This design comes from an exercise in tuning for small area and a short achievable clock period on the open sky130 flow, not from production work.
At most, simulation tests tie the RTL to the original design; equivalence was not proved.
Some runs may be left out. An edit can pass the tests and still lose a function that they never use.
Only the layout flow was run in runs 9 and 10; the RTL was not checked for function there.
Power is estimated from default activity; no workload was simulated.

==> flow/design.v, too long to show whole: its modules and the start of the top module <==
// module fa: 10 lines
// module sel16: 9 lines
// module sel1: 9 lines
// module og1: 7 lines
// module ha: 9 lines
// module sel1s: 10 lines
// module FIR: 7224 lines
module FIR (
	input  wire        rst_n,
	input  wire        CLK,
	input  wire [15:0] sample_in,
	input  wire        En_FIR,
	output wire [31:0] sample_out
);
  // ...
==> flow/flow/run.sh <==
#!/bin/bash
# Own flow: the standard layout (standard.sh, unchanged synthesis), with
# timing repair aimed below the achieved period instead of the 24 ns clock,
# port buffers of a plain buffer cell, and a clock tree with larger sink
# clusters.  Each tool's output goes to its own log in this folder.
set -euo pipefail
export SETUP_SLACK_MARGIN=14.05
export BUFFER_PORTS_ARGS="-buffer_cell sky130_fd_sc_hd__buf_4"
export CTS_ARGS="-sink_clustering_enable -repair_clock_nets -buf_list sky130_fd_sc_hd__clkbuf_8 -sink_clustering_size 12 -sink_clustering_max_diameter 50 -dont_use_dummy_load"
bash standard.sh synth      > synth.log 2>&1
bash standard.sh floorplan  > floorplan.log 2>&1
bash standard.sh place      > place.log 2>&1
bash standard.sh cts        > cts.log 2>&1
bash standard.sh route      > route.log 2>&1
bash standard.sh finish     > finish.log 2>&1
==> flow/standard.sh <==
#!/bin/bash
# synth_recipe.tcl (not shown) runs the flow's synth.tcl, then flattens the netlist and writes it again
# the make line also repeats each setting of config.mk as NAME=value (left out here)
make -C /OpenROAD-flow-scripts/flow DESIGN_CONFIG=/design/flow/config.mk WORK_HOME=/design/flow/orfs CLKGATE_MAP_FILE= SYNTH_SCRIPT=/design/flow/synth_recipe.tcl "${@:-finish}"
==> flow/config.mk <==
export PLATFORM = sky130hd
export DESIGN_NAME = FIR
export DESIGN_NICKNAME = FIR
export VERILOG_FILES = /design/flow/design.v
export SDC_FILE = /design/flow/constraint.sdc
export NUM_CORES = 8
export LEC_CHECK = 0
export CAP_MARGIN = 20
export CORE_MARGIN = 2
export CORE_UTILIZATION = 70
export PLACE_DENSITY = 0.8
export SLEW_MARGIN = 20
export SYNTH_HIERARCHICAL = 1
==> flow/constraint.sdc <==
create_clock -name core_clock -period 24.0 [get_ports {CLK}]
set_input_delay 4.8000 -clock core_clock [delete_from_list [all_inputs] [get_ports {CLK}]]
set_output_delay 4.8000 -clock core_clock [all_outputs]
set_load 0.01 [all_outputs]
### Congestion heat map, run 1

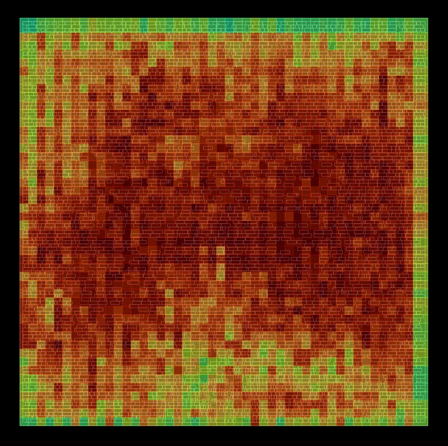
Util after Layout: 75.5%
Total GRT Usage: 52.0%
Most Used Layer, Global Route: met2

### Pin map, run 1

Pins as bars across the die edge, other pins in grey.
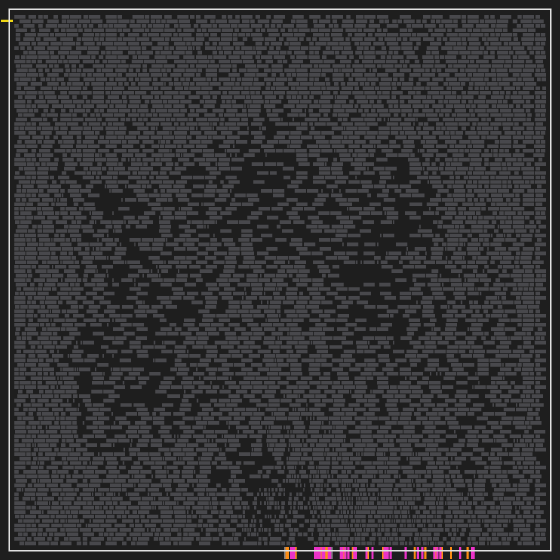
legend:
  magenta:
    port: sample_out
    pins: 32
    direction: output
    edge: bottom
  orange:
    port: sample_in
    pins: 16
    direction: input
    edge: bottom
  yellow:
    port: CLK
    pins: 1
    direction: input
    edge: left
Die W: 329 um
PortBufs: 50
die height: 329 um

### Signal wires on met4, run 1

Supply wires on this layer in grey.
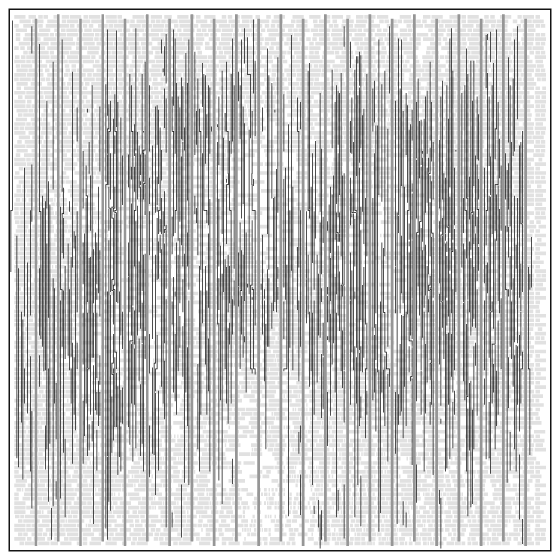
main direction: vertical
wire length on this layer: 36.6 mm
share of all routed wire: 13%
nets with wire on the layer: 492

==> metrics.yaml, run 1 <==
cts:
  clkTransAtPathRegs_ps: 80
  clk_latency_ps: 860
  postCtsHoldBufs: 0
  cts-root-buf: "clkbuf_8"
  numCtsBuffers: 114
global_route:
  grt_pass1_wl_um: 380000
  grt_start_max_net_pins: 216
sta:
  layout_min_cycle_time_ps: 10000
  hold_slack_ps: 447
  slew_headroom_pct: 28.4
  rsz0062_at_grt: "true"
  finalSetupViolCount: 0
  worst_pin_slew_ps: 1070
  worst_slack_ps: 14000
  finalCritPeriodShare_pct: 41.6
  clock-skew-final_ps: 144
  slew_viol_final: 0
finish:
  final_area_um2: 79400
  ff_latch_area_um2: 22500
  layout_commonest_cell: "fa_1"
power:
  clock_power_share_pct: 18.7
  p_sw_uw: 2090
  switching_share_pct: 37.5
  powerComb_uw: 2600
  pg_seq_uw: 1930
  power_per_cell_area_nw_per_um2: 70.1
  ir_worst_vdd_v: 0.000157
  top_power_group: "combinational logic"
run_status:
  status: "finished clean"
route:
  routed_via_density: 7.35
  drtPass1Iterations: 8
  num_vias: 48100
  ant_nets: 0
  wl_um: 273000
  post_drt_wl_per_cell_um: 41.7
worst_setup_path:
  slowest_stage: "and2_4"
  critPathLaunchType: "primary input"
  reg2reg_depth: 23
  r2r_setup_slack_ps: 14030
  crit_path_end_kind: "primary output"
  critPathArrivalTime_ps: 5200
  crit_fanout: 7
logic_synthesis:
  synthCells: 4896
  synth_cell_type_count: 58
  synth_top_family_by_area: "adder cells"
  synthSimpleGateAreaFrac_pct: 1.08
  synth-xor-area-share_pct: 0.213
  synth-seq-cells: 1121
  synth.avg_cell_area_um2: 15.1
  netlist_area_um2: 74000
  ys_warn_count: 7
  yosys-mux-area-fraction_pct: 0.0811
  synth_compound_area_share_pct: 14.1
min_path:
  hp-class: "flip-flop to flip-flop"
  hold_path_depth: 1
placed_design:
  gp_congestion: 1.12
  pre_cts_ws_ps: 13690
  place_area_um2: 76400
die:
  initial_core_util_pct: 70.4
run:
  maxCapViolCount: 0
-- run 1: area by class of cell --
type / instances / share of cell area [%]
multi-input combinational: 3416 / 64.2
sequential: 1121 / 28.3
tap: 1391 / 2.19
clock buffer: 114 / 1.98
inverter: 355 / 1.68
timing repair buffer: 132 / 1.67
antenna: 18 / 0.0567
-- run 1: repair_timing --
action	4_1_cts	5_1_grt
setup endpoints to repair	39	40
endpoints found under the hold margin	0	0
pin swaps	45	45
cloned	5	1
gates resized for setup	187	127
setup buffers	10	31
-- run 1: Yosys cell counts, drive strengths merged, types with 2 or more instances --
cell,instances
nand4,8
nor2,35
a22o,1105
a221oi,3
buf,5
and4,4
o21a,5
a211oi,4
fa,1796
clkbuf,8
conb,2
o21bai,4
o21ai,18
a21boi,2
and3,2
a21oi,28
xnor2,8
nor4,3
nand2b,5
a221o,15
dfxtp,1120
a21o,10
ha,218
nand2,32
mux2i,6
a31o,2
inv,354
o211ai,3
and2,36
nand3,9
xor2,10
or3,3
nor3,14
-- run 1: per-layer routing --
| layer | track usage (%) | share of wire, % |
|---|---|---|
| met5 | 0.391 | 0.038 |
| met4 | 51.2 | 13 |
| met3 | 17.3 | 11 |
| met2 | 76.5 | 44 |
| met1 | 59.2 | 31 |
==> inputs of run 2 (changes only) <==
--- a/flow/config.mk
+++ b/flow/config.mk
@@ -9,4 +9,4 @@
 export CORE_MARGIN = 2
-export CORE_UTILIZATION = 70
-export PLACE_DENSITY = 0.8
+export CORE_UTILIZATION = 55
+export PLACE_DENSITY = 0.7
 export SLEW_MARGIN = 20
### Signal wires on met4, run 2

Supply wires on this layer in grey.
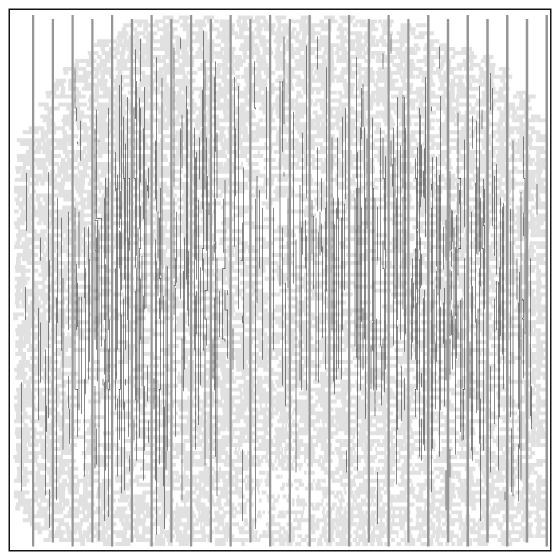
longest straight run: 244 um
wire length on this layer: 27.7 mm
nets with wire on the layer: 280

==> metrics.yaml, run 2 <==
worst_setup_path:
  crit_fanout: 7  # unchanged
  reg2reg_depth: 21  # was 23
  slowest_stage: "and2_4"  # unchanged
  crit_path_end_kind: "primary output"  # unchanged
sta:
  hold_slack_ps: 448  # was 447 ps
  rsz0062_at_grt: "true"  # unchanged
  worst_pin_slew_ps: 1160  # was 1070 ps
  slew_headroom_pct: 22.4  # was 28.4%
  finalCritPeriodShare_pct: 41.7  # was 41.6%
  slew_viol_final: 0  # unchanged
  clock-skew-final_ps: 124  # was 144 ps
  finalSetupViolCount: 0  # unchanged
die:
  die_h_um: 371  # was 329 um
  fp.dieW_um: 371  # was 329 um
  initial_core_util_pct: 55.4  # was 70.4%
  num_tap_cells: 1768  # was 1391
finish:
  ff_latch_area_um2: 22500  # about the same
  num-clock-buffers: 115  # was 114
  clock_area_share_pct: 1.98  # about the same
  largest_cell_class: "multi-input gates"  # unchanged
  nonClkBufAreaFrac_pct: 1.57  # was 1.67%
  sh_seq_area_pct: 28.1  # was 28.3%
run_status:
  status: "finished clean"  # unchanged
logic_synthesis:
  synth_cell_type_count: 58  # unchanged
  synth_most_common_cell: "fa_1"  # unchanged
  synth_common_cells: "fa_1 (1796), dfxtp_1 (1120), a22o_1 (1105), inv_1 (354), ha_1 (218)"  # unchanged
  synth-seq-cells: 1121  # unchanged
route:
  wl_um: 262000  # was 273000 um
  ant_nets: 0  # unchanged
  drtPass1Iterations: 7  # was 8
  routed_via_density: 6.44  # was 7.35
placed_design:
  place_area_um2: 76900  # was 76400 um2
global_route:
  grt_pass1_wl_um: 364000  # was 380000 um
power:
  power_per_cell_area_nw_per_um2: 67.3  # was 70.1 nW/um2
min_path:
  hold_path_depth: 1  # unchanged
cts:
  cts.repair.resized: 177  # was 187
### Congestion heat map, run 2

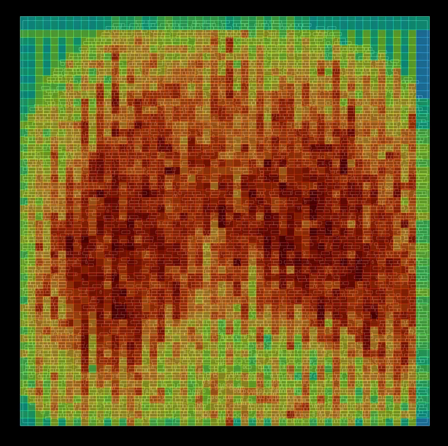
Util after Layout: 59.7%
wire per inst: 37.9 um
M2 GR Usage: 61.3%
M1 GR Usage: 47.0%
Total GRT Usage: 39.2%

[run 2: report_power, final]
| part | internal, uW | switching, uW |
|---|---|---|
| sequential | 1900 | 25.8 |
| combinational | 1100 | 1280 |
| clock | 422 | 634 |
| total | 3420 | 1940 |
[run 2: logic make-up (layout without fill, tap and decap cells)]
| group | count (synthesis) | after routing | share of synthesized area (%) |
|---|---|---|---|
| adders and majority gates | 2014 | 2014 | 52.2 |
| AOI/OAI and AO/OA | 1211 | 1211 | 14.1 |
| DFF | 1121 | 1121 | 30.3 |
| buffers and inverters | 369 | 591 | 1.93 |
| and+or+nand+nor | 155 | 155 | 1.08 |
| xor gates and xnor gates | 18 | 18 | 0.213 |
| muxes | 6 | 6 | 0.0811 |
| other | 2 | 16 | 0.0101 |
[run 2: routing by layer]
| metal | track usage, % | up-vias | wire (um) |
|---|---|---|---|
| li1 | - | 17600 | - |
| met1 | 47.0 | 24000 | 92300 |
| met2 | 61.3 | 2056 | 122000 |
| met3 | 8.27 | 781 | 19300 |
| met4 | 32.1 | 8 | 27700 |
| met5 | 0 | - | 59 |
==> inputs of run 3 (changes only) <==
--- a/flow/flow/run.sh
+++ b/flow/flow/run.sh
@@ -6,3 +6,3 @@
 set -euo pipefail
-export SETUP_SLACK_MARGIN=14.05
+export SETUP_SLACK_MARGIN=14.0
 export BUFFER_PORTS_ARGS="-buffer_cell sky130_fd_sc_hd__buf_4"
### Logic cells by family, run 3

Scale bar: 100 um.
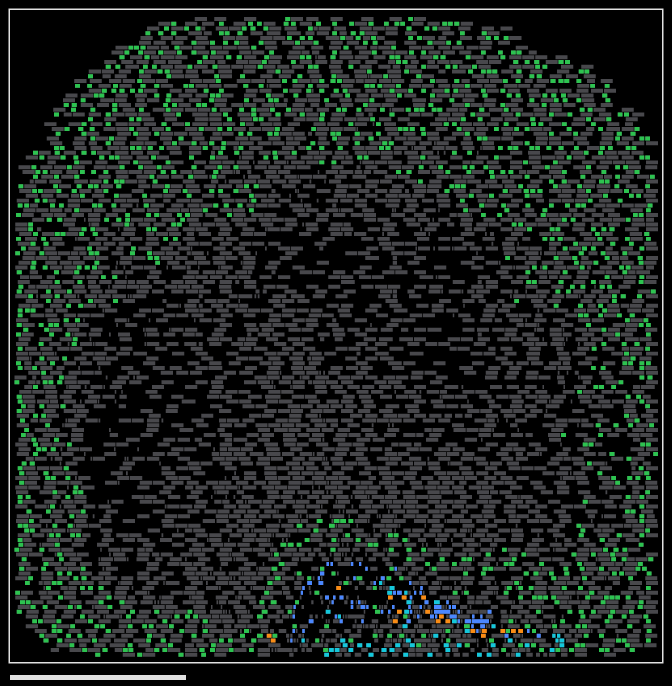
legend:
  green:
    family: non-inverting ao/oa cells
    cells: 1141
    where: all over the die
  cyan:
    family: and/or cells
    cells: 46
  blue:
    family: aoi and oai cells
    cells: 70
    where: bottom centre
  orange:
    family: xor and xnor cells
    cells: 18
Post-Layout Cell Count: 6910
leading cell type in the layout, fill and taps excluded: fa_1

==> metrics.yaml, run 3 <==
run_status:
  status: "finished clean"  # unchanged
global_route:
  grt_pass1_wl_um: 364000  # unchanged
  grt_start_max_net_pins: 246  # unchanged
power:
  p_int_uw: 3420  # about the same
  powerClk_uw: 1050  # was 1060 uW
  combPwrFrac_pct: 44.5  # was 44.4%
  power_per_cell_area_nw_per_um2: 67.2  # was 67.3 nW/um2
  top_power_group: "combinational logic"  # unchanged
  ir_worst_vdd_v: 0.000155  # was 0.000156 V
  powerComb_uw: 2380  # about the same
  clock_power_share_pct: 19.6  # was 19.7%
  pg_seq_uw: 1930  # about the same
logic_synthesis:
  synth_fa_ha_area_share_pct: 52.2  # unchanged
  synth_cell_type_count: 58  # unchanged
  synth-xor-area-share_pct: 0.213  # unchanged
  synth_compound_area_share_pct: 14.1  # unchanged
  synth-seq-cells: 1121  # unchanged
  synth_top_family_by_area: "adder cells"  # unchanged
  synth_most_common_cell: "fa_1"  # unchanged
  synthSimpleGateAreaFrac_pct: 1.08  # unchanged
  ys_warn_count: 7  # unchanged
  yosys-mux-area-fraction_pct: 0.0811  # unchanged
  synth_common_cells: "fa_1 (1796), dfxtp_1 (1120), a22o_1 (1105), inv_1 (354), ha_1 (218)"  # unchanged
  synth.avg_cell_area_um2: 15.1  # unchanged
cts:
  cts-root-buf: "clkbuf_8"  # unchanged
  clk_latency_ps: 900  # was 910 ps
  postCtsHoldBufs: 0  # unchanged
  numCtsBuffers: 115  # unchanged
worst_setup_path:
  slowest_stage: "and2_4"  # unchanged
  crit_path_end_kind: "primary output"  # unchanged
  reg2reg_depth: 23  # was 21
route:
  drtPass1Iterations: 5  # was 7
  wl_um: 262000  # about the same
  num_vias: 44500  # was 44400
  routed_via_density: 6.44  # about the same
sta:
  hold_slack_ps: 451  # was 448 ps
  slew_headroom_pct: 22.5  # was 22.4%
  rsz0062_at_grt: "true"  # unchanged
  finalCritPeriodShare_pct: 41.7  # about the same
  clock-skew-final_ps: 117  # was 124 ps
  layout_min_cycle_time_ps: 10010  # was 10000 ps
min_path:
  hp-class: "flip-flop to flip-flop"  # unchanged
die:
  die_h_um: 371  # unchanged
  initial_core_util_pct: 55.4  # unchanged
  fp.dieW_um: 371  # unchanged
placed_design:
  numPortBuffers: 50  # unchanged
  gp_congestion: 1.09  # unchanged
run:
  maxCapViolCount: 0  # unchanged
### Congestion heat map, run 3

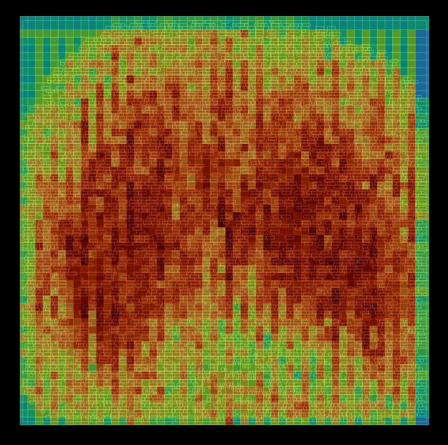
GR Layer Usage met3: 8.86%
wire per inst: 37.9 um
Util after Layout: 59.7%
Total GRT Usage: 39.1%

==> run 3: repair_timing <==
item	CTS	global route
setup endpoints to repair	37	34
cloned	4	1
pin swaps	11	69
buffers inserted	3	42
resized for setup	140	165
==> run 3: layout make-up <==
| type | count | area (um2) |
|---|---|---|
| Antenna cell | 7 | 17.5 |
| Clock buffer | 115 | 1580 |
| Tap cell | 1768 | 2210 |
| Sequential cell | 1121 | 22500 |
| Multi-Input combinational cell | 3416 | 50900 |
| Inverter | 355 | 1330 |
| Fill cell | 10400 | 53800 |
| Timing Repair Buffer | 128 | 1290 |
==> run 3: per-layer routing <==
layer | global-route usage (%) | vias up | part of all wire (%)
li1 | - | 17600 | -
met1 | 46.4 | 24000 | 35
met2 | 61.6 | 2085 | 47
met3 | 8.86 | 790 | 7.6
met4 | 31.4 | 4 | 10
met5 | 0 | - | 0.0095
==> run 3: stage by stage <==
stage          cell area [um2]  std cells  utilization (%)  power, uW  worst slack (ps)
3_3_place_gp             76900       6738             57.5       4340             13710
5_1_grt                  79800       6908             59.7       5860             13990
2_1_floorplan            74100       4906                -       3780              6510
6_report                 79800       6910             59.7       5360             13990
3_5_place_dp             76900       6738             57.5       4360             13620
4_1_cts                  79000       6860             59.1       5440             13970
==> inputs of run 4 (changes only) <==
--- a/flow/flow/run.sh
+++ b/flow/flow/run.sh
@@ -6,5 +6,5 @@
 set -euo pipefail
-export SETUP_SLACK_MARGIN=14.0
+export SETUP_SLACK_MARGIN=14.05
 export BUFFER_PORTS_ARGS="-buffer_cell sky130_fd_sc_hd__buf_4"
-export CTS_ARGS="-sink_clustering_enable -repair_clock_nets -buf_list sky130_fd_sc_hd__clkbuf_8 -sink_clustering_size 12 -sink_clustering_max_diameter 50 -dont_use_dummy_load"
+export CTS_ARGS="-sink_clustering_enable -repair_clock_nets -buf_list sky130_fd_sc_hd__clkbuf_8 -sink_clustering_size 16 -sink_clustering_max_diameter 40 -dont_use_dummy_load"
 bash standard.sh synth      > synth.log 2>&1
### Nets reached from selected ports, run 4

Scale bar: 100 um.
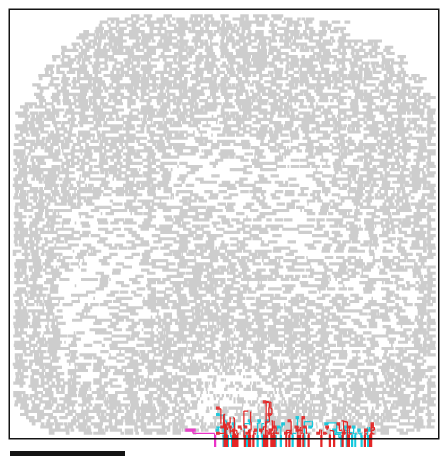
legend:
  magenta:
    port: rst_n
    direction: input
    edge: bottom
    end_cells: 1
    wire: 26.9 um
  red:
    port: sample_out
    direction: output
    edge: bottom
    end_cells: 32
    wire: 538 um
  cyan:
    port: sample_in
    direction: input
    edge: bottom
    end_cells: 16
    wire: 293 um
total I/O pin count: 51

==> metrics.yaml, run 4 <==
run_status:
  status: "finished clean"  # unchanged
sta:
  worst_slack_ps: 14000  # was 13990 ps
  clock-skew-final_ps: 160  # was 117 ps
  slew_viol_final: 0  # unchanged
  hold_slack_ps: 416  # was 451 ps
  slew_headroom_pct: 23.7  # was 22.5%
  worst_pin_slew_ps: 1140  # was 1160 ps
placed_design:
  numPortBuffers: 50  # unchanged
  pre_cts_ws_ps: 13620  # unchanged
power:
  clock_power_share_pct: 21.8  # was 19.6%
  pg_seq_uw: 1930  # about the same
  p_int_uw: 3550  # was 3420 uW
  ir_worst_vdd_v: 0.000156  # was 0.000155 V
  powerClk_uw: 1200  # was 1050 uW
  power_per_cell_area_nw_per_um2: 68.6  # was 67.2 nW/um2
  powerComb_uw: 2390  # was 2380 uW
  p_sw_uw: 1970  # was 1940 uW
route:
  ant_nets: 0  # unchanged
  met3_length_um: 18600  # was 19900 um
  post_drt_wl_per_cell_um: 37.8  # was 37.9 um
  routed_via_density: 6.47  # was 6.44
  wl_met2_um: 123000  # about the same
  highest_layer: "met5"  # unchanged
logic_synthesis:
  synth-seq-cells: 1121  # unchanged
  synth.avg_cell_area_um2: 15.1  # unchanged
  synth_most_common_cell: "fa_1"  # unchanged
  synth_cell_type_count: 58  # unchanged
  synthCells: 4896  # unchanged
global_route:
  grt_pass1_wl_um: 365000  # was 364000 um
  grt.busiest_layer: "met2"  # unchanged
  met2_usage_pct: 61.5  # was 61.6%
  grt_start_max_net_pins: 246  # unchanged
  grt_use_met3_pct: 7.78  # was 8.86%
  track_usage_pct: 39.3  # was 39.1%
cts:
  cts.repair.resized: 213  # was 140
  postCtsHoldBufs: 0  # unchanged
  numCtsBuffers: 148  # was 115
  post-cts-setup-buffer-count: 13  # was 3
  clk_latency_ps: 950  # was 900 ps
  cts-root-buf: "clkbuf_8"  # unchanged
  clkTransAtPathRegs_ps: 70  # was 80 ps
worst_setup_path:
  crit_fanout: 7  # was 6
  crit_path_end_kind: "primary output"  # unchanged
  critPathLaunchType: "primary input"  # unchanged
run:
  maxCapViolCount: 0  # unchanged
die:
  initial_core_util_pct: 55.4  # unchanged
### Signal wires on met4, run 4

Supply wires on this layer in grey.
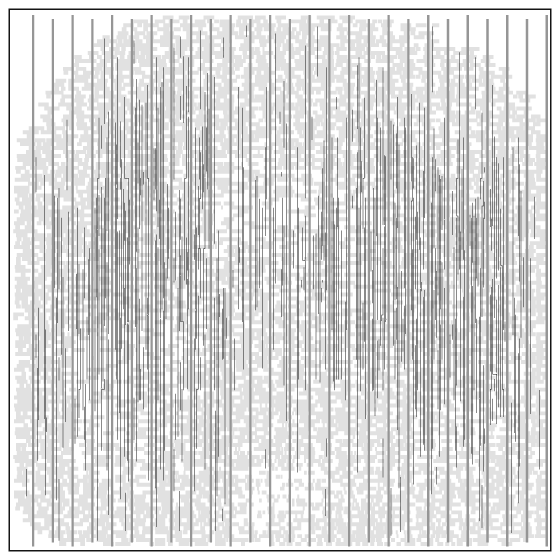
nets with wire on the layer: 284
share of all routed wire: 11%
longest straight run: 236 um
Detailed Route WL: 263000 um
vias after detailed routing: 44900

==> run 4: cell counts after synthesis <==
Identical to the previous run, type by type.
==> run 4: through the flow <==
step           util, %  std cells  total power, uW  cell area [um2]
6_report          60.2       6940             5520            80400
4_1_cts           59.7       6904             5600            79700
3_3_place_gp      57.5       6738             4340            76900
2_1_floorplan        -       4906             3780            74100
3_5_place_dp      57.5       6738             4360            76900
5_1_grt           60.2       6938             6020            80400
==> run 4: area by class of cell <==
cell class	instances	area, um2
antenna	5	12.5
clock buffer	148	2040
fill	10300	53200
inverter	355	1330
multi-input combinational	3416	51100
sequential	1121	22500
tap	1768	2210
timing repair buffer	127	1320
==> run 4: critical path: cells and delay by family <==
family	cells	cell delay, ps
AND/OR/NAND/NOR	1	160
buffers and inverters	2	240
==> run 4: kinds of logic (layout without fill, tap and decap cells) <==
family	after synthesis	in the layout	synth area share (%)
DFF	1121	1121	30.3
buffers and inverters	369	630	1.93
adders and majority gates	2014	2014	52.2
other	2	17	0.0101
AOI/OAI and AO/OA	1211	1211	14.1
muxes	6	6	0.0811
and+or+nand+nor	155	155	1.08
xor gates and xnor gates	18	18	0.213
==> inputs of run 5 (changes only) <==
--- a/flow/flow/run.sh
+++ b/flow/flow/run.sh
@@ -8,3 +8,3 @@
 export BUFFER_PORTS_ARGS="-buffer_cell sky130_fd_sc_hd__buf_4"
-export CTS_ARGS="-sink_clustering_enable -repair_clock_nets -buf_list sky130_fd_sc_hd__clkbuf_8 -sink_clustering_size 16 -sink_clustering_max_diameter 40 -dont_use_dummy_load"
+export CTS_ARGS="-sink_clustering_enable -repair_clock_nets -buf_list sky130_fd_sc_hd__clkbuf_8 -sink_clustering_size 18 -sink_clustering_max_diameter 60 -dont_use_dummy_load"
 bash standard.sh synth      > synth.log 2>&1
### Nets reached from selected ports, run 5

Scale bar: 100 um.
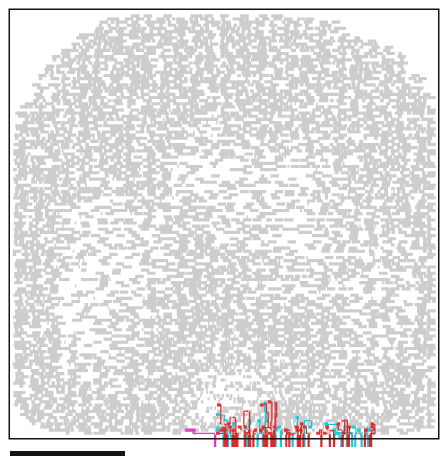
legend:
  magenta:
    port: rst_n
    direction: input
    edge: bottom
    end_cells: 1
    wire: 26.9 um
  cyan:
    port: sample_in
    direction: input
    edge: bottom
    end_cells: 16
    wire: 323 um
  red:
    port: sample_out
    direction: output
    edge: bottom
    end_cells: 32
    wire: 513 um

==> metrics.yaml, run 5 <==
worst_setup_path:
  crit_path_end_kind: "primary output"  # unchanged
  r2r_setup_slack_ps: 14150  # was 14160 ps
  cp.buffers_inverters: 2  # unchanged
  critPathTopFamily: "buffers and inverters"  # unchanged
  crit_fanout: 7  # unchanged
  critPathLaunchType: "primary input"  # unchanged
run_status:
  status: "finished clean"  # unchanged
die:
  initial_core_util_pct: 55.4  # unchanged
  die_h_um: 371  # unchanged
  fp.dieW_um: 371  # unchanged
  io_pins: 51  # unchanged
finish:
  fin_cells: 6868  # was 6940
  layout_commonest_cell: "fa_1"  # unchanged
sta:
  slew_viol_final: 0  # unchanged
  worst_slack_ps: 14000  # about the same
  finalCritPeriodShare_pct: 41.7  # about the same
  rsz0062_at_grt: "true"  # unchanged
  clock-skew-final_ps: 154  # was 160 ps
  hold_slack_ps: 437  # was 416 ps
route:
  routed_via_density: 6.49  # was 6.47
  ant_nets: 0  # unchanged
  wl_met2_um: 122000  # was 123000 um
  met3_length_um: 18700  # was 18600 um
  post_drt_wl_per_cell_um: 38.0  # was 37.8 um
  highest_layer: "met5"  # unchanged
placed_design:
  gp_congestion: 1.09  # unchanged
power:
  p_total_uw: 5220  # was 5520 uW
  ir_worst_vdd_v: 0.000156  # about the same
global_route:
  grt_use_met3_pct: 8.10  # was 7.78%
  grt_pass1_wl_um: 363000  # was 365000 um
logic_synthesis:
  synth_cell_type_count: 58  # unchanged
  synth_common_cells: "fa_1 (1796), dfxtp_1 (1120), a22o_1 (1105), inv_1 (354), ha_1 (218)"  # unchanged
  ys_warn_count: 7  # unchanged
  synth-seq-cells: 1121  # unchanged
min_path:
  hp-class: "flip-flop to flip-flop"  # unchanged
  hold_path_depth: 1  # unchanged
cts:
  clk_latency_ps: 860  # was 950 ps
  cts-root-buf: "clkbuf_8"  # unchanged
### Signal wires on met4, run 5

Supply wires on this layer in grey.
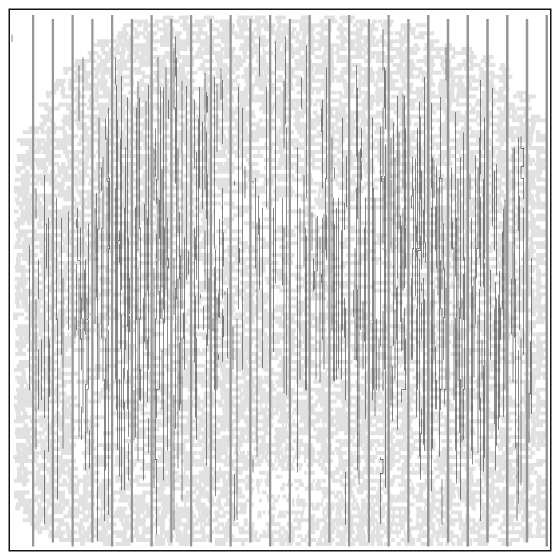
main direction: vertical
longest straight run: 236 um
share of all routed wire: 11%

[run 5: cell counts after synthesis]
Identical to the previous run, type by type.
[run 5: power breakdown]
group | internal (uW) | switching, uW
Clock | 310 | 597
Combinational | 1110 | 1280
Sequential | 1900 | 25.9
[run 5: logic make-up after synthesis]
| logic type | share of synthesized area, % |
|---|---|
| adder cells (fa/ha/maj) | 52.2 |
| AO/OA/AOI/OAI | 14.1 |
| flip-flops | 30.3 |
| buffers and inverters | 1.93 |
| AND/OR/NAND/NOR | 1.08 |
| XOR/XNOR | 0.213 |
| multiplexers | 0.0811 |
| other | 0.0101 |
[run 5: area by class of cell]
| type | instances | area (um2) | share of cell area (%) |
|---|---|---|---|
| inverters | 355 | 1330 | 1.68 |
| well taps | 1768 | 2210 | 2.79 |
| clock buffers | 83 | 1140 | 1.44 |
| repair buffers | 123 | 1260 | 1.58 |
| flip-flops and latches | 1121 | 22500 | 28.3 |
| diodes | 2 | 5.00 | 0.00630 |
| multi-input cells | 3416 | 51000 | 64.2 |
[run 5: timing repair]
action,in CTS,in global routing
setup buffers,8,31
setup endpoints to repair,38,38
gates cloned,6,0
pin swaps,27,57
resized for setup,185,161
hold endpoints to repair,0,0
==> inputs of run 6 (changes only) <==
--- a/flow/flow/run.sh
+++ b/flow/flow/run.sh
@@ -8,3 +8,3 @@
 export BUFFER_PORTS_ARGS="-buffer_cell sky130_fd_sc_hd__buf_4"
-export CTS_ARGS="-sink_clustering_enable -repair_clock_nets -buf_list sky130_fd_sc_hd__clkbuf_8 -sink_clustering_size 18 -sink_clustering_max_diameter 60 -dont_use_dummy_load"
+export CTS_ARGS="-sink_clustering_enable -repair_clock_nets -buf_list sky130_fd_sc_hd__clkbuf_4 -sink_clustering_size 10 -sink_clustering_max_diameter 50 -dont_use_dummy_load"
 bash standard.sh synth      > synth.log 2>&1
### Logic cells by family, run 6

Scale bar: 100 um.
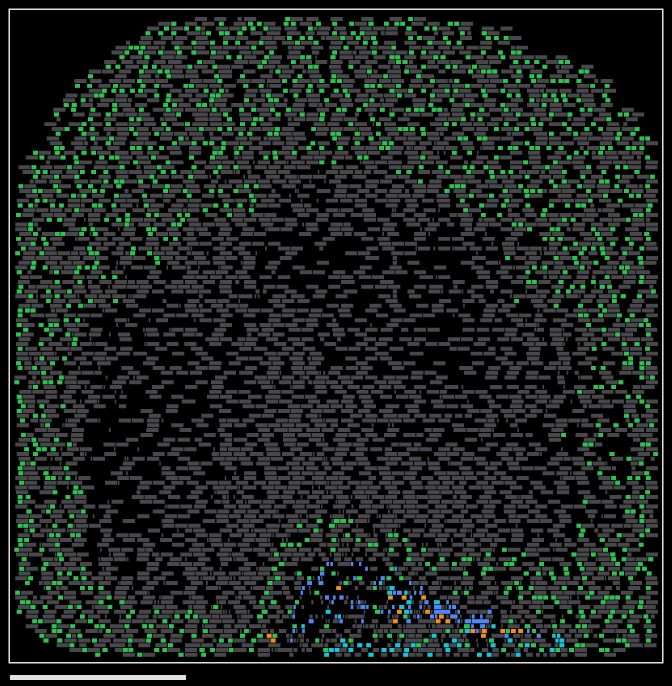
legend:
  cyan:
    family: and/or cells
    cells: 46
  blue:
    family: aoi and oai cells
    cells: 70
    where: bottom centre
  green:
    family: non-inverting ao/oa cells
    cells: 1141
    where: all over the die
  orange:
    family: xor and xnor cells
    cells: 18

==> metrics.yaml, run 6 <==
run_status:
  status: "finished clean"  # unchanged
global_route:
  met2_usage_pct: 61.1  # was 61.0%
  grt_start_max_net_pins: 246  # unchanged
  use_met1_pct: 46.8  # was 46.9%
  grt_use_met3_pct: 8.65  # was 8.10%
  grt.busiest_layer: "met2"  # unchanged
  track_usage_pct: 39.2  # was 39.0%
route:
  highest_layer: "met5"  # unchanged
  met3_length_um: 19100  # was 18700 um
  drtPass1Iterations: 7  # unchanged
  wl_um: 262000  # was 261000 um
  wl_met2_um: 123000  # was 122000 um
  post_drt_wl_per_cell_um: 37.8  # was 38.0 um
die:
  fp.dieW_um: 371  # unchanged
worst_setup_path:
  critPathLaunchType: "primary input"  # unchanged
  crit_fanout: 7  # unchanged
  critPathArrivalTime_ps: 5200  # about the same
logic_synthesis:
  synth.avg_cell_area_um2: 15.1  # unchanged
  netlist_area_um2: 74000  # unchanged
  synth_cell_type_count: 58  # unchanged
sta:
  clock-skew-final_ps: 121  # was 154 ps
  slew_headroom_pct: 25.6  # was 23.5%
  slew_viol_final: 0  # unchanged
  finalSetupViolCount: 0  # unchanged
min_path:
  hp-class: "flip-flop to flip-flop"  # unchanged
power:
  ir_worst_vdd_v: 0.000157  # was 0.000156 V
  p_total_uw: 5190  # was 5220 uW
placed_design:
  numPortBuffers: 50  # unchanged
  gp_congestion: 1.09  # unchanged
finish:
  layout_commonest_cell: "fa_1"  # unchanged
run:
  maxCapViolCount: 0  # unchanged
### Nets reached from selected ports, run 6

Scale bar: 100 um.
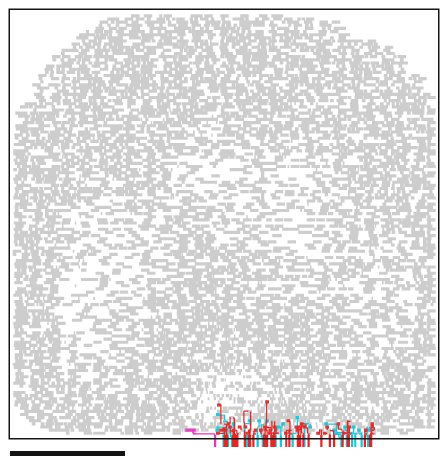
legend:
  magenta:
    port: rst_n
    direction: input
    edge: bottom
    end_cells: 1
    wire: 26.9 um
  cyan:
    port: sample_in
    direction: input
    edge: bottom
    end_cells: 16
    wire: 279 um
  red:
    port: sample_out
    direction: output
    edge: bottom
    end_cells: 32
    wire: 487 um

## run 6: cell families after synthesis
family	after synthesis	synth area share [%]
mux	6	0.0811
flops	1121	30.3
fa+ha+maj	2014	52.2
other cells	2	0.0101
buf+inv	369	1.93
xor+xnor	18	0.213
compound gates	1211	14.1
simple gates	155	1.08
## run 6: timing repair
action,4_1_cts,5_1_grt
setup endpoints to repair,37,39
pin swaps,27,59
gates cloned,5,0
buffers inserted,5,29
resized for setup,172,135
## run 6: final cells by class
cell class | count | area, um2
tap | 1768 | 2210
inverter | 355 | 1330
sequential | 1121 | 22500
fill | 10500 | 54400
timing repair buffer | 117 | 1200
antenna | 11 | 27.5
multi-input combinational | 3416 | 50900
clock buffer | 138 | 1040
## run 6: power by group
group / total [uW] / internal (uW) / switching [uW]
Clock: 878 / 265 / 614
Sequential: 1930 / 1900 / 25.8
Combinational: 2380 / 1100 / 1280
Total: 5190 / 3270 / 1920
## run 6: worst max-delay path: cells and delay by family
kind / cells / cell delay, ps
buffers and inverters: 2 / 230
AND/OR/NAND/NOR: 1 / 160
==> inputs of run 7 (changes only) <==
--- a/flow/flow/run.sh
+++ b/flow/flow/run.sh
@@ -8,3 +8,3 @@
 export BUFFER_PORTS_ARGS="-buffer_cell sky130_fd_sc_hd__buf_4"
-export CTS_ARGS="-sink_clustering_enable -repair_clock_nets -buf_list sky130_fd_sc_hd__clkbuf_4 -sink_clustering_size 10 -sink_clustering_max_diameter 50 -dont_use_dummy_load"
+export CTS_ARGS="-sink_clustering_enable -repair_clock_nets -buf_list sky130_fd_sc_hd__clkbuf_4 -sink_clustering_size 8 -sink_clustering_max_diameter 50 -dont_use_dummy_load"
 bash standard.sh synth      > synth.log 2>&1
### Nets reached from selected ports, run 7

Scale bar: 100 um.
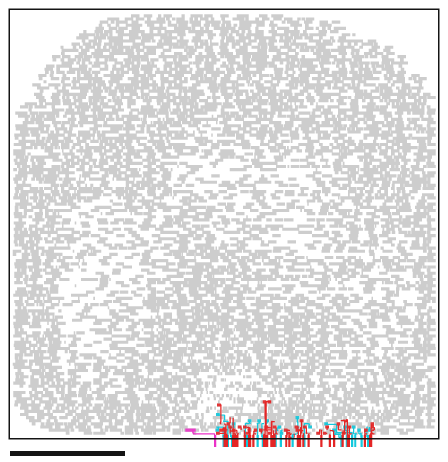
legend:
  red:
    port: sample_out
    direction: output
    edge: bottom
    end_cells: 32
    wire: 482 um
  magenta:
    port: rst_n
    direction: input
    edge: bottom
    end_cells: 1
    wire: 26.9 um
  cyan:
    port: sample_in
    direction: input
    edge: bottom
    end_cells: 16
    wire: 279 um

==> metrics.yaml, run 7 <==
min_path:
  hold_path_depth: 1  # unchanged
  hp-class: "flip-flop to flip-flop"  # unchanged
cts:
  cts.repair.resized: 201  # was 172
  post-cts-setup-buffer-count: 7  # was 5
  clk_latency_ps: 1220  # was 1170 ps
  postCtsHoldBufs: 0  # unchanged
sta:
  slew_headroom_pct: 22.8  # was 25.6%
  finalSetupViolCount: 0  # unchanged
  hold_slack_ps: 406  # was 411 ps
  finalCritPeriodShare_pct: 41.6  # was 41.7%
  worst_pin_slew_ps: 1160  # was 1120 ps
  rsz0062_at_grt: "true"  # unchanged
worst_setup_path:
  crit_fanout: 7  # unchanged
  cp.depth: 3  # unchanged
  critPathArrivalTime_ps: 5190  # was 5200 ps
  slowest_stage: "and2_4"  # unchanged
  critPathTopFamily: "buffers and inverters"  # unchanged
  critPathLaunchType: "primary input"  # unchanged
  crit_path_end_kind: "primary output"  # unchanged
logic_synthesis:
  synth_common_cells: "fa_1 (1796), dfxtp_1 (1120), a22o_1 (1105), inv_1 (354), ha_1 (218)"  # unchanged
  ys_warn_count: 7  # unchanged
  synthCells: 4896  # unchanged
  netlist_area_um2: 74000  # unchanged
  synth_most_common_cell: "fa_1"  # unchanged
route:
  routed_via_density: 6.46  # was 6.45
  wl_um: 262000  # about the same
  num_vias: 45000  # was 44700
  met1Wirelength_um: 92900  # was 92700 um
  drtPass1Iterations: 8  # was 7
  post_drt_wl_per_cell_um: 37.7  # was 37.8 um
  ant_nets: 0  # unchanged
  met3_length_um: 19100  # about the same
global_route:
  grt.busiest_layer: "met2"  # unchanged
  grt_pass1_wl_um: 365000  # was 364000 um
  grt_use_met3_pct: 8.36  # was 8.65%
  use_met1_pct: 47.1  # was 46.8%
finish:
  layout_commonest_cell: "fa_1"  # unchanged
die:
  fp.dieW_um: 371  # unchanged
  initial_core_util_pct: 55.4  # unchanged
power:
  clock_power_share_pct: 18.0  # was 16.9%
  ir_worst_vdd_v: 0.000156  # was 0.000157 V
  p_int_uw: 3320  # was 3270 uW
run_status:
  status: "finished clean"  # unchanged
placed_design:
  numPortBuffers: 50  # unchanged
### Pin map, run 7

Pins as bars across the die edge, other pins in grey.
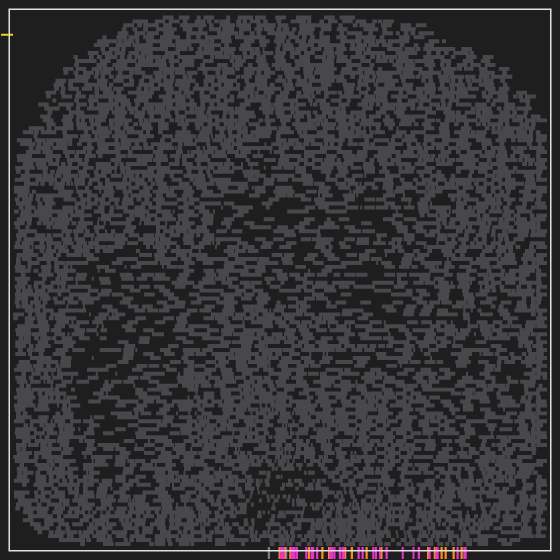
legend:
  orange:
    port: sample_in
    pins: 16
    direction: input
    edge: bottom
  yellow:
    port: CLK
    pins: 1
    direction: input
    edge: left
  magenta:
    port: sample_out
    pins: 32
    direction: output
    edge: bottom
all pins by edge: 50 bottom, 1 left

-- run 7: cell counts after synthesis --
No cell type changed its count.
-- run 7: cell type report --
class	count	area (um2)	area share, %
Multi-Input combinational cell	3416	51000	64.1
Tap cell	1768	2210	2.78
Sequential cell	1121	22500	28.2
Timing Repair Buffer	129	1320	1.65
Inverter	355	1330	1.67
Clock buffer	165	1240	1.56
Antenna cell	10	25.0	0.0314
-- run 7: cells by family (layout without fill, tap and decap cells) --
kind of cell    count (synthesis)  in the layout  share of synthesized area (%)
compound gates               1211           1211                           14.1
other cells                     2             22                         0.0101
xor+xnor                       18             18                          0.213
buf+inv                       369            649                           1.93
fa+ha+maj                    2014           2014                           52.2
flops                        1121           1121                           30.3
mux                             6              6                         0.0811
simple gates                  155            155                           1.08
-- run 7: stage by stage --
| stage | power, uW | cell area, um2 | setup slack [ps] | std cells |
|---|---|---|---|---|
| final | 5270 | 79600 | 14010 | 6964 |
| after global placement | 4340 | 76900 | 13710 | 6738 |
| after floorplan | 3780 | 74100 | 6510 | 4906 |
| after detailed placement | 4360 | 76900 | 13620 | 6738 |
| after global routing | 5780 | 79600 | 13970 | 6963 |
| after CTS | 5360 | 78900 | 14000 | 6916 |
==> inputs of run 8 (changes only) <==
--- a/flow/flow/run.sh
+++ b/flow/flow/run.sh
@@ -8,3 +8,3 @@
 export BUFFER_PORTS_ARGS="-buffer_cell sky130_fd_sc_hd__buf_4"
-export CTS_ARGS="-sink_clustering_enable -repair_clock_nets -buf_list sky130_fd_sc_hd__clkbuf_4 -sink_clustering_size 8 -sink_clustering_max_diameter 50 -dont_use_dummy_load"
+export CTS_ARGS="-sink_clustering_enable -repair_clock_nets -buf_list sky130_fd_sc_hd__clkbuf_4 -sink_clustering_size 10 -sink_clustering_max_diameter 35 -dont_use_dummy_load"
 bash standard.sh synth      > synth.log 2>&1
### Signal wires on met4, run 8

Supply wires on this layer in grey.
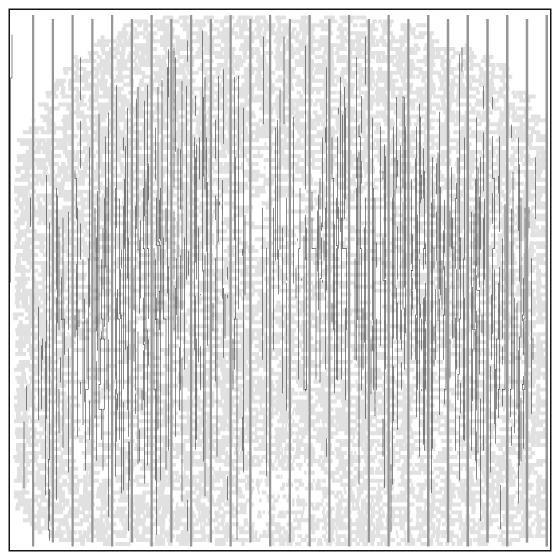
nets with wire on the layer: 286
main direction: vertical
longest straight run: 250 um
wire length on this layer: 27.5 mm

==> metrics.yaml, run 8 <==
run_status:
  status: "finished clean"  # unchanged
power:
  combPwrFrac_pct: 45.2  # was 45.5%
  seq_power_share_pct: 36.3  # was 36.5%
  power_per_cell_area_nw_per_um2: 66.7  # was 66.2 nW/um2
global_route:
  track_usage_pct: 39.3  # about the same
  met2_usage_pct: 61.1  # was 61.4%
  grt_use_met3_pct: 8.53  # was 8.36%
  grt.busiest_layer: "met2"  # unchanged
  grt_start_max_net_pins: 246  # unchanged
  use_met1_pct: 47.0  # was 47.1%
logic_synthesis:
  synth.avg_cell_area_um2: 15.1  # unchanged
  synth-xor-area-share_pct: 0.213  # unchanged
  synth_top_family_by_area: "adder cells"  # unchanged
  synth-seq-cells: 1121  # unchanged
  synthCells: 4896  # unchanged
  synthSimpleGateAreaFrac_pct: 1.08  # unchanged
  yosys-mux-area-fraction_pct: 0.0811  # unchanged
  synth_most_common_cell: "fa_1"  # unchanged
worst_setup_path:
  reg2reg_depth: 20  # was 21
  crit_fanout: 7  # unchanged
  critPathLaunchType: "primary input"  # unchanged
  slowest_stage: "and2_4"  # unchanged
  cp.buffers_inverters: 2  # unchanged
  cp.depth: 3  # unchanged
  critPathTopFamily: "buffers and inverters"  # unchanged
  crit_path_end_kind: "primary output"  # unchanged
placed_design:
  pre_cts_ws_ps: 13620  # unchanged
  place_area_um2: 76900  # unchanged
cts:
  numCtsBuffers: 180  # was 165
  clk_latency_ps: 1260  # was 1220 ps
  postCtsHoldBufs: 0  # unchanged
  clkTransAtPathRegs_ps: 100  # was 90 ps
die:
  io_pins: 51  # unchanged
  initial_core_util_pct: 55.4  # unchanged
  fp.dieW_um: 371  # unchanged
sta:
  clock-skew-final_ps: 146  # was 125 ps
  layout_min_cycle_time_ps: 9990  # about the same
  slew_viol_final: 0  # unchanged
  rsz0062_at_grt: "true"  # unchanged
  worst_slack_ps: 14010  # about the same
  worst_pin_slew_ps: 1230  # was 1160 ps
route:
  met1Wirelength_um: 92800  # was 92900 um
  post_drt_wl_per_cell_um: 37.7  # about the same
  wl_met2_um: 123000  # about the same
  routed_via_density: 6.45  # was 6.46
finish:
  nonClkBufAreaFrac_pct: 1.52  # was 1.65%
  layout_commonest_cell: "fa_1"  # unchanged
  clock_area_share_pct: 1.70  # was 1.56%
  nFlopsAndLatches: 1121  # unchanged
  n_antenna_cell: 10  # unchanged
  multi_input_area_um2: 51000  # about the same
  largest_cell_class: "multi-input gates"  # unchanged
  nonClockBufferCount: 120  # was 129
  ff_latch_area_um2: 22500  # about the same
  sh_seq_area_pct: 28.2  # about the same
  multi_input_area_share_pct: 64.1  # about the same
run:
  maxCapViolCount: 0  # unchanged
min_path:
  hold_path_depth: 1  # unchanged
  hp-class: "flip-flop to flip-flop"  # unchanged
### Nets reached from selected ports, run 8

Scale bar: 100 um.
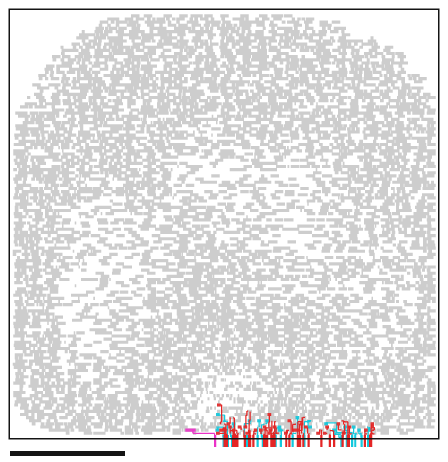
legend:
  magenta:
    port: rst_n
    direction: input
    edge: bottom
    end_cells: 1
    wire: 26.9 um
  cyan:
    port: sample_in
    direction: input
    edge: bottom
    end_cells: 16
    wire: 290 um
  red:
    port: sample_out
    direction: output
    edge: bottom
    end_cells: 32
    wire: 492 um

-- run 8: cell types whose count changed in the layout (fill, tap and decap cells not counted) --
cell / previous run / this run
buf_4: 82 / 76
dfxtp_2: 10 / 5
ha_2: 10 / 8
fa_2: 234 / 210
buf_16: 6 / 5
buf_6: 34 / 33
clkbuf_4: 165 / 180
dfxtp_1: 1110 / 1115
buf_12: 6 / 5
fa_1: 1562 / 1586
ha_4: 9 / 11
-- run 8: repair_timing --
| action | in CTS | in global routing |
|---|---|---|
| setup buffers | 6 | 31 |
| gates resized for setup | 184 | 131 |
| cloned | 5 | 0 |
| setup endpoints to repair | 40 | 40 |
| pin swaps | 28 | 62 |
-- run 8: per-stage QoR --
step	utilization, %	total power [uW]	hold WS, ps	instances
after CTS	59.1	5380	391	6929
final	59.5	5300	431	6970
after detailed placement	57.5	4360	455	6738
after floorplan	-	3780	439	4906
after global placement	57.5	4340	452	6738
after global routing	59.5	5810	421	6969
-- run 8: power groups by stage --
stage | sequential, uW | clock [uW] | combinational [uW]
after global placement | 1970 | 0 | 2370
final | 1930 | 979 | 2400
after global routing | 1930 | 1080 | 2800
after CTS | 1930 | 1000 | 2450
after detailed placement | 1970 | 0 | 2390
after floorplan | 1960 | 0 | 1820
--- run 9: outline of the changes from run 8 ---
flow/design.v: 7278 -> 7203 lines; modules unchanged: 6
  FIR: edited, 7224 -> 7149 lines
--- a/flow/flow/run.sh
+++ b/flow/flow/run.sh
@@ -7,5 +7,5 @@
 export SETUP_SLACK_MARGIN=14.05
 export BUFFER_PORTS_ARGS="-buffer_cell sky130_fd_sc_hd__buf_4"
-export CTS_ARGS="-sink_clustering_enable -repair_clock_nets -buf_list sky130_fd_sc_hd__clkbuf_4 -sink_clustering_size 10 -sink_clustering_max_diameter 35 -dont_use_dummy_load"
+export CTS_ARGS="-sink_clustering_enable -repair_clock_nets -buf_list sky130_fd_sc_hd__clkbuf_8 -sink_clustering_size 12 -sink_clustering_max_diameter 50 -dont_use_dummy_load"
 bash standard.sh synth      > synth.log 2>&1
 bash standard.sh floorplan  > floorplan.log 2>&1
### Nets reached from selected ports, run 9

Scale bar: 100 um.
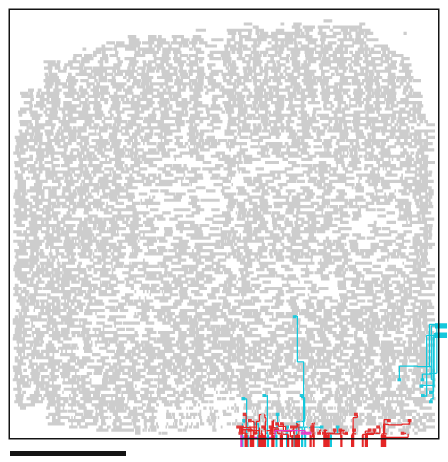
legend:
  red:
    port: sample_out
    direction: output
    edge: bottom
    end_cells: 32
    wire: 574 um
  magenta:
    port: rst_n
    direction: input
    edge: bottom
    end_cells: 1
    wire: 63.5 um
  cyan:
    port: sample_in
    direction: input
    edge: 10 bottom, 6 right
    end_cells: 16
    wire: 741 um

==> metrics.yaml, run 9 <==
run_status:
  status: "finished clean"  # unchanged
die:
  io_pins: 51  # unchanged
sta:
  finalCritPeriodShare_pct: 41.7  # was 41.6%
  rsz0062_at_grt: "true"  # unchanged
  slew_headroom_pct: 23.2  # was 18.0%
  layout_min_cycle_time_ps: 10010  # was 9990 ps
  hold_slack_ps: 454  # was 431 ps
  worst_slack_ps: 13990  # was 14010 ps
route:
  wl_met2_um: 115000  # was 123000 um
  highest_layer: "met4"  # was met5
  met1Wirelength_um: 88700  # was 92800 um
  ant_nets: 0  # unchanged
  num_vias: 44500  # was 45000
  drtPass1Iterations: 6  # was 7
  post_drt_wl_per_cell_um: 36.5  # was 37.7 um
  routed_via_density: 6.49  # was 6.45
placed_design:
  gp_congestion: 1.07  # was 1.09
  numPortBuffers: 50  # unchanged
  place_area_um2: 76400  # was 76900 um2
  pre_cts_ws_ps: 13410  # was 13620 ps
  placedCellCount: 6674  # was 6738
finish:
  fin_cells: 6860  # was 6970
  layout_commonest_cell: "fa_1"  # unchanged
  final_area_um2: 79900  # was 79600 um2
  n_fill_cell: 10400  # was 10500
  final_util_pct: 60.1  # was 59.5%
logic_synthesis:
  synth.avg_cell_area_um2: 15.2  # was 15.1 um2
  synth_cell_type_count: 58  # unchanged
  synth_most_common_cell: "fa_1"  # unchanged
global_route:
  use_met1_pct: 45.5  # was 47.0%
  grt_pass1_wl_um: 352000  # was 365000 um
  track_usage_pct: 37.6  # was 39.3%
  met2_usage_pct: 57.4  # was 61.1%
  grt.busiest_layer: "met2"  # unchanged
worst_setup_path:
  critPathLaunchType: "primary input"  # unchanged
  critPathTopFamily: "buffers and inverters"  # unchanged
  crit_fanout: 6  # was 7
  reg2reg_depth: 21  # was 20
  critPathArrivalTime_ps: 5210  # was 5190 ps
  r2r_setup_slack_ps: 14070  # was 14140 ps
  cp.depth: 3  # unchanged
power:
  power_per_cell_area_nw_per_um2: 65.2  # was 66.7 nW/um2
  p_total_uw: 5210  # was 5300 uW
run:
  maxCapViolCount: 0  # unchanged
min_path:
  hp-class: "flip-flop to flip-flop"  # unchanged
  hold_path_depth: 1  # unchanged
cts:
  clkTransAtPathRegs_ps: 80  # was 100 ps
  clk_latency_ps: 900  # was 1260 ps
  postCtsHoldBufs: 0  # unchanged
  cts-root-buf: "clkbuf_8"  # was clkbuf_4
  numCtsBuffers: 131  # was 180
### Pin map, run 9

Pins as bars across the die edge, other pins in grey.
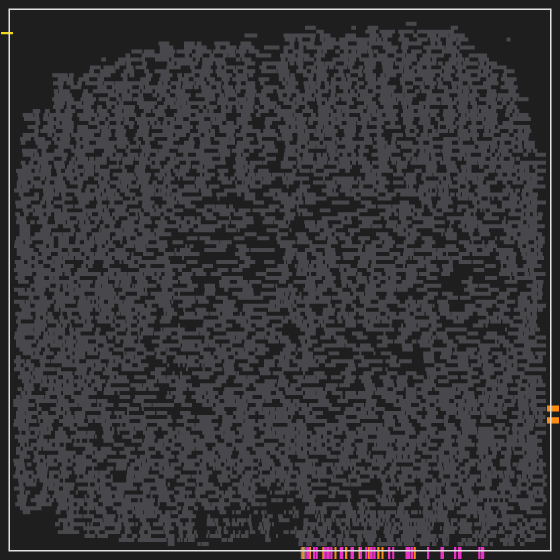
legend:
  yellow:
    port: CLK
    pins: 1
    direction: input
    edge: left
  orange:
    port: sample_in
    pins: 16
    direction: input
    edge: 10 bottom, 6 right
  magenta:
    port: sample_out
    pins: 32
    direction: output
    edge: bottom
all pins by edge: 44 bottom, 6 right, 1 left
Die W: 370 um
die height: 370 um

## run 9: power breakdown
part           switching [uW]  internal (uW)
clock                     649            483
sequential               27.3           1900
combinational            1170            985
total                    1840           3370
## run 9: timing repair
item / CTS / global route
pin swaps: 51 / 94
setup endpoints to repair: 50 / 45
setup buffers: 28 / 16
hold endpoints to repair: 0 / 0
gates resized for setup: 278 / 185
gates cloned: 2 / 3
## run 9: cells by family after synthesis
| kind of cell | count (synthesis) | synth area share, % |
|---|---|---|
| buffers and inverters | 328 | 1.73 |
| adder cells (fa/ha/maj) | 1989 | 52.1 |
| other | 2 | 0.0102 |
| XOR/XNOR | 18 | 0.214 |
| flip-flops | 1121 | 30.5 |
| AND/OR/NAND/NOR | 155 | 1.09 |
| AO/OA/AOI/OAI | 1211 | 14.2 |
| multiplexers | 6 | 0.0816 |
## run 9: layout make-up
cell class	instances	area share [%]
multi-input cells	3389	63.7
flip-flops and latches	1121	28.1
clock buffers	131	2.26
well taps	1768	2.77
repair buffers	132	1.62
inverters	314	1.47
diodes	5	0.0157
==> run 10: too many edits to list; what changed since run 9 <==
flow/design.v: 7203 -> 7098 lines; modules unchanged: 6
  FIR: edited, 7149 -> 7044 lines
### Pin map, run 10

Pins as bars across the die edge, other pins in grey.
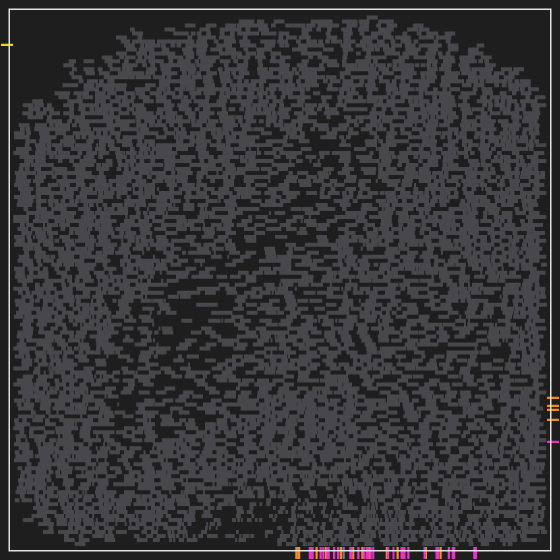
legend:
  yellow:
    port: CLK
    pins: 1
    direction: input
    edge: left
  orange:
    port: sample_in
    pins: 16
    direction: input
    edge: 12 bottom, 4 right
  magenta:
    port: sample_out
    pins: 32
    direction: output
    edge: 31 bottom, 1 right
all pins by edge: 45 bottom, 5 right, 1 left

==> metrics.yaml, run 10 <==
run_status:
  status: "finished clean"  # unchanged
sta:
  worst_slack_ps: 13540  # was 13990 ps
  slew_headroom_pct: 22.9  # was 23.2%
  slew_viol_final: 0  # unchanged
  worst_pin_slew_ps: 1160  # was 1150 ps
  clock-skew-final_ps: 121  # was 94.1 ps
  rsz0062_at_grt: "true"  # unchanged
logic_synthesis:
  synthCells: 4815  # was 4830
  synth_common_cells: "fa_1 (1762), dfxtp_1 (1120), a22o_1 (1105), inv_1 (333), ha_1 (192)"  # was fa_1 (1796), dfxtp_1 (1120), a22o_1 (1105), inv_1 (313), ha_1 (193)
  synth_fa_ha_area_share_pct: 51.6  # was 52.1%
  synth-seq-cells: 1121  # unchanged
  synth_compound_area_share_pct: 14.3  # was 14.2%
  yosys-mux-area-fraction_pct: 0.0823  # was 0.0816%
  synth.avg_cell_area_um2: 15.2  # about the same
placed_design:
  numPortBuffers: 50  # unchanged
  gp_congestion: 1.12  # was 1.07
  pre_cts_ws_ps: 13010  # was 13410 ps
cts:
  numCtsBuffers: 120  # was 131
  cts-root-buf: "clkbuf_8"  # unchanged
  postCtsHoldBufs: 0  # unchanged
  cts.repair.resized: 438  # was 278
  clk_latency_ps: 920  # was 900 ps
worst_setup_path:
  critPathLaunchType: "flip-flop"  # was primary input
  slowest_stage: "fa_1"  # was and2_4
  r2r_setup_slack_ps: 13540  # was 14070 ps
  crit_path_end_kind: "flip-flop"  # was primary output
  cp.buffers_inverters: 2  # unchanged
die:
  initial_core_util_pct: 55.4  # was 55.3%
  io_pins: 51  # unchanged
  die_h_um: 368  # was 370 um
route:
  wl_met2_um: 117000  # was 115000 um
  num_vias: 44200  # was 44500
  ant_nets: 0  # unchanged
  met1Wirelength_um: 90400  # was 88700 um
global_route:
  grt_start_max_net_pins: 236  # was 244
min_path:
  hold_path_depth: 1  # unchanged
power:
  ir_worst_vdd_v: 0.000126  # was 0.000145 V
run:
  maxCapViolCount: 0  # unchanged
finish:
  layout_commonest_cell: "fa_1"  # unchanged
### Nets reached from selected ports, run 10

Scale bar: 100 um.
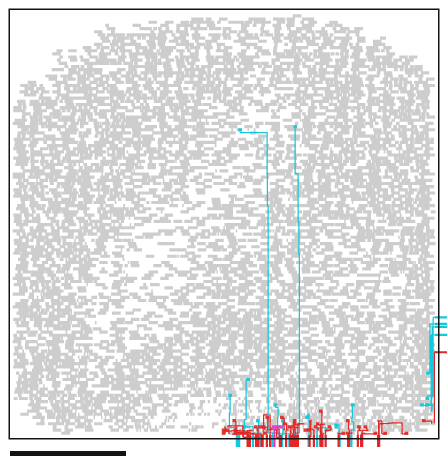
legend:
  red:
    port: sample_out
    direction: output
    edge: 31 bottom, 1 right
    end_cells: 32
    wire: 719 um
  cyan:
    port: sample_in
    direction: input
    edge: 12 bottom, 4 right
    end_cells: 16
    wire: 1160 um
  magenta:
    port: rst_n
    direction: input
    edge: bottom
    end_cells: 1
    wire: 10.4 um

-- run 10: changes by cell type after synthesis, sizes merged --
cell  change
fa       -34
ha        -1
inv      +20
-- run 10: stage by stage --
step | util [%] | hold slack [ps] | area [um2] | instances
finish | 60.6 | 462 | 79800 | 6847
floorplan | - | 439 | 73000 | 4820
global route | 60.6 | 465 | 79800 | 6846
global placement | 57.5 | 453 | 75700 | 6637
detailed placement | 57.5 | 455 | 75700 | 6637
CTS | 60.1 | 454 | 79100 | 6817
-- run 10: routing by layer --
metal / global-route usage (%) / up-vias
li1: - / 17400
met3: 10.1 / 893
met4: 32.0 / 10
met1: 46.8 / 23700
met5: 0 / -
met2: 59.5 / 2240
-- run 10: cell type report --
type	instances	area share, %
diodes	4	0.0126
clock buffers	120	2.07
inverters	334	1.57
multi-input cells	3351	63.4
flip-flops and latches	1121	28.2
well taps	1755	2.75
repair buffers	162	1.97
-- run 10: report_power, final --
part | leakage, uW | switching [uW] | internal, uW | total [uW]
Combinational | 0.0241 | 1340 | 1210 | 2550
Clock | 0.000863 | 636 | 439 | 1070
Sequential | 0.00906 | 29.9 | 1900 | 1930
==> run 11: too many edits to list; what changed since run 10 <==
flow/design.v: 7098 -> 7278 lines; modules unchanged: 6
  FIR: edited, 7044 -> 7224 lines
--- a/flow/flow/run.sh
+++ b/flow/flow/run.sh
@@ -7,5 +7,5 @@
 export SETUP_SLACK_MARGIN=14.05
 export BUFFER_PORTS_ARGS="-buffer_cell sky130_fd_sc_hd__buf_4"
-export CTS_ARGS="-sink_clustering_enable -repair_clock_nets -buf_list sky130_fd_sc_hd__clkbuf_8 -sink_clustering_size 12 -sink_clustering_max_diameter 50 -dont_use_dummy_load"
+export CTS_ARGS="-sink_clustering_enable -repair_clock_nets -buf_list sky130_fd_sc_hd__clkbuf_4 -sink_clustering_size 10 -sink_clustering_max_diameter 35 -dont_use_dummy_load"
 bash standard.sh synth      > synth.log 2>&1
 bash standard.sh floorplan  > floorplan.log 2>&1
--- a/flow/config.mk
+++ b/flow/config.mk
@@ -6,4 +6,5 @@
 export NUM_CORES = 8
 export LEC_CHECK = 0
+export ABC_AREA = 1
 export CAP_MARGIN = 20
 export CORE_MARGIN = 2
### Pin map, run 11

Pins as bars across the die edge, other pins in grey.
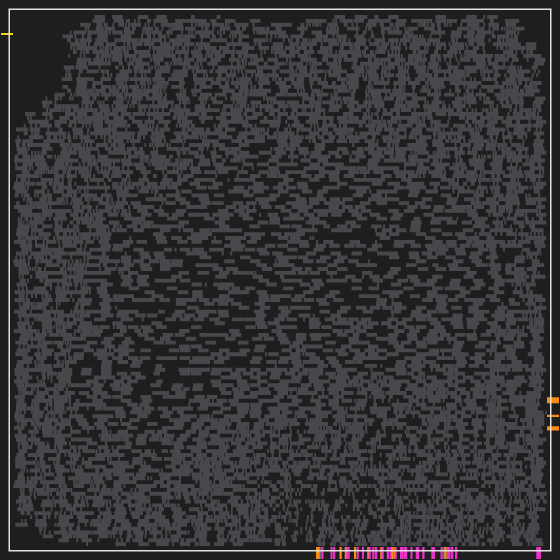
legend:
  yellow:
    port: CLK
    pins: 1
    direction: input
    edge: left
  orange:
    port: sample_in
    pins: 16
    direction: input
    edge: 10 bottom, 6 right
  magenta:
    port: sample_out
    pins: 32
    direction: output
    edge: bottom

==> metrics.yaml, run 11 <==
route:
  num_vias: 52700  # was 44200
  routed_via_density: 5.53  # was 6.46
  ant_nets: 0  # unchanged
global_route:
  track_usage_pct: 40.0  # was 39.0%
  grt.busiest_layer: "met2"  # unchanged
  grt_start_max_net_pins: 257  # was 236
worst_setup_path:
  crit_fanout: 7  # was 3
  slowest_stage: "clkbuf_16"  # was fa_1
  critPathLaunchType: "primary input"  # was flip-flop
  r2r_setup_slack_ps: 14170  # was 13540 ps
  critPathArrivalTime_ps: 5190  # was 11190 ps
  reg2reg_depth: 24  # unchanged
  cp.depth: 4  # was 24
  cp.buffers_inverters: 3  # was 2
sta:
  slew_viol_final: 0  # unchanged
  worst_slack_ps: 14010  # was 13540 ps
  slew_headroom_pct: 22.8  # was 22.9%
  hold_slack_ps: 301  # was 462 ps
  finalSetupViolCount: 0  # unchanged
cts:
  clkTransAtPathRegs_ps: 100  # was 80 ps
  numCtsBuffers: 192  # was 120
finish:
  multi_input_area_um2: 53600  # was 50600 um2
  layout_commonest_cell: "nand2_1"  # was fa_1
  final_util_pct: 59.2  # was 60.6%
placed_design:
  placedCellCount: 9311  # was 6637
  place_area_um2: 80400  # was 75700 um2
logic_synthesis:
  synth-seq-cells: 1121  # unchanged
  netlist_area_um2: 77300  # was 73000 um2
  synth_most_common_cell: "nand2_1"  # was fa_1
  synth_cell_type_count: 27  # was 58
power:
  powerClk_uw: 1000  # was 1070 uW
  combPwrFrac_pct: 43.8  # was 45.9%
  p_sw_uw: 2000  # was 2010 uW
  switching_share_pct: 38.5  # was 36.1%
  p_total_uw: 5210  # was 5560 uW
  powerComb_uw: 2280  # was 2550 uW
  seq_power_share_pct: 37.0  # was 34.8%
run_status:
  status: "finished clean"  # unchanged
run:
  maxCapViolCount: 0  # unchanged
### Nets reached from selected ports, run 11

Scale bar: 100 um.
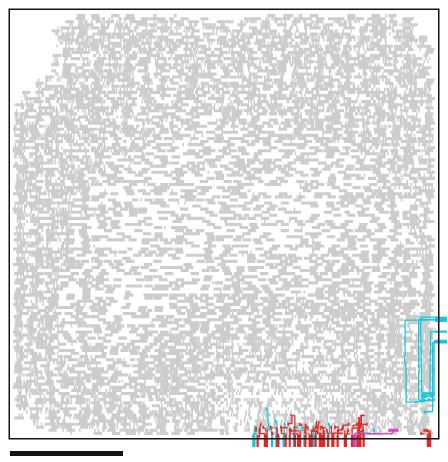
legend:
  red:
    port: sample_out
    direction: output
    edge: bottom
    end_cells: 32
    wire: 463 um
  cyan:
    port: sample_in
    direction: input
    edge: 10 bottom, 6 right
    end_cells: 16
    wire: 710 um
  magenta:
    port: rst_n
    direction: input
    edge: bottom
    end_cells: 1
    wire: 40.3 um

==> run 11: worst register-to-register path, delay by kind of cell, from the launching register on <==
kind,cells,cell delay (ps)
flip-flops,1,610
buffers and inverters,3,160
adder cells (fa/ha/maj),19,8790
AND/OR/NAND/NOR,2,150
==> run 11: timing repair <==
action	in CTS	in global routing
pin swaps	1	25
resized for setup	36	151
cloned	3	3
setup buffers	2	3
endpoints found under the setup margin	33	40
hold buffers	0	0
==> run 11: cells by family (layout without fill, tap and decap cells) <==
| kind of cell | count (synthesis) | count (layout) | share of synthesized area (%) |
|---|---|---|---|
| flops | 1121 | 1121 | 29.0 |
| buf+inv | 456 | 734 | 2.22 |
| compound gates | 52 | 52 | 0.353 |
| other cells | 2 | 17 | 0.00971 |
| fa+ha+maj | 2014 | 2014 | 50.1 |
| xor+xnor | 6 | 6 | 0.0680 |
| simple gates | 3703 | 3703 | 18.2 |
==> run 11: cell type report <==
type,count,area share (%)
multi-input cells,5783,64.9
flip-flops and latches,1121,27.2
well taps,1876,2.84
inverters,453,2.06
clock buffers,192,1.75
repair buffers,89,1.23
diodes,9,0.0273
==> inputs of run 12 (changes only) <==
--- a/flow/config.mk
+++ b/flow/config.mk
@@ -7,3 +7,2 @@
 export LEC_CHECK = 0
-export ABC_AREA = 1
 export CAP_MARGIN = 20
### Pin map, run 12

Pins as bars across the die edge, other pins in grey.
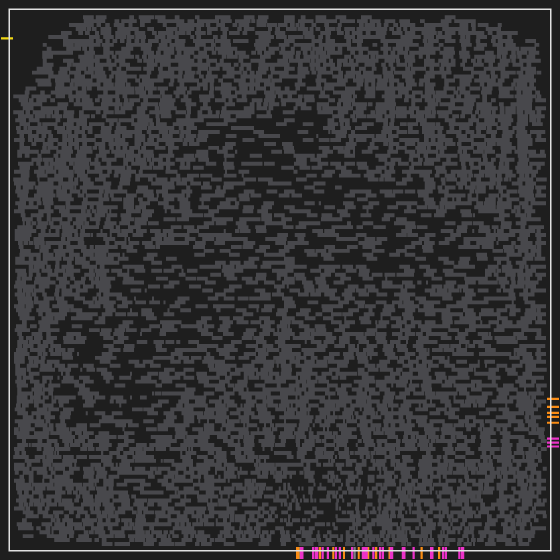
legend:
  yellow:
    port: CLK
    pins: 1
    direction: input
    edge: left
  magenta:
    port: sample_out
    pins: 32
    direction: output
    edge: 29 bottom, 3 right
  orange:
    port: sample_in
    pins: 16
    direction: input
    edge: 11 bottom, 5 right
Die W: 371 um
die height: 371 um

==> metrics.yaml, run 12 <==
logic_synthesis:
  synth_fa_ha_area_share_pct: 52.3  # was 50.1%
  synth_compound_area_share_pct: 14.3  # was 0.353%
  ys_warn_count: 7  # unchanged
  synth-xor-area-share_pct: 0.189  # was 0.0680%
  synth_most_common_cell: "fa_1"  # was nand2_1
finish:
  multi_input_area_um2: 50900  # was 53600 um2
  n_fill_cell: 10500  # was 12000
  final_util_pct: 59.5  # was 59.2%
  clock_area_share_pct: 1.68  # was 1.75%
  num-nonclk-inverters: 312  # was 453
  n_antenna_cell: 11  # was 9
route:
  ant_nets: 0  # unchanged
  num_vias: 44800  # was 52700
sta:
  slew_viol_final: 0  # unchanged
  layout_min_cycle_time_ps: 10010  # was 9990 ps
  worst_slack_ps: 13990  # was 14010 ps
  rsz0062_at_grt: "true"  # unchanged
  worst_pin_slew_ps: 1110  # was 1160 ps
  hold_slack_ps: 396  # was 301 ps
  finalSetupViolCount: 0  # unchanged
global_route:
  grt_start_max_net_pins: 238  # was 257
worst_setup_path:
  critPathArrivalTime_ps: 5210  # was 5190 ps
die:
  io_pins: 51  # unchanged
min_path:
  hold_path_depth: 1  # was 2
run_status:
  status: "finished clean"  # unchanged
placed_design:
  gp_congestion: 1.08  # was 1.12
power:
  p_total_uw: 5100  # was 5210 uW
### Logic cells by family, run 12

Scale bar: 100 um.
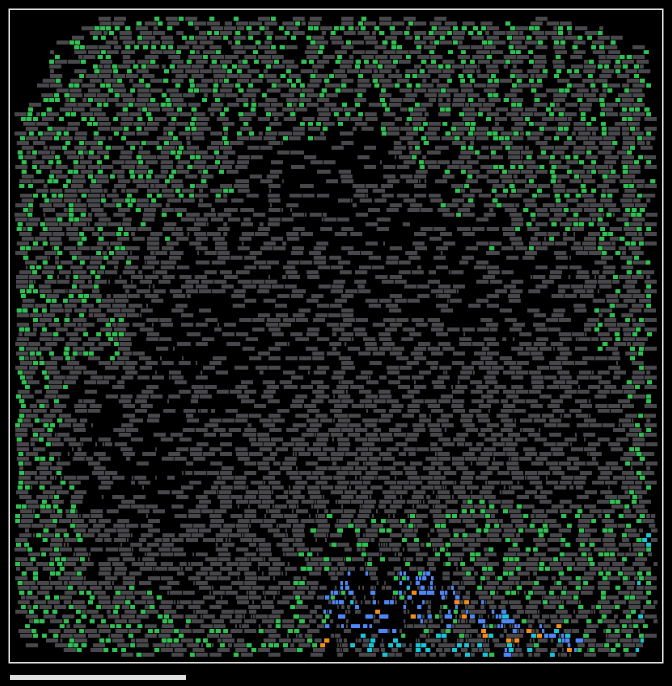
legend:
  blue:
    family: aoi and oai cells
    cells: 91
  orange:
    family: xor and xnor cells
    cells: 16
  green:
    family: non-inverting ao/oa cells
    cells: 1136
    where: all over the die
  cyan:
    family: and/or cells
    cells: 40
Post-Layout Cell Count: 6933
multi-input combinational area share: 64.1%

## run 12: cell types whose count changed after synthesis, moves of 26 or more
cell / delta
inv_1: -138
a22o_1: +1106
nand2_1: -3541
nor2_1: -37
and2_1: +35
nand3_1: -26
## run 12: power breakdown
part	internal [uW]	switching (uW)
Clock	337	623
Combinational	1000	1210
Sequential	1900	27.1
Total	3240	1860
## run 12: cells by family (layout without fill, tap and decap cells)
logic type	Yosys count	after routing
AOI/OAI and AO/OA	1227	1227
xor gates and xnor gates	16	16
adders and majority gates	2014	2014
buffers and inverters	327	618
DFF	1121	1121
muxes	8	8
other	2	19
and+or+nand+nor	142	142
## run 12: metal layers
layer	vias to the layer above	track usage (%)	part of all wire, %
li1	17700	-	-
met3	775	8.70	7.3
met4	16	31.0	9.8
met1	24300	49.2	36
met5	-	0	0.042
met2	2022	63.5	47
## run 12: what timing repair did
item / CTS / global route
endpoints found under the setup margin: 37 / 42
pin swaps: 20 / 37
buffers inserted: 11 / 27
cloned: 4 / 2
resized for setup: 146 / 114
## run 12: through the flow
stage / area, um2 / std cells
floorplan: 74000 / 4863
global placement: 76800 / 6700
detailed placement: 76800 / 6700
CTS: 78800 / 6893
global route: 79400 / 6931
finish: 79400 / 6933
==> inputs of run 13 (changes only) <==
--- a/flow/design.v
+++ b/flow/design.v
@@ -7243,3 +7243,207 @@
 wire [31:0] sum;
-assign sum = {qa[31], qa[30], qa[29], qa[28], qa[27], qa[26], qa[25], qa[24], qa[23], qa[22], qa[21], qa[20], qa[19], os18, os17, os16, os15, os14, os13, os12, os11, os10, os9, os8, os7, os6, os5, os4, os3, qa[2], qa[1], qa[0]} + {qb[31], qb[30], qb[29], qb[28], qb[27], qb[26], qb[25], qb[24], qb[23], qb[22], qb[21], qb[20], oc18, oc17, oc16, oc15, oc14, oc13, oc12, oc11, oc10, oc9, oc8, oc7, oc6, oc5, oc4, oc3, 1'b0, qb[2], qb[1], qb[0]} + {12'd0, qb[19], 19'd0};
+wire hs19, hc19;
+ha u_oh19 (.a(qa[19]), .b(qb[19]), .s(hs19), .co(hc19));
+wire hs20, hc20;
+ha u_oh20 (.a(qa[20]), .b(qb[20]), .s(hs20), .co(hc20));
+wire hs21, hc21;
+ha u_oh21 (.a(qa[21]), .b(qb[21]), .s(hs21), .co(hc21));
+wire hs22, hc22;
+ha u_oh22 (.a(qa[22]), .b(qb[22]), .s(hs22), .co(hc22));
+wire hs23, hc23;
+ha u_oh23 (.a(qa[23]), .b(qb[23]), .s(hs23), .co(hc23));
+wire hs24, hc24;
+ha u_oh24 (.a(qa[24]), .b(qb[24]), .s(hs24), .co(hc24));
+wire hs25, hc25;
+ha u_oh25 (.a(qa[25]), .b(qb[25]), .s(hs25), .co(hc25));
+wire hs26, hc26;
+ha u_oh26 (.a(qa[26]), .b(qb[26]), .s(hs26), .co(hc26));
+wire hs27, hc27;
+ha u_oh27 (.a(qa[27]), .b(qb[27]), .s(hs27), .co(hc27));
+wire hs28, hc28;
+ha u_oh28 (.a(qa[28]), .b(qb[28]), .s(hs28), .co(hc28));
+wire hs29, hc29;
+ha u_oh29 (.a(qa[29]), .b(qb[29]), .s(hs29), .co(hc29));
+wire hs30, hc30;
+ha u_oh30 (.a(qa[30]), .b(qb[30]), .s(hs30), .co(hc30));
+wire hs31, hc31;
+ha u_oh31 (.a(qa[31]), .b(qb[31]), .s(hs31), .co(hc31));
+wire [31:0] pg_g, pg_p;
+ha u_pg0 (.a(qa[0]), .b(qb[0]), .s(pg_p[0]), .co(pg_g[0]));
+ha u_pg1 (.a(qa[1]), .b(qb[1]), .s(pg_p[1]), .co(pg_g[1]));
+ha u_pg2 (.a(qa[2]), .b(qb[2]), .s(pg_p[2]), .co(pg_g[2]));
+assign pg_g[3] = 1'b0; assign pg_p[3] = os3;
+ha u_pg4 (.a(os4), .b(oc3), .s(pg_p[4]), .co(pg_g[4]));
+ha u_pg5 (.a(os5), .b(oc4), .s(pg_p[5]), .co(pg_g[5]));
+ha u_pg6 (.a(os6), .b(oc5), .s(pg_p[6]), .co(pg_g[6]));
+ha u_pg7 (.a(os7), .b(oc6), .s(pg_p[7]), .co(pg_g[7]));
+ha u_pg8 (.a(os8), .b(oc7), .s(pg_p[8]), .co(pg_g[8]));
+ha u_pg9 (.a(os9), .b(oc8), .s(pg_p[9]), .co(pg_g[9]));
+ha u_pg10 (.a(os10), .b(oc9), .s(pg_p[10]), .co(pg_g[10]));
+ha u_pg11 (.a(os11), .b(oc10), .s(pg_p[11]), .co(pg_g[11]));
+ha u_pg12 (.a(os12), .b(oc11), .s(pg_p[12]), .co(pg_g[12]));
+ha u_pg13 (.a(os13), .b(oc12), .s(pg_p[13]), .co(pg_g[13]));
+ha u_pg14 (.a(os14), .b(oc13), .s(pg_p[14]), .co(pg_g[14]));
+ha u_pg15 (.a(os15), .b(oc14), .s(pg_p[15]), .co(pg_g[15]));
+ha u_pg16 (.a(os16), .b(oc15), .s(pg_p[16]), .co(pg_g[16]));
+ha u_pg17 (.a(os17), .b(oc16), .s(pg_p[17]), .co(pg_g[17]));
+ha u_pg18 (.a(os18), .b(oc17), .s(pg_p[18]), .co(pg_g[18]));
+ha u_pg19 (.a(hs19), .b(oc18), .s(pg_p[19]), .co(pg_g[19]));
+ha u_pg20 (.a(hs20), .b(hc19), .s(pg_p[20]), .co(pg_g[20]));
+ha u_pg21 (.a(hs21), .b(hc20), .s(pg_p[21]), .co(pg_g[21]));
+ha u_pg22 (.a(hs22), .b(hc21), .s(pg_p[22]), .co(pg_g[22]));
+ha u_pg23 (.a(hs23), .b(hc22), .s(pg_p[23]), .co(pg_g[23]));
+ha u_pg24 (.a(hs24), .b(hc23), .s(pg_p[24]), .co(pg_g[24]));
+ha u_pg25 (.a(hs25), .b(hc24), .s(pg_p[25]), .co(pg_g[25]));
+ha u_pg26 (.a(hs26), .b(hc25), .s(pg_p[26]), .co(pg_g[26]));
+ha u_pg27 (.a(hs27), .b(hc26), .s(pg_p[27]), .co(pg_g[27]));
+ha u_pg28 (.a(hs28), .b(hc27), .s(pg_p[28]), .co(pg_g[28]));
+ha u_pg29 (.a(hs29), .b(hc28), .s(pg_p[29]), .co(pg_g[29]));
+ha u_pg30 (.a(hs30), .b(hc29), .s(pg_p[30]), .co(pg_g[30]));
+ha u_pg31 (.a(hs31), .b(hc30), .s(pg_p[31]), .co(pg_g[31]));
+wire bkg1 = pg_g[1] | (pg_p[1] & pg_g[0]);
+wire bkp1 = pg_p[1] & pg_p[0];
+wire bkg2 = pg_g[3] | (pg_p[3] & pg_g[2]);
+wire bkp2 = pg_p[3] & pg_p[2];
+wire bkg3 = pg_g[5] | (pg_p[5] & pg_g[4]);
+wire bkp3 = pg_p[5] & pg_p[4];
+wire bkg4 = pg_g[7] | (pg_p[7] & pg_g[6]);
+wire bkp4 = pg_p[7] & pg_p[6];
+wire bkg5 = pg_g[9] | (pg_p[9] & pg_g[8]);
+wire bkp5 = pg_p[9] & pg_p[8];
+wire bkg6 = pg_g[11] | (pg_p[11] & pg_g[10]);
+wire bkp6 = pg_p[11] & pg_p[10];
+wire bkg7 = pg_g[13] | (pg_p[13] & pg_g[12]);
+wire bkp7 = pg_p[13] & pg_p[12];
+wire bkg8 = pg_g[15] | (pg_p[15] & pg_g[14]);
+wire bkp8 = pg_p[15] & pg_p[14];
+wire bkg9 = pg_g[17] | (pg_p[17] & pg_g[16]);
+wire bkp9 = pg_p[17] & pg_p[16];
+wire bkg10 = pg_g[19] | (pg_p[19] & pg_g[18]);
+wire bkp10 = pg_p[19] & pg_p[18];
+wire bkg11 = pg_g[21] | (pg_p[21] & pg_g[20]);
+wire bkp11 = pg_p[21] & pg_p[20];
+wire bkg12 = pg_g[23] | (pg_p[23] & pg_g[22]);
+wire bkp12 = pg_p[23] & pg_p[22];
+wire bkg13 = pg_g[25] | (pg_p[25] & pg_g[24]);
+wire bkp13 = pg_p[25] & pg_p[24];
+wire bkg14 = pg_g[27] | (pg_p[27] & pg_g[26]);
+wire bkp14 = pg_p[27] & pg_p[26];
+wire bkg15 = pg_g[29] | (pg_p[29] & pg_g[28]);
+wire bkp15 = pg_p[29] & pg_p[28];
+wire bkg16 = pg_g[31] | (pg_p[31] & pg_g[30]);
+wire bkp16 = pg_p[31] & pg_p[30];
+wire bkg17 = bkg2 | (bkp2 & bkg1);
+wire bkp17 = bkp2 & bkp1;
+wire bkg18 = bkg4 | (bkp4 & bkg3);
+wire bkp18 = bkp4 & bkp3;
+wire bkg19 = bkg6 | (bkp6 & bkg5);
+wire bkp19 = bkp6 & bkp5;
+wire bkg20 = bkg8 | (bkp8 & bkg7);
+wire bkp20 = bkp8 & bkp7;
+wire bkg21 = bkg10 | (bkp10 & bkg9);
+wire bkp21 = bkp10 & bkp9;
+wire bkg22 = bkg12 | (bkp12 & bkg11);
+wire bkp22 = bkp12 & bkp11;
+wire bkg23 = bkg14 | (bkp14 & bkg13);
+wire bkp23 = bkp14 & bkp13;
+wire bkg24 = bkg16 | (bkp16 & bkg15);
+wire bkp24 = bkp16 & bkp15;
+wire bkg25 = bkg18 | (bkp18 & bkg17);
+wire bkp25 = bkp18 & bkp17;
+wire bkg26 = bkg20 | (bkp20 & bkg19);
+wire bkp26 = bkp20 & bkp19;
+wire bkg27 = bkg22 | (bkp22 & bkg21);
+wire bkp27 = bkp22 & bkp21;
+wire bkg28 = bkg24 | (bkp24 & bkg23);
+wire bkp28 = bkp24 & bkp23;
+wire bkg29 = bkg26 | (bkp26 & bkg25);
+wire bkp29 = bkp26 & bkp25;
+wire bkg30 = bkg28 | (bkp28 & bkg27);
+wire bkp30 = bkp28 & bkp27;
+wire bkg31 = bkg30 | (bkp30 & bkg29);
+wire bkp31 = bkp30 & bkp29;
+wire bkg32 = bkg27 | (bkp27 & bkg29);
+wire bkp32 = bkp27 & bkp29;
+wire bkg33 = bkg19 | (bkp19 & bkg25);
+wire bkp33 = bkp19 & bkp25;
+wire bkg34 = bkg21 | (bkp21 & bkg29);
+wire bkp34 = bkp21 & bkp29;
+wire bkg35 = bkg23 | (bkp23 & bkg32);
+wire bkp35 = bkp23 & bkp32;
+wire bkg36 = bkg3 | (bkp3 & bkg17);
+wire bkp36 = bkp3 & bkp17;
+wire bkg37 = bkg5 | (bkp5 & bkg25);
+wire bkp37 = bkp5 & bkp25;
+wire bkg38 = bkg7 | (bkp7 & bkg33);
+wire bkp38 = bkp7 & bkp33;
+wire bkg39 = bkg9 | (bkp9 & bkg29);
+wire bkp39 = bkp9 & bkp29;
+wire bkg40 = bkg11 | (bkp11 & bkg34);
+wire bkp40 = bkp11 & bkp34;
+wire bkg41 = bkg13 | (bkp13 & bkg32);
+wire bkp41 = bkp13 & bkp32;
+wire bkg42 = bkg15 | (bkp15 & bkg35);
+wire bkp42 = bkp15 & bkp35;
+wire bkg43 = pg_g[2] | (pg_p[2] & bkg1);
+wire bkp43 = pg_p[2] & bkp1;
+wire bkg44 = pg_g[4] | (pg_p[4] & bkg17);
+wire bkp44 = pg_p[4] & bkp17;
+wire bkg45 = pg_g[6] | (pg_p[6] & bkg36);
+wire bkp45 = pg_p[6] & bkp36;
+wire bkg46 = pg_g[8] | (pg_p[8] & bkg25);
+wire bkp46 = pg_p[8] & bkp25;
+wire bkg47 = pg_g[10] | (pg_p[10] & bkg37);
+wire bkp47 = pg_p[10] & bkp37;
+wire bkg48 = pg_g[12] | (pg_p[12] & bkg33);
+wire bkp48 = pg_p[12] & bkp33;
+wire bkg49 = pg_g[14] | (pg_p[14] & bkg38);
+wire bkp49 = pg_p[14] & bkp38;
+wire bkg50 = pg_g[16] | (pg_p[16] & bkg29);
+wire bkp50 = pg_p[16] & bkp29;
+wire bkg51 = pg_g[18] | (pg_p[18] & bkg39);
+wire bkp51 = pg_p[18] & bkp39;
+wire bkg52 = pg_g[20] | (pg_p[20] & bkg34);
+wire bkp52 = pg_p[20] & bkp34;
+wire bkg53 = pg_g[22] | (pg_p[22] & bkg40);
+wire bkp53 = pg_p[22] & bkp40;
+wire bkg54 = pg_g[24] | (pg_p[24] & bkg32);
+wire bkp54 = pg_p[24] & bkp32;
+wire bkg55 = pg_g[26] | (pg_p[26] & bkg41);
+wire bkp55 = pg_p[26] & bkp41;
+wire bkg56 = pg_g[28] | (pg_p[28] & bkg35);
+wire bkp56 = pg_p[28] & bkp35;
+wire bkg57 = pg_g[30] | (pg_p[30] & bkg42);
+wire bkp57 = pg_p[30] & bkp42;
+assign sum[0] = pg_p[0];
+assign sum[1] = pg_p[1] ^ pg_g[0];
+assign sum[2] = pg_p[2] ^ bkg1;
+assign sum[3] = pg_p[3] ^ bkg43;
+assign sum[4] = pg_p[4] ^ bkg17;
+assign sum[5] = pg_p[5] ^ bkg44;
+assign sum[6] = pg_p[6] ^ bkg36;
+assign sum[7] = pg_p[7] ^ bkg45;
+assign sum[8] = pg_p[8] ^ bkg25;
+assign sum[9] = pg_p[9] ^ bkg46;
+assign sum[10] = pg_p[10] ^ bkg37;
+assign sum[11] = pg_p[11] ^ bkg47;
+assign sum[12] = pg_p[12] ^ bkg33;
+assign sum[13] = pg_p[13] ^ bkg48;
+assign sum[14] = pg_p[14] ^ bkg38;
+assign sum[15] = pg_p[15] ^ bkg49;
+assign sum[16] = pg_p[16] ^ bkg29;
+assign sum[17] = pg_p[17] ^ bkg50;
+assign sum[18] = pg_p[18] ^ bkg39;
+assign sum[19] = pg_p[19] ^ bkg51;
+assign sum[20] = pg_p[20] ^ bkg34;
+assign sum[21] = pg_p[21] ^ bkg52;
+assign sum[22] = pg_p[22] ^ bkg40;
+assign sum[23] = pg_p[23] ^ bkg53;
+assign sum[24] = pg_p[24] ^ bkg32;
+assign sum[25] = pg_p[25] ^ bkg54;
+assign sum[26] = pg_p[26] ^ bkg41;
+assign sum[27] = pg_p[27] ^ bkg55;
+assign sum[28] = pg_p[28] ^ bkg35;
+assign sum[29] = pg_p[29] ^ bkg56;
+assign sum[30] = pg_p[30] ^ bkg42;
+assign sum[31] = pg_p[31] ^ bkg57;
 wire [31:0] osum = {32{flag}} & sum;
--- a/flow/config.mk
+++ b/flow/config.mk
@@ -10,3 +10,3 @@
 export CORE_UTILIZATION = 55
-export PLACE_DENSITY = 0.7
+export PLACE_DENSITY = 0.6
 export SLEW_MARGIN = 20
### Congestion heat map, run 13

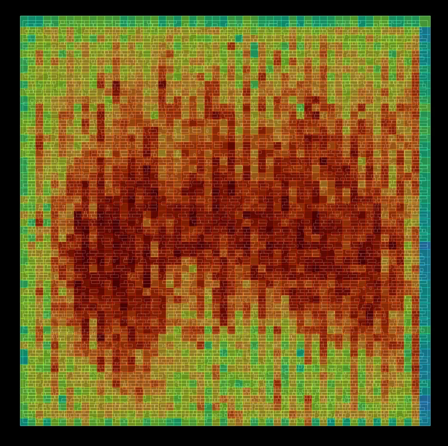
M1 GR Usage: 48.0%
Total GRT Usage: 39.9%
GR Layer Usage met3: 9.69%

==> metrics.yaml, run 13 <==
finish:
  ff_latch_area_um2: 22500  # about the same
  n_fill_cell: 10500  # about the same
  n_antenna_cell: 13  # was 11
  nFlopsAndLatches: 1121  # unchanged
  num-clock-buffers: 182  # was 178
  sh_seq_area_pct: 28.6  # was 28.3%
  num-nonclk-inverters: 302  # was 312
logic_synthesis:
  synth_compound_area_share_pct: 13.8  # was 14.3%
  synth_common_cells: "fa_1 (1800), dfxtp_1 (1120), a22o_1 (1105), inv_1 (301), ha_1 (214)"  # was fa_1 (1802), dfxtp_1 (1120), a22o_1 (1106), inv_1 (312), ha_1 (212)
  synthCells: 4721  # was 4857
  ys_warn_count: 7  # unchanged
  synth_cell_type_count: 39  # was 52
  netlist_area_um2: 73100  # was 74000 um2
  synthSimpleGateAreaFrac_pct: 0.786  # was 0.996%
  synth.avg_cell_area_um2: 15.5  # was 15.2 um2
  synth-seq-cells: 1121  # unchanged
global_route:
  grt_start_max_net_pins: 243  # was 238
  met2_usage_pct: 60.8  # was 63.5%
die:
  fp.dieW_um: 369  # was 371 um
  die_h_um: 369  # was 371 um
  num_tap_cells: 1755  # was 1768
route:
  wl_met2_um: 121000  # was 127000 um
  drtPass1Iterations: 5  # was 6
  ant_nets: 0  # unchanged
  met3_length_um: 20700  # was 19900 um
  wl_um: 264000  # was 271000 um
  num_vias: 43600  # was 44800
  met1Wirelength_um: 94500  # was 97400 um
cts:
  cts-root-buf: "clkbuf_4"  # unchanged
  postCtsHoldBufs: 0  # unchanged
power:
  clock_power_share_pct: 20.2  # was 18.8%
  combPwrFrac_pct: 39.8  # was 43.4%
  p_sw_uw: 1660  # was 1860 uW
  seq_power_share_pct: 40.0  # was 37.8%
min_path:
  hp-class: "flip-flop to flip-flop"  # unchanged
sta:
  slew_headroom_pct: 22.8  # was 26.2%
  worst_pin_slew_ps: 1160  # was 1110 ps
  hold_slack_ps: 425  # was 396 ps
  clock-skew-final_ps: 178  # was 213 ps
  finalCritPeriodShare_pct: 41.7  # about the same
placed_design:
  gp_congestion: 1.10  # was 1.08
run:
  maxCapViolCount: 0  # unchanged
worst_setup_path:
  crit_path_end_kind: "primary output"  # unchanged
  crit_fanout: 7  # unchanged
run_status:
  status: "finished clean"  # unchanged
### Pin map, run 13

Pins as bars across the die edge, other pins in grey.
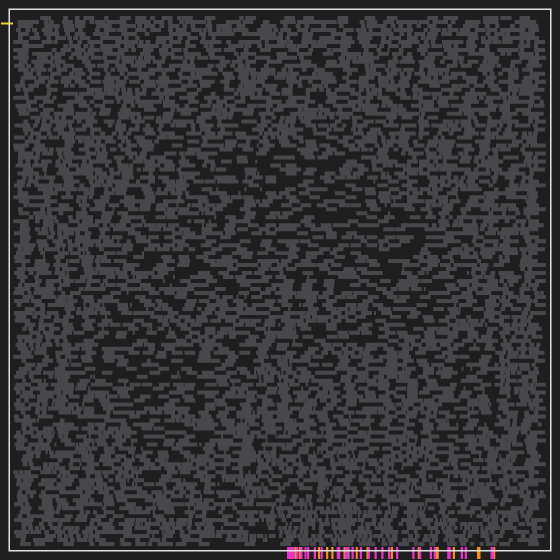
legend:
  yellow:
    port: CLK
    pins: 1
    direction: input
    edge: left
  magenta:
    port: sample_out
    pins: 32
    direction: output
    edge: bottom
  orange:
    port: sample_in
    pins: 16
    direction: input
    edge: bottom
all pins by edge: 50 bottom, 1 left

==> run 13: cell count changes after synthesis, sizes merged, moves of 11 or more <==
cell,delta
nor2,+12
and2,+14
nand2,-27
o21ai,-14
a21oi,-19
nor3,-18
inv,-11
==> run 13: timing repair <==
action                                  in CTS  in global routing
gates resized for setup                    125                136
pin swaps                                   36                 50
endpoints found under the setup margin      40                 39
cloned                                       5                  1
buffers inserted                             7                 20
==> run 13: power by group through the flow <==
stage	logic (uW)	clock network, uW	registers, uW
after floorplan	1430	0	1960
after global placement	1910	0	1970
after detailed placement	1920	0	1970
after CTS	1970	1010	1930
after global routing	2250	1080	1930
final	1920	975	1920
==> run 13: through the flow <==
step	instance area [um2]	utilization, %	setup WS (ps)	std cells	total power (uW)
floorplan	73100	-	6500	4727	3390
global placement	76000	57.7	13680	6561	3880
detailed placement	76000	57.7	13550	6561	3890
CTS	77900	59.2	14020	6755	4900
global route	78500	59.7	13990	6786	5250
finish	78500	59.7	14000	6789	4820
==> run 13: critical path: stages <==
cell	delay, ps
clkbuf_16	140
and2_4	140
buf_6	110
==> inputs of run 14 (changes only) <==
--- a/flow/config.mk
+++ b/flow/config.mk
@@ -10,3 +10,3 @@
 export CORE_UTILIZATION = 55
-export PLACE_DENSITY = 0.6
+export PLACE_DENSITY = 0.7
 export SLEW_MARGIN = 20
### Pin map, run 14

Pins as bars across the die edge, other pins in grey.
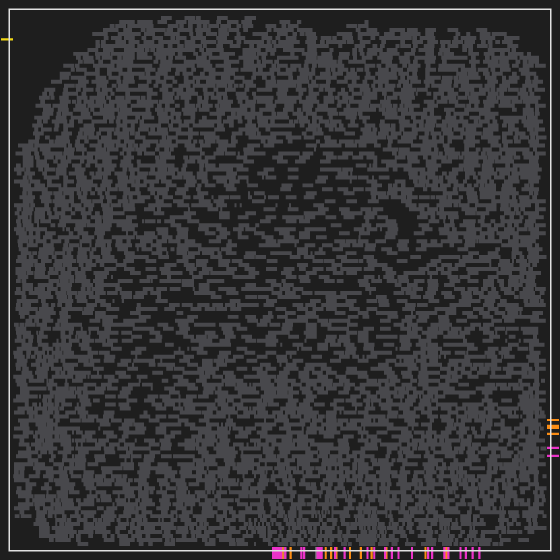
legend:
  yellow:
    port: CLK
    pins: 1
    direction: input
    edge: left
  magenta:
    port: sample_out
    pins: 32
    direction: output
    edge: 30 bottom, 2 right
  orange:
    port: sample_in
    pins: 16
    direction: input
    edge: 12 bottom, 4 right
all pins by edge: 44 bottom, 6 right, 1 left

==> metrics.yaml, run 14 <==
run_status:
  status: "finished clean"  # unchanged
logic_synthesis:
  synth.avg_cell_area_um2: 15.5  # unchanged
  ys_warn_count: 7  # unchanged
  synth_cell_type_count: 39  # unchanged
  synthCells: 4721  # unchanged
  synthSimpleGateAreaFrac_pct: 0.786  # unchanged
  synth-xor-area-share_pct: 0.180  # unchanged
  synth_fa_ha_area_share_pct: 53.0  # unchanged
  synth_compound_area_share_pct: 13.8  # unchanged
  yosys-mux-area-fraction_pct: 0  # unchanged
run:
  maxCapViolCount: 0  # unchanged
cts:
  numCtsBuffers: 180  # was 182
  clkTransAtPathRegs_ps: 110  # was 90 ps
worst_setup_path:
  critPathTopFamily: "buffers and inverters"  # unchanged
  crit_fanout: 7  # unchanged
  slowest_delay_ps: 160  # was 140 ps
  crit_chain: "buf_16 -> and2_4 -> buf_6"  # was clkbuf_16 -> and2_4 -> buf_6
  cp.depth: 3  # unchanged
  r2r_setup_slack_ps: 14070  # was 14140 ps
  reg2reg_depth: 22  # was 23
route:
  num_vias: 43800  # was 43600
  routed_via_density: 6.45  # was 6.43
  wl_um: 263000  # was 264000 um
power:
  power_per_cell_area_nw_per_um2: 61.9  # was 61.3 nW/um2
  pg_seq_uw: 1930  # was 1920 uW
  powerClk_uw: 973  # was 975 uW
  p_sw_uw: 1690  # was 1660 uW
  powerComb_uw: 1960  # was 1920 uW
  p_int_uw: 3160  # was 3150 uW
  clock_power_share_pct: 20.0  # was 20.2%
  p_total_uw: 4860  # was 4820 uW
  combPwrFrac_pct: 40.3  # was 39.8%
  switching_share_pct: 34.9  # was 34.5%
global_route:
  track_usage_pct: 39.9  # about the same
  grt_pass1_wl_um: 365000  # about the same
die:
  fp.dieW_um: 369  # unchanged
  die_h_um: 369  # unchanged
  initial_core_util_pct: 55.5  # unchanged
  io_pins: 51  # unchanged
placed_design:
  pre_cts_ws_ps: 13640  # was 13550 ps
  gp_congestion: 1.11  # was 1.10
sta:
  slew_viol_final: 0  # unchanged
  finalCritPeriodShare_pct: 41.7  # about the same
  slew_headroom_pct: 25.6  # was 22.8%
  finalSetupViolCount: 0  # unchanged
  layout_min_cycle_time_ps: 10000  # about the same
min_path:
  hold_path_depth: 1  # unchanged
finish:
  final_util_pct: 59.6  # was 59.7%
### Nets reached from selected ports, run 14

Scale bar: 100 um.
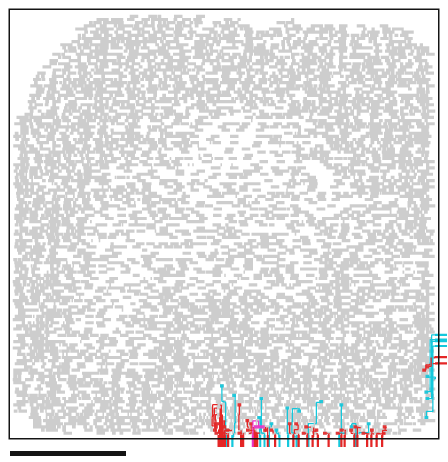
legend:
  magenta:
    port: rst_n
    direction: input
    edge: bottom
    end_cells: 1
    wire: 23.6 um
  cyan:
    port: sample_in
    direction: input
    edge: 12 bottom, 4 right
    end_cells: 16
    wire: 588 um
  red:
    port: sample_out
    direction: output
    edge: 30 bottom, 2 right
    end_cells: 32
    wire: 479 um

[run 14: cell counts after synthesis]
Identical to the previous run, type by type.
[run 14: cells by family after synthesis]
family / Yosys count
buffers and inverters: 304
flip-flops: 1121
XOR/XNOR: 15
adder cells (fa/ha/maj): 2014
AO/OA/AOI/OAI: 1159
other: 2
AND/OR/NAND/NOR: 106
[run 14: through the flow]
| step | std cells | hold WS [ps] |
|---|---|---|
| 2_1_floorplan | 4727 | 440 |
| 3_3_place_gp | 6564 | 453 |
| 3_5_place_dp | 6564 | 453 |
| 4_1_cts | 6757 | 394 |
| 5_1_grt | 6779 | 429 |
| 6_report | 6783 | 407 |
[run 14: cell type report]
class	count	area [um2]	area share [%]
Clock buffer	180	1350	1.72
Sequential cell	1121	22500	28.6
Inverter	302	1140	1.45
Tap cell	1755	2200	2.80
Antenna cell	8	20.0	0.0255
Timing Repair Buffer	115	1160	1.48
Multi-Input combinational cell	3302	50100	63.9
[run 14: per-layer routing]
layer	up-vias	track usage, %	wire length, um
li1	17200	-	-
met1	23600	47.7	93400
met2	2103	61.4	122000
met3	815	8.33	18500
met4	2	35.4	29400
met5	-	0	14
==> inputs of run 15 (changes only) <==
--- a/flow/config.mk
+++ b/flow/config.mk
@@ -9,4 +9,4 @@
 export CORE_MARGIN = 2
-export CORE_UTILIZATION = 55
-export PLACE_DENSITY = 0.7
+export CORE_UTILIZATION = 60
+export PLACE_DENSITY = 0.75
 export SLEW_MARGIN = 20
### Signal wires on met4, run 15

Supply wires on this layer in grey.
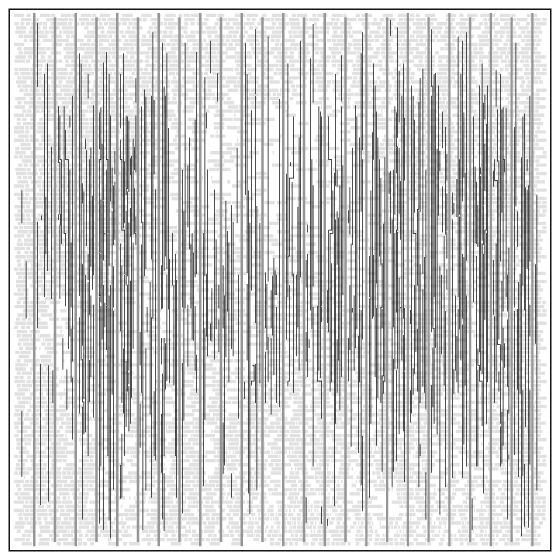
main direction: vertical
share of all routed wire: 12%
nets with wire on the layer: 334
vias after detailed routing: 44300
Detailed Route WL: 270000 um

==> metrics.yaml, run 15 <==
sta:
  finalSetupViolCount: 0  # unchanged
  clock-skew-final_ps: 151  # was 188 ps
  worst_pin_slew_ps: 1180  # was 1120 ps
  hold_slack_ps: 397  # was 407 ps
  slew_headroom_pct: 21.0  # was 25.6%
cts:
  cts-root-buf: "clkbuf_4"  # unchanged
  cts.repair.resized: 176  # was 141
logic_synthesis:
  synth.avg_cell_area_um2: 15.5  # unchanged
  synth_cell_type_count: 39  # unchanged
  synthSimpleGateAreaFrac_pct: 0.786  # unchanged
  ys_warn_count: 7  # unchanged
  synth_fa_ha_area_share_pct: 53.0  # unchanged
  synth_compound_area_share_pct: 13.8  # unchanged
  synth_top_family_by_area: "adder cells"  # unchanged
global_route:
  track_usage_pct: 44.5  # was 39.9%
  grt_pass1_wl_um: 372000  # was 365000 um
  grt_use_met3_pct: 9.80  # was 8.33%
placed_design:
  gp_congestion: 1.08  # was 1.11
  placedCellCount: 6427  # was 6564
worst_setup_path:
  slowest_delay_ps: 160  # about the same
  crit_path_end_kind: "primary output"  # unchanged
  critPathArrivalTime_ps: 5210  # was 5200 ps
  critPathLaunchType: "primary input"  # unchanged
  reg2reg_depth: 23  # was 22
  crit_fanout: 6  # was 7
die:
  initial_core_util_pct: 60.2  # was 55.5%
  die_h_um: 353  # was 369 um
  io_pins: 51  # unchanged
power:
  ir_worst_vdd_v: 0.000144  # was 0.000164 V
  power_per_cell_area_nw_per_um2: 61.6  # was 61.9 nW/um2
route:
  post_drt_wl_per_cell_um: 40.7  # was 38.8 um
  drtPass1Iterations: 7  # unchanged
  highest_layer: "met5"  # unchanged
finish:
  multi_input_area_um2: 50200  # was 50100 um2
  layout_commonest_cell: "fa_1"  # unchanged
  n_fill_cell: 8921  # was 10300
run:
  maxCapViolCount: 0  # unchanged
run_status:
  status: "finished clean"  # unchanged
min_path:
  hold_path_depth: 1  # unchanged
### Pin map, run 15

Pins as bars across the die edge, other pins in grey.
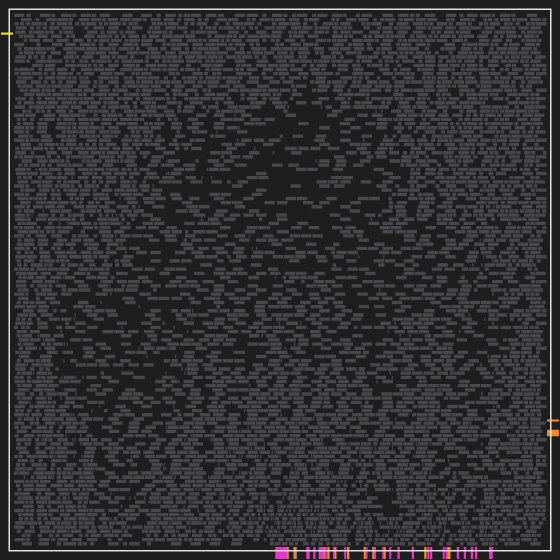
legend:
  yellow:
    port: CLK
    pins: 1
    direction: input
    edge: left
  orange:
    port: sample_in
    pins: 16
    direction: input
    edge: 12 bottom, 4 right
  magenta:
    port: sample_out
    pins: 32
    direction: output
    edge: bottom

run 15: metrics by stage:
step / instance area (um2) / utilization, % / worst slack, ps / power [uW]
floorplan: 73100 / - / 6500 / 3390
global placement: 75800 / 62.5 / 13750 / 3840
detailed placement: 75800 / 62.5 / 13700 / 3920
CTS: 77800 / 64.1 / 14010 / 4890
global route: 78400 / 64.6 / 13990 / 5220
finish: 78400 / 64.6 / 13990 / 4830
run 15: cell type report:
type,instances,area share (%)
multi-input combinational,3302,64.0
timing repair buffer,118,1.61
tap,1625,2.59
inverter,302,1.45
sequential,1121,28.6
clock buffer,173,1.66
antenna,8,0.0255
run 15: worst max-delay path, delay by kind of cell:
family	cells	cell delay (ps)
and+or+nand+nor	1	160
buffers and inverters	2	240
run 15: kinds of logic after synthesis:
group	after synthesis
AO/OA/AOI/OAI	1159
XOR/XNOR	15
adder cells (fa/ha/maj)	2014
buffers and inverters	304
flip-flops	1121
other	2
AND/OR/NAND/NOR	106
run 15: where the power goes:
group / internal, uW / switching (uW) / leakage (uW)
Clock: 328 / 625 / 0.000796
Sequential: 1900 / 27.9 / 0.00905
Combinational: 922 / 1030 / 0.0258
Total: 3150 / 1680 / 0.0356
==> inputs of run 16 (changes only) <==
--- a/flow/flow/run.sh
+++ b/flow/flow/run.sh
@@ -8,3 +8,3 @@
 export BUFFER_PORTS_ARGS="-buffer_cell sky130_fd_sc_hd__buf_4"
-export CTS_ARGS="-sink_clustering_enable -repair_clock_nets -buf_list sky130_fd_sc_hd__clkbuf_4 -sink_clustering_size 10 -sink_clustering_max_diameter 35 -dont_use_dummy_load"
+export CTS_ARGS="-sink_clustering_enable -repair_clock_nets -buf_list {sky130_fd_sc_hd__clkbuf_4 sky130_fd_sc_hd__clkbuf_8} -sink_clustering_size 10 -sink_clustering_max_diameter 35 -dont_use_dummy_load"
 bash standard.sh synth      > synth.log 2>&1
--- a/flow/config.mk
+++ b/flow/config.mk
@@ -9,4 +9,4 @@
 export CORE_MARGIN = 2
-export CORE_UTILIZATION = 60
-export PLACE_DENSITY = 0.75
+export CORE_UTILIZATION = 55
+export PLACE_DENSITY = 0.7
 export SLEW_MARGIN = 20
### Logic cells by family, run 16

Scale bar: 100 um.
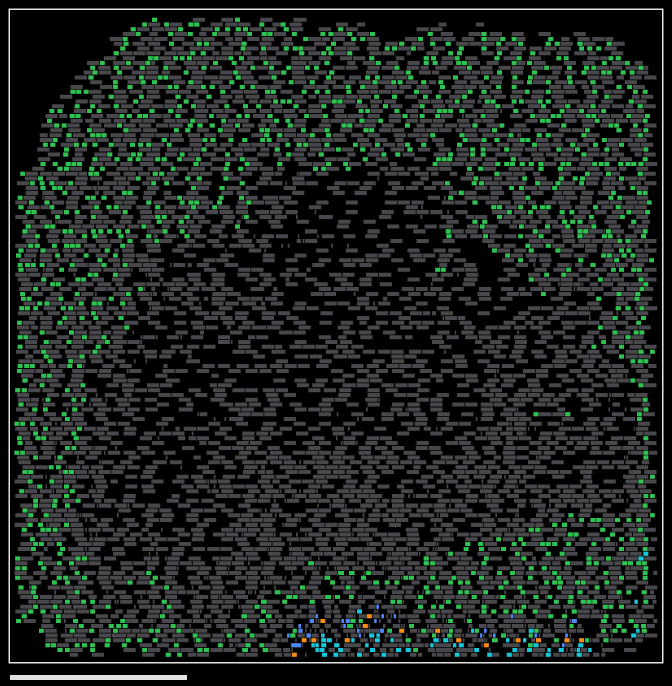
legend:
  cyan:
    family: and/or cells
    cells: 52
  orange:
    family: xor and xnor cells
    cells: 15
  green:
    family: non-inverting ao/oa cells
    cells: 1134
    where: all over the die
  blue:
    family: aoi and oai cells
    cells: 25
multi-input combinational area share: 63.0%
Post-Layout Cell Count: 6776

==> metrics.yaml, run 16 <==
sta:
  finalCritPeriodShare_pct: 41.7  # about the same
  clock-skew-final_ps: 131  # was 151 ps
  slew_headroom_pct: 24.5  # was 21.0%
  layout_min_cycle_time_ps: 10000  # was 10010 ps
  worst_pin_slew_ps: 1130  # was 1180 ps
  finalSetupViolCount: 0  # unchanged
logic_synthesis:
  synth-seq-cells: 1121  # unchanged
  synth-xor-area-share_pct: 0.180  # unchanged
  synth_cell_type_count: 39  # unchanged
  netlist_area_um2: 73100  # unchanged
route:
  met1Wirelength_um: 92800  # was 93000 um
  post_drt_wl_per_cell_um: 38.8  # was 40.7 um
  wl_met2_um: 121000  # was 124000 um
  ant_nets: 0  # unchanged
  drtPass1Iterations: 7  # unchanged
worst_setup_path:
  r2r_setup_slack_ps: 14110  # was 14140 ps
  crit_path_end_kind: "primary output"  # unchanged
  slowest_delay_ps: 160  # about the same
  cp.depth: 3  # unchanged
global_route:
  grt_pass1_wl_um: 365000  # was 372000 um
  met2_usage_pct: 61.3  # was 67.7%
  use_met1_pct: 47.0  # was 52.6%
  track_usage_pct: 39.9  # was 44.5%
  grt_use_met3_pct: 9.15  # was 9.80%
  grt.busiest_layer: "met2"  # unchanged
placed_design:
  numPortBuffers: 50  # unchanged
  gp_congestion: 1.11  # was 1.08
finish:
  final_util_pct: 60.4  # was 64.6%
  final_area_um2: 79500  # was 78400 um2
  n_fill_cell: 10200  # was 8921
  layout_commonest_cell: "fa_1"  # unchanged
die:
  fp.dieW_um: 369  # was 353 um
  initial_core_util_pct: 55.5  # was 60.2%
cts:
  numCtsBuffers: 180  # was 173
  post-cts-setup-buffer-count: 7  # was 11
  postCtsHoldBufs: 0  # unchanged
min_path:
  hold_path_depth: 1  # unchanged
  hp-class: "flip-flop to flip-flop"  # unchanged
run_status:
  status: "finished clean"  # unchanged
power:
  power_per_cell_area_nw_per_um2: 65.7  # was 61.6 nW/um2
### Signal wires on met4, run 16

Supply wires on this layer in grey.
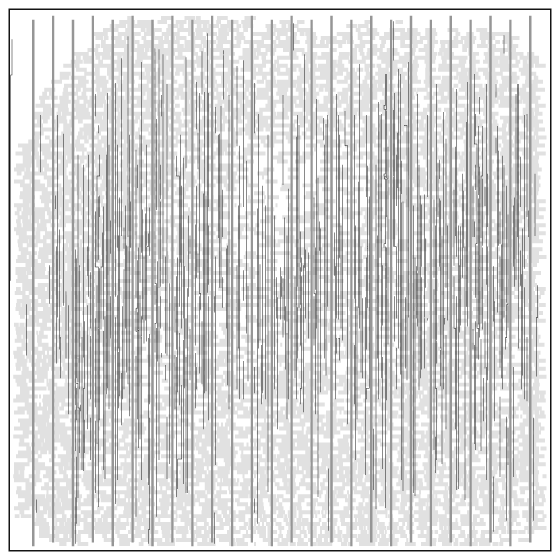
longest straight run: 243 um
share of all routed wire: 11%
Detailed Route WL: 263000 um
vias after detailed routing: 43600

-- run 16: kinds of logic (layout without fill, tap and decap cells) --
family / after synthesis / count (layout)
fa+ha+maj: 2014 / 2014
compound gates: 1159 / 1159
flops: 1121 / 1121
buf+inv: 304 / 594
simple gates: 106 / 106
xor+xnor: 15 / 15
other cells: 2 / 12
-- run 16: final cells by class --
| type | count | area, um2 | share of cell area (%) |
|---|---|---|---|
| tap | 1755 | 2200 | 2.76 |
| inverter | 302 | 1140 | 1.43 |
| sequential | 1121 | 22500 | 28.2 |
| antenna | 4 | 10.0 | 0.0126 |
| clock buffer | 180 | 2480 | 3.12 |
| multi-input combinational | 3302 | 50100 | 63.0 |
| timing repair buffer | 112 | 1140 | 1.43 |
-- run 16: through the flow --
stage          power [uW]  instances  setup slack, ps
6_report             5220       6776            14000
5_1_grt              5660       6773            13980
4_1_cts              5310       6756            14000
3_5_place_dp         3940       6564            13640
3_3_place_gp         3900       6564            13680
2_1_floorplan        3390       4727             6500
-- run 16: power breakdown --
| group | switching (uW) | total, uW | internal (uW) |
|---|---|---|---|
| logic | 1030 | 1960 | 924 |
| registers | 27.1 | 1930 | 1900 |
| clock network | 679 | 1330 | 654 |
==> inputs of run 17 (changes only) <==
--- a/flow/flow/run.sh
+++ b/flow/flow/run.sh
@@ -8,3 +8,3 @@
 export BUFFER_PORTS_ARGS="-buffer_cell sky130_fd_sc_hd__buf_4"
-export CTS_ARGS="-sink_clustering_enable -repair_clock_nets -buf_list {sky130_fd_sc_hd__clkbuf_4 sky130_fd_sc_hd__clkbuf_8} -sink_clustering_size 10 -sink_clustering_max_diameter 35 -dont_use_dummy_load"
+export CTS_ARGS="-sink_clustering_enable -repair_clock_nets -buf_list {sky130_fd_sc_hd__clkbuf_2 sky130_fd_sc_hd__clkbuf_4} -sink_clustering_size 8 -sink_clustering_max_diameter 35 -dont_use_dummy_load"
 bash standard.sh synth      > synth.log 2>&1
### Signal wires on met4, run 17

Supply wires on this layer in grey.
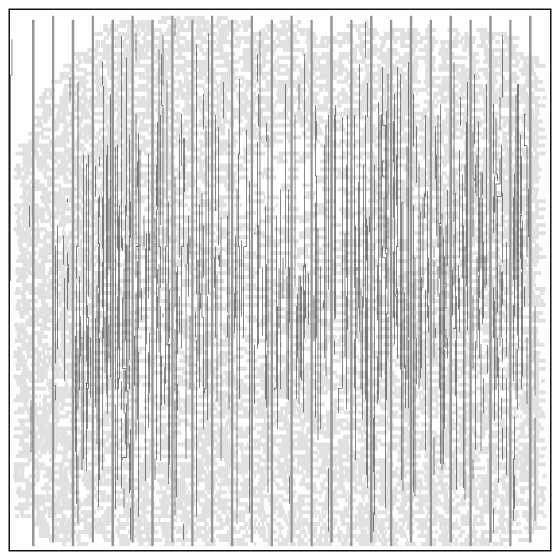
longest straight run: 244 um
nets with wire on the layer: 290
Detailed Route WL: 263000 um
vias after detailed routing: 43900

==> metrics.yaml, run 17 <==
die:
  die_h_um: 369  # unchanged
finish:
  clock_area_share_pct: 1.86  # was 3.12%
  multi_input_area_share_pct: 63.8  # was 63.0%
  sh_seq_area_pct: 28.6  # was 28.2%
  nonClkBufAreaFrac_pct: 1.44  # was 1.43%
  multi_input_area_um2: 50100  # about the same
  n_fill_cell: 10400  # was 10200
  largest_cell_class: "multi-input gates"  # unchanged
worst_setup_path:
  critPathLaunchType: "primary input"  # unchanged
  cp.buffers_inverters: 2  # unchanged
  reg2reg_depth: 21  # was 22
  crit_fanout: 7  # unchanged
  crit_chain: "buf_16 -> and2_4 -> buf_6"  # unchanged
route:
  ant_nets: 0  # unchanged
logic_synthesis:
  ys_warn_count: 7  # unchanged
  synthCells: 4721  # unchanged
  synth_common_cells: "fa_1 (1800), dfxtp_1 (1120), a22o_1 (1105), inv_1 (301), ha_1 (214)"  # unchanged
  synth.avg_cell_area_um2: 15.5  # unchanged
sta:
  finalCritPeriodShare_pct: 41.7  # about the same
  slew_headroom_pct: 18.3  # was 24.5%
  layout_min_cycle_time_ps: 10000  # about the same
  rsz0062_at_grt: "true"  # unchanged
  worst_pin_slew_ps: 1230  # was 1130 ps
  slew_viol_final: 0  # unchanged
run_status:
  status: "finished clean"  # unchanged
placed_design:
  numPortBuffers: 50  # unchanged
power:
  p_int_uw: 3190  # was 3480 uW
cts:
  numCtsBuffers: 194  # was 180
### Nets reached from selected ports, run 17

Scale bar: 100 um.
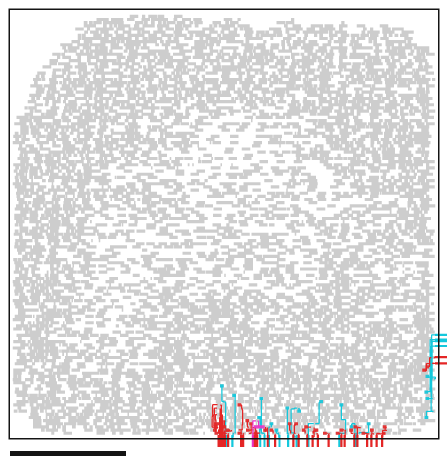
legend:
  magenta:
    port: rst_n
    direction: input
    edge: bottom
    end_cells: 1
    wire: 23.6 um
  cyan:
    port: sample_in
    direction: input
    edge: 12 bottom, 4 right
    end_cells: 16
    wire: 590 um
  red:
    port: sample_out
    direction: output
    edge: 30 bottom, 2 right
    end_cells: 32
    wire: 494 um

[run 17: logic make-up after synthesis]
kind of cell | Yosys count | synth area share, %
other | 2 | 0.0103
AOI/OAI and AO/OA | 1159 | 13.8
DFF | 1121 | 30.7
xor gates and xnor gates | 15 | 0.180
buffers and inverters | 304 | 1.56
and+or+nand+nor | 106 | 0.786
adders and majority gates | 2014 | 53.0
[run 17: power by group through the flow]
stage                     clock network, uW  logic (uW)  registers, uW
final                                  1010        1960           1930
after global routing                   1120        2290           1930
after CTS                              1040        2020           1930
after detailed placement                  0        1970           1970
after global placement                    0        1940           1970
after floorplan                           0        1430           1960
[run 17: per-stage QoR]
| step | total power [uW] | worst slack [ps] |
|---|---|---|
| floorplan | 3390 | 6500 |
| global placement | 3900 | 13680 |
| detailed placement | 3940 | 13640 |
| CTS | 4980 | 14000 |
| global route | 5330 | 13970 |
| finish | 4890 | 14000 |
[run 17: what timing repair did]
item                       4_1_cts  5_1_grt
pin swaps                       33       28
setup buffers                    9       13
cloned                           5        0
setup endpoints to repair       35       39
resized for setup              122      122
[run 17: routing by layer]
layer  share of wire, %  global-route usage [%]
met5              0.011                       0
met4                 11                    34.7
met3                7.1                    8.78
met2                 47                    61.9
met1                 35                    47.4
## Run 18: large edit since run 17, in outline
flow/design.v: 7482 -> 7471 lines; modules unchanged: 6
  FIR: edited, 7428 -> 7417 lines
--- a/flow/flow/run.sh
+++ b/flow/flow/run.sh
@@ -6,6 +6,6 @@
 set -euo pipefail
 export SETUP_SLACK_MARGIN=14.05
-export BUFFER_PORTS_ARGS="-buffer_cell sky130_fd_sc_hd__buf_4"
-export CTS_ARGS="-sink_clustering_enable -repair_clock_nets -buf_list {sky130_fd_sc_hd__clkbuf_2 sky130_fd_sc_hd__clkbuf_4} -sink_clustering_size 8 -sink_clustering_max_diameter 35 -dont_use_dummy_load"
+export BUFFER_PORTS_ARGS="-buffer_cell sky130_fd_sc_hd__buf_1"
+export CTS_ARGS="-sink_clustering_enable -repair_clock_nets -buf_list sky130_fd_sc_hd__clkbuf_4 -sink_clustering_size 10 -sink_clustering_max_diameter 35 -dont_use_dummy_load"
 bash standard.sh synth      > synth.log 2>&1
 bash standard.sh floorplan  > floorplan.log 2>&1
### Congestion heat map, run 18

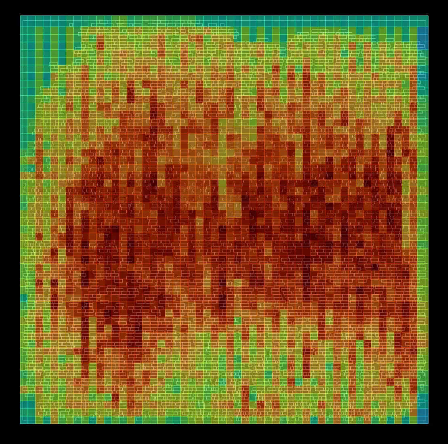
Util after Layout: 59.2%
M2 GR Usage: 60.9%
wire per inst: 38.3 um
M1 GR Usage: 47.1%
Total GRT Usage: 39.3%

==> metrics.yaml, run 18 <==
worst_setup_path:
  critPathArrivalTime_ps: 5230  # was 5200 ps
  critPathLaunchType: "primary input"  # unchanged
  r2r_setup_slack_ps: 14170  # was 14090 ps
  worst_path_most_repeated_cell: "buf_6"
  reg2reg_depth: 19  # was 21
  cp.depth: 3  # unchanged
  critPathTopFamily: "buffers and inverters"  # unchanged
  slowest_stage: "and2_4"  # unchanged
power:
  ir_worst_vdd_v: 0.000133  # was 0.000164 V
route:
  num_vias: 43600  # was 43900
  highest_layer: "met5"  # unchanged
  wl_um: 261000  # was 263000 um
  wl_met2_um: 121000  # was 123000 um
  ant_nets: 0  # unchanged
placed_design:
  numPortBuffers: 50  # unchanged
  place_area_um2: 75800  # was 76000 um2
  pre_cts_ws_ps: 13280  # was 13640 ps
global_route:
  grt.busiest_layer: "met2"  # unchanged
  grt_pass1_wl_um: 360000  # was 366000 um
  grt_start_max_net_pins: 254  # was 241
min_path:
  hp-class: "flip-flop to flip-flop"  # unchanged
  hold_path_depth: 1  # unchanged
logic_synthesis:
  synthCells: 4757  # was 4721
  synth_common_cells: "fa_1 (1794), dfxtp_1 (1120), a22o_1 (1112), inv_1 (336), ha_1 (214)"  # was fa_1 (1800), dfxtp_1 (1120), a22o_1 (1105), inv_1 (301), ha_1 (214)
  synth_most_common_cell: "fa_1"  # unchanged
  synth.avg_cell_area_um2: 15.4  # was 15.5 um2
die:
  initial_core_util_pct: 55.5  # about the same
  fp.dieW_um: 369  # about the same
sta:
  slew_headroom_pct: 17.4  # was 18.3%
  worst_pin_slew_ps: 1240  # was 1230 ps
  clock-skew-final_ps: 207  # was 187 ps
  finalSetupViolCount: 0  # unchanged
  worst_slack_ps: 13970  # was 14000 ps
  finalCritPeriodShare_pct: 41.8  # was 41.7%
cts:
  clk_latency_ps: 1260  # was 1220 ps
  clkTransAtPathRegs_ps: 70  # was 90 ps
  numCtsBuffers: 177  # was 194
finish:
  multi_input_area_um2: 49800  # was 50100 um2
  final_area_um2: 78000  # was 78500 um2
run_status:
  status: "finished clean"  # unchanged
### Logic cells by family, run 18

Scale bar: 100 um.
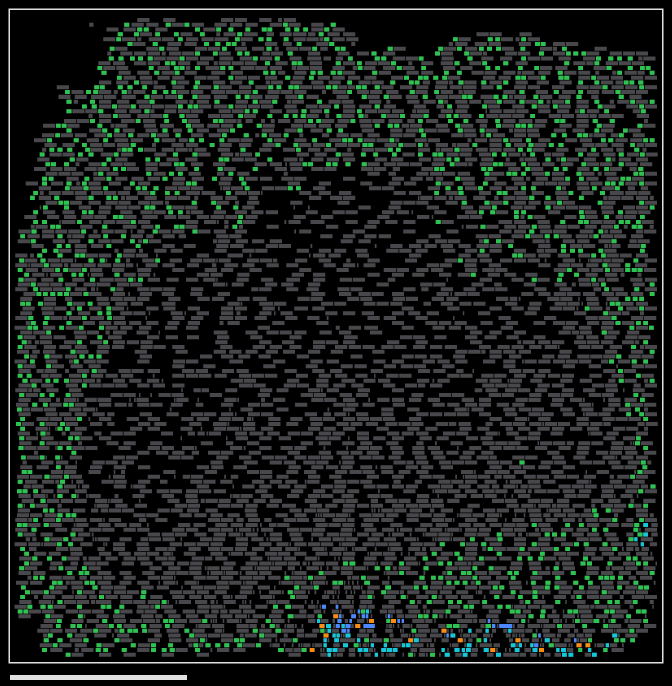
legend:
  blue:
    family: aoi and oai cells
    cells: 24
    where: bottom centre
  cyan:
    family: and/or cells
    cells: 59
  orange:
    family: xor and xnor cells
    cells: 15
  green:
    family: non-inverting ao/oa cells
    cells: 1132
    where: all over the die
multi-input combinational area share: 63.8%
Post-Layout Cell Count: 6808

run 18: kinds of logic after synthesis:
logic type | Yosys count | share of synthesized area [%]
DFF | 1121 | 30.7
buffers and inverters | 339 | 1.74
adders and majority gates | 2008 | 52.7
and+or+nand+nor | 116 | 0.852
xor gates and xnor gates | 15 | 0.180
other | 2 | 0.0103
AOI/OAI and AO/OA | 1156 | 13.8
run 18: repair_timing:
item | in CTS | in global routing
hold buffers | 0 | 0
gates cloned | 3 | 2
gates resized for setup | 39 | 171
setup buffers | 2 | 14
pin swaps | 7 | 41
endpoints found under the setup margin | 37 | 41
run 18: power breakdown:
group	switching, uW	internal [uW]	leakage [uW]
registers	26.1	1900	0.00905
clock network	629	336	0.000814
logic	1050	915	0.0259
total	1700	3150	0.0358
run 18: area by class of cell:
cell class | instances | area share (%)
multi-input combinational | 3303 | 63.8
tap | 1755 | 2.81
clock buffer | 177 | 1.70
inverter | 337 | 1.64
sequential | 1121 | 28.8
antenna | 10 | 0.0321
timing repair buffer | 105 | 1.23
run 18: metrics by stage:
step                power (uW)  hold WS [ps]  std cells
finish                    4850           401       6808
global route              5280           418       6805
CTS                       4900           394       6780
detailed placement        3930           453       6598
global placement          3890           452       6598
floorplan                 3380           439       4763

==> notes/layouts.md <==
Pictures saved along the way, in no particular order.

Congestion heat map.
Plate I
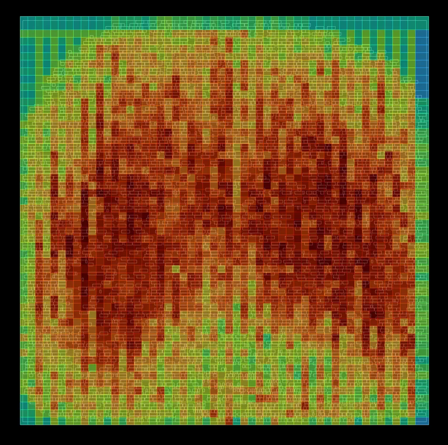
Plate II
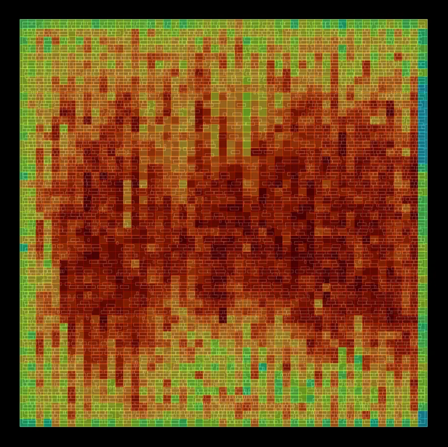
For run 15, see Plate II.
For run 7, see Plate I.

-- what the ideal ports hide --
No port has a modelled driver above. Below, the same layouts with a new extraction and two added sets of constraints. Step 1 assumes that a clkbuf_16 drives the clock port and a buf_2 every other input. Step 2 adds t to the input delays and takes it off the output delays; t is the mean of the earliest and latest rising clock arrival at the registers after step 1. Input paths then give back, and output paths get back, about the clock's delay inside the block. Slacks: no drivers / after step 1 / after step 2; pairs: no drivers / after step 1.
run | t, ns | setup slack, ns | worst register clock-pin slew, ns
run 1 | 0.869 | 14.004 / 13.605 / 13.605 | 0.09 / 0.09
run 2 | 0.934 | 14.001 / 13.607 / 13.401 | 0.09 / 0.09
run 3 | 0.927 | 13.988 / 13.633 / 13.619 | 0.09 / 0.09
run 4 | 0.957 | 14.003 / 13.598 / 13.257 | 0.10 / 0.10
run 5 | 0.863 | 14.000 / 13.604 / 13.326 | 0.12 / 0.12
run 6 | 1.192 | 14.003 / 13.665 / 13.511 | 0.12 / 0.12
run 7 | 1.242 | 14.006 / 13.606 / 13.271 | 0.11 / 0.11
run 8 | 1.250 | 14.007 / 13.670 / 13.316 | 0.11 / 0.11
run 9 | 0.935 | 13.993 / 13.652 / 13.652 | 0.09 / 0.09
run 10 | 0.912 | 13.538 / 13.538 / 13.471 | 0.08 / 0.08
run 11 | 1.231 | 14.012 / 13.583 / 13.583 | 0.11 / 0.11
run 12 | 1.191 | 13.993 / 13.590 / 13.590 | 0.11 / 0.11
run 13 | 1.200 | 14.003 / 13.562 / 13.272 | 0.11 / 0.11
run 14 | 1.236 | 13.996 / 13.644 / 13.644 | 0.11 / 0.11
run 15 | 1.222 | 13.995 / 13.661 / 13.661 | 0.11 / 0.11
run 16 | 0.936 | 14.000 / 13.646 / 13.646 | 0.07 / 0.07
run 17 | 1.216 | 14.000 / 13.635 / 13.635 | 0.10 / 0.10
run 18 | 1.231 | 13.973 / 13.673 / 13.673 | 0.11 / 0.11
After both steps every run listed still meets setup and hold. The setup slack of run 4, which loses most, moves by -0.405 ns with the drivers and by -0.746 ns with both steps.
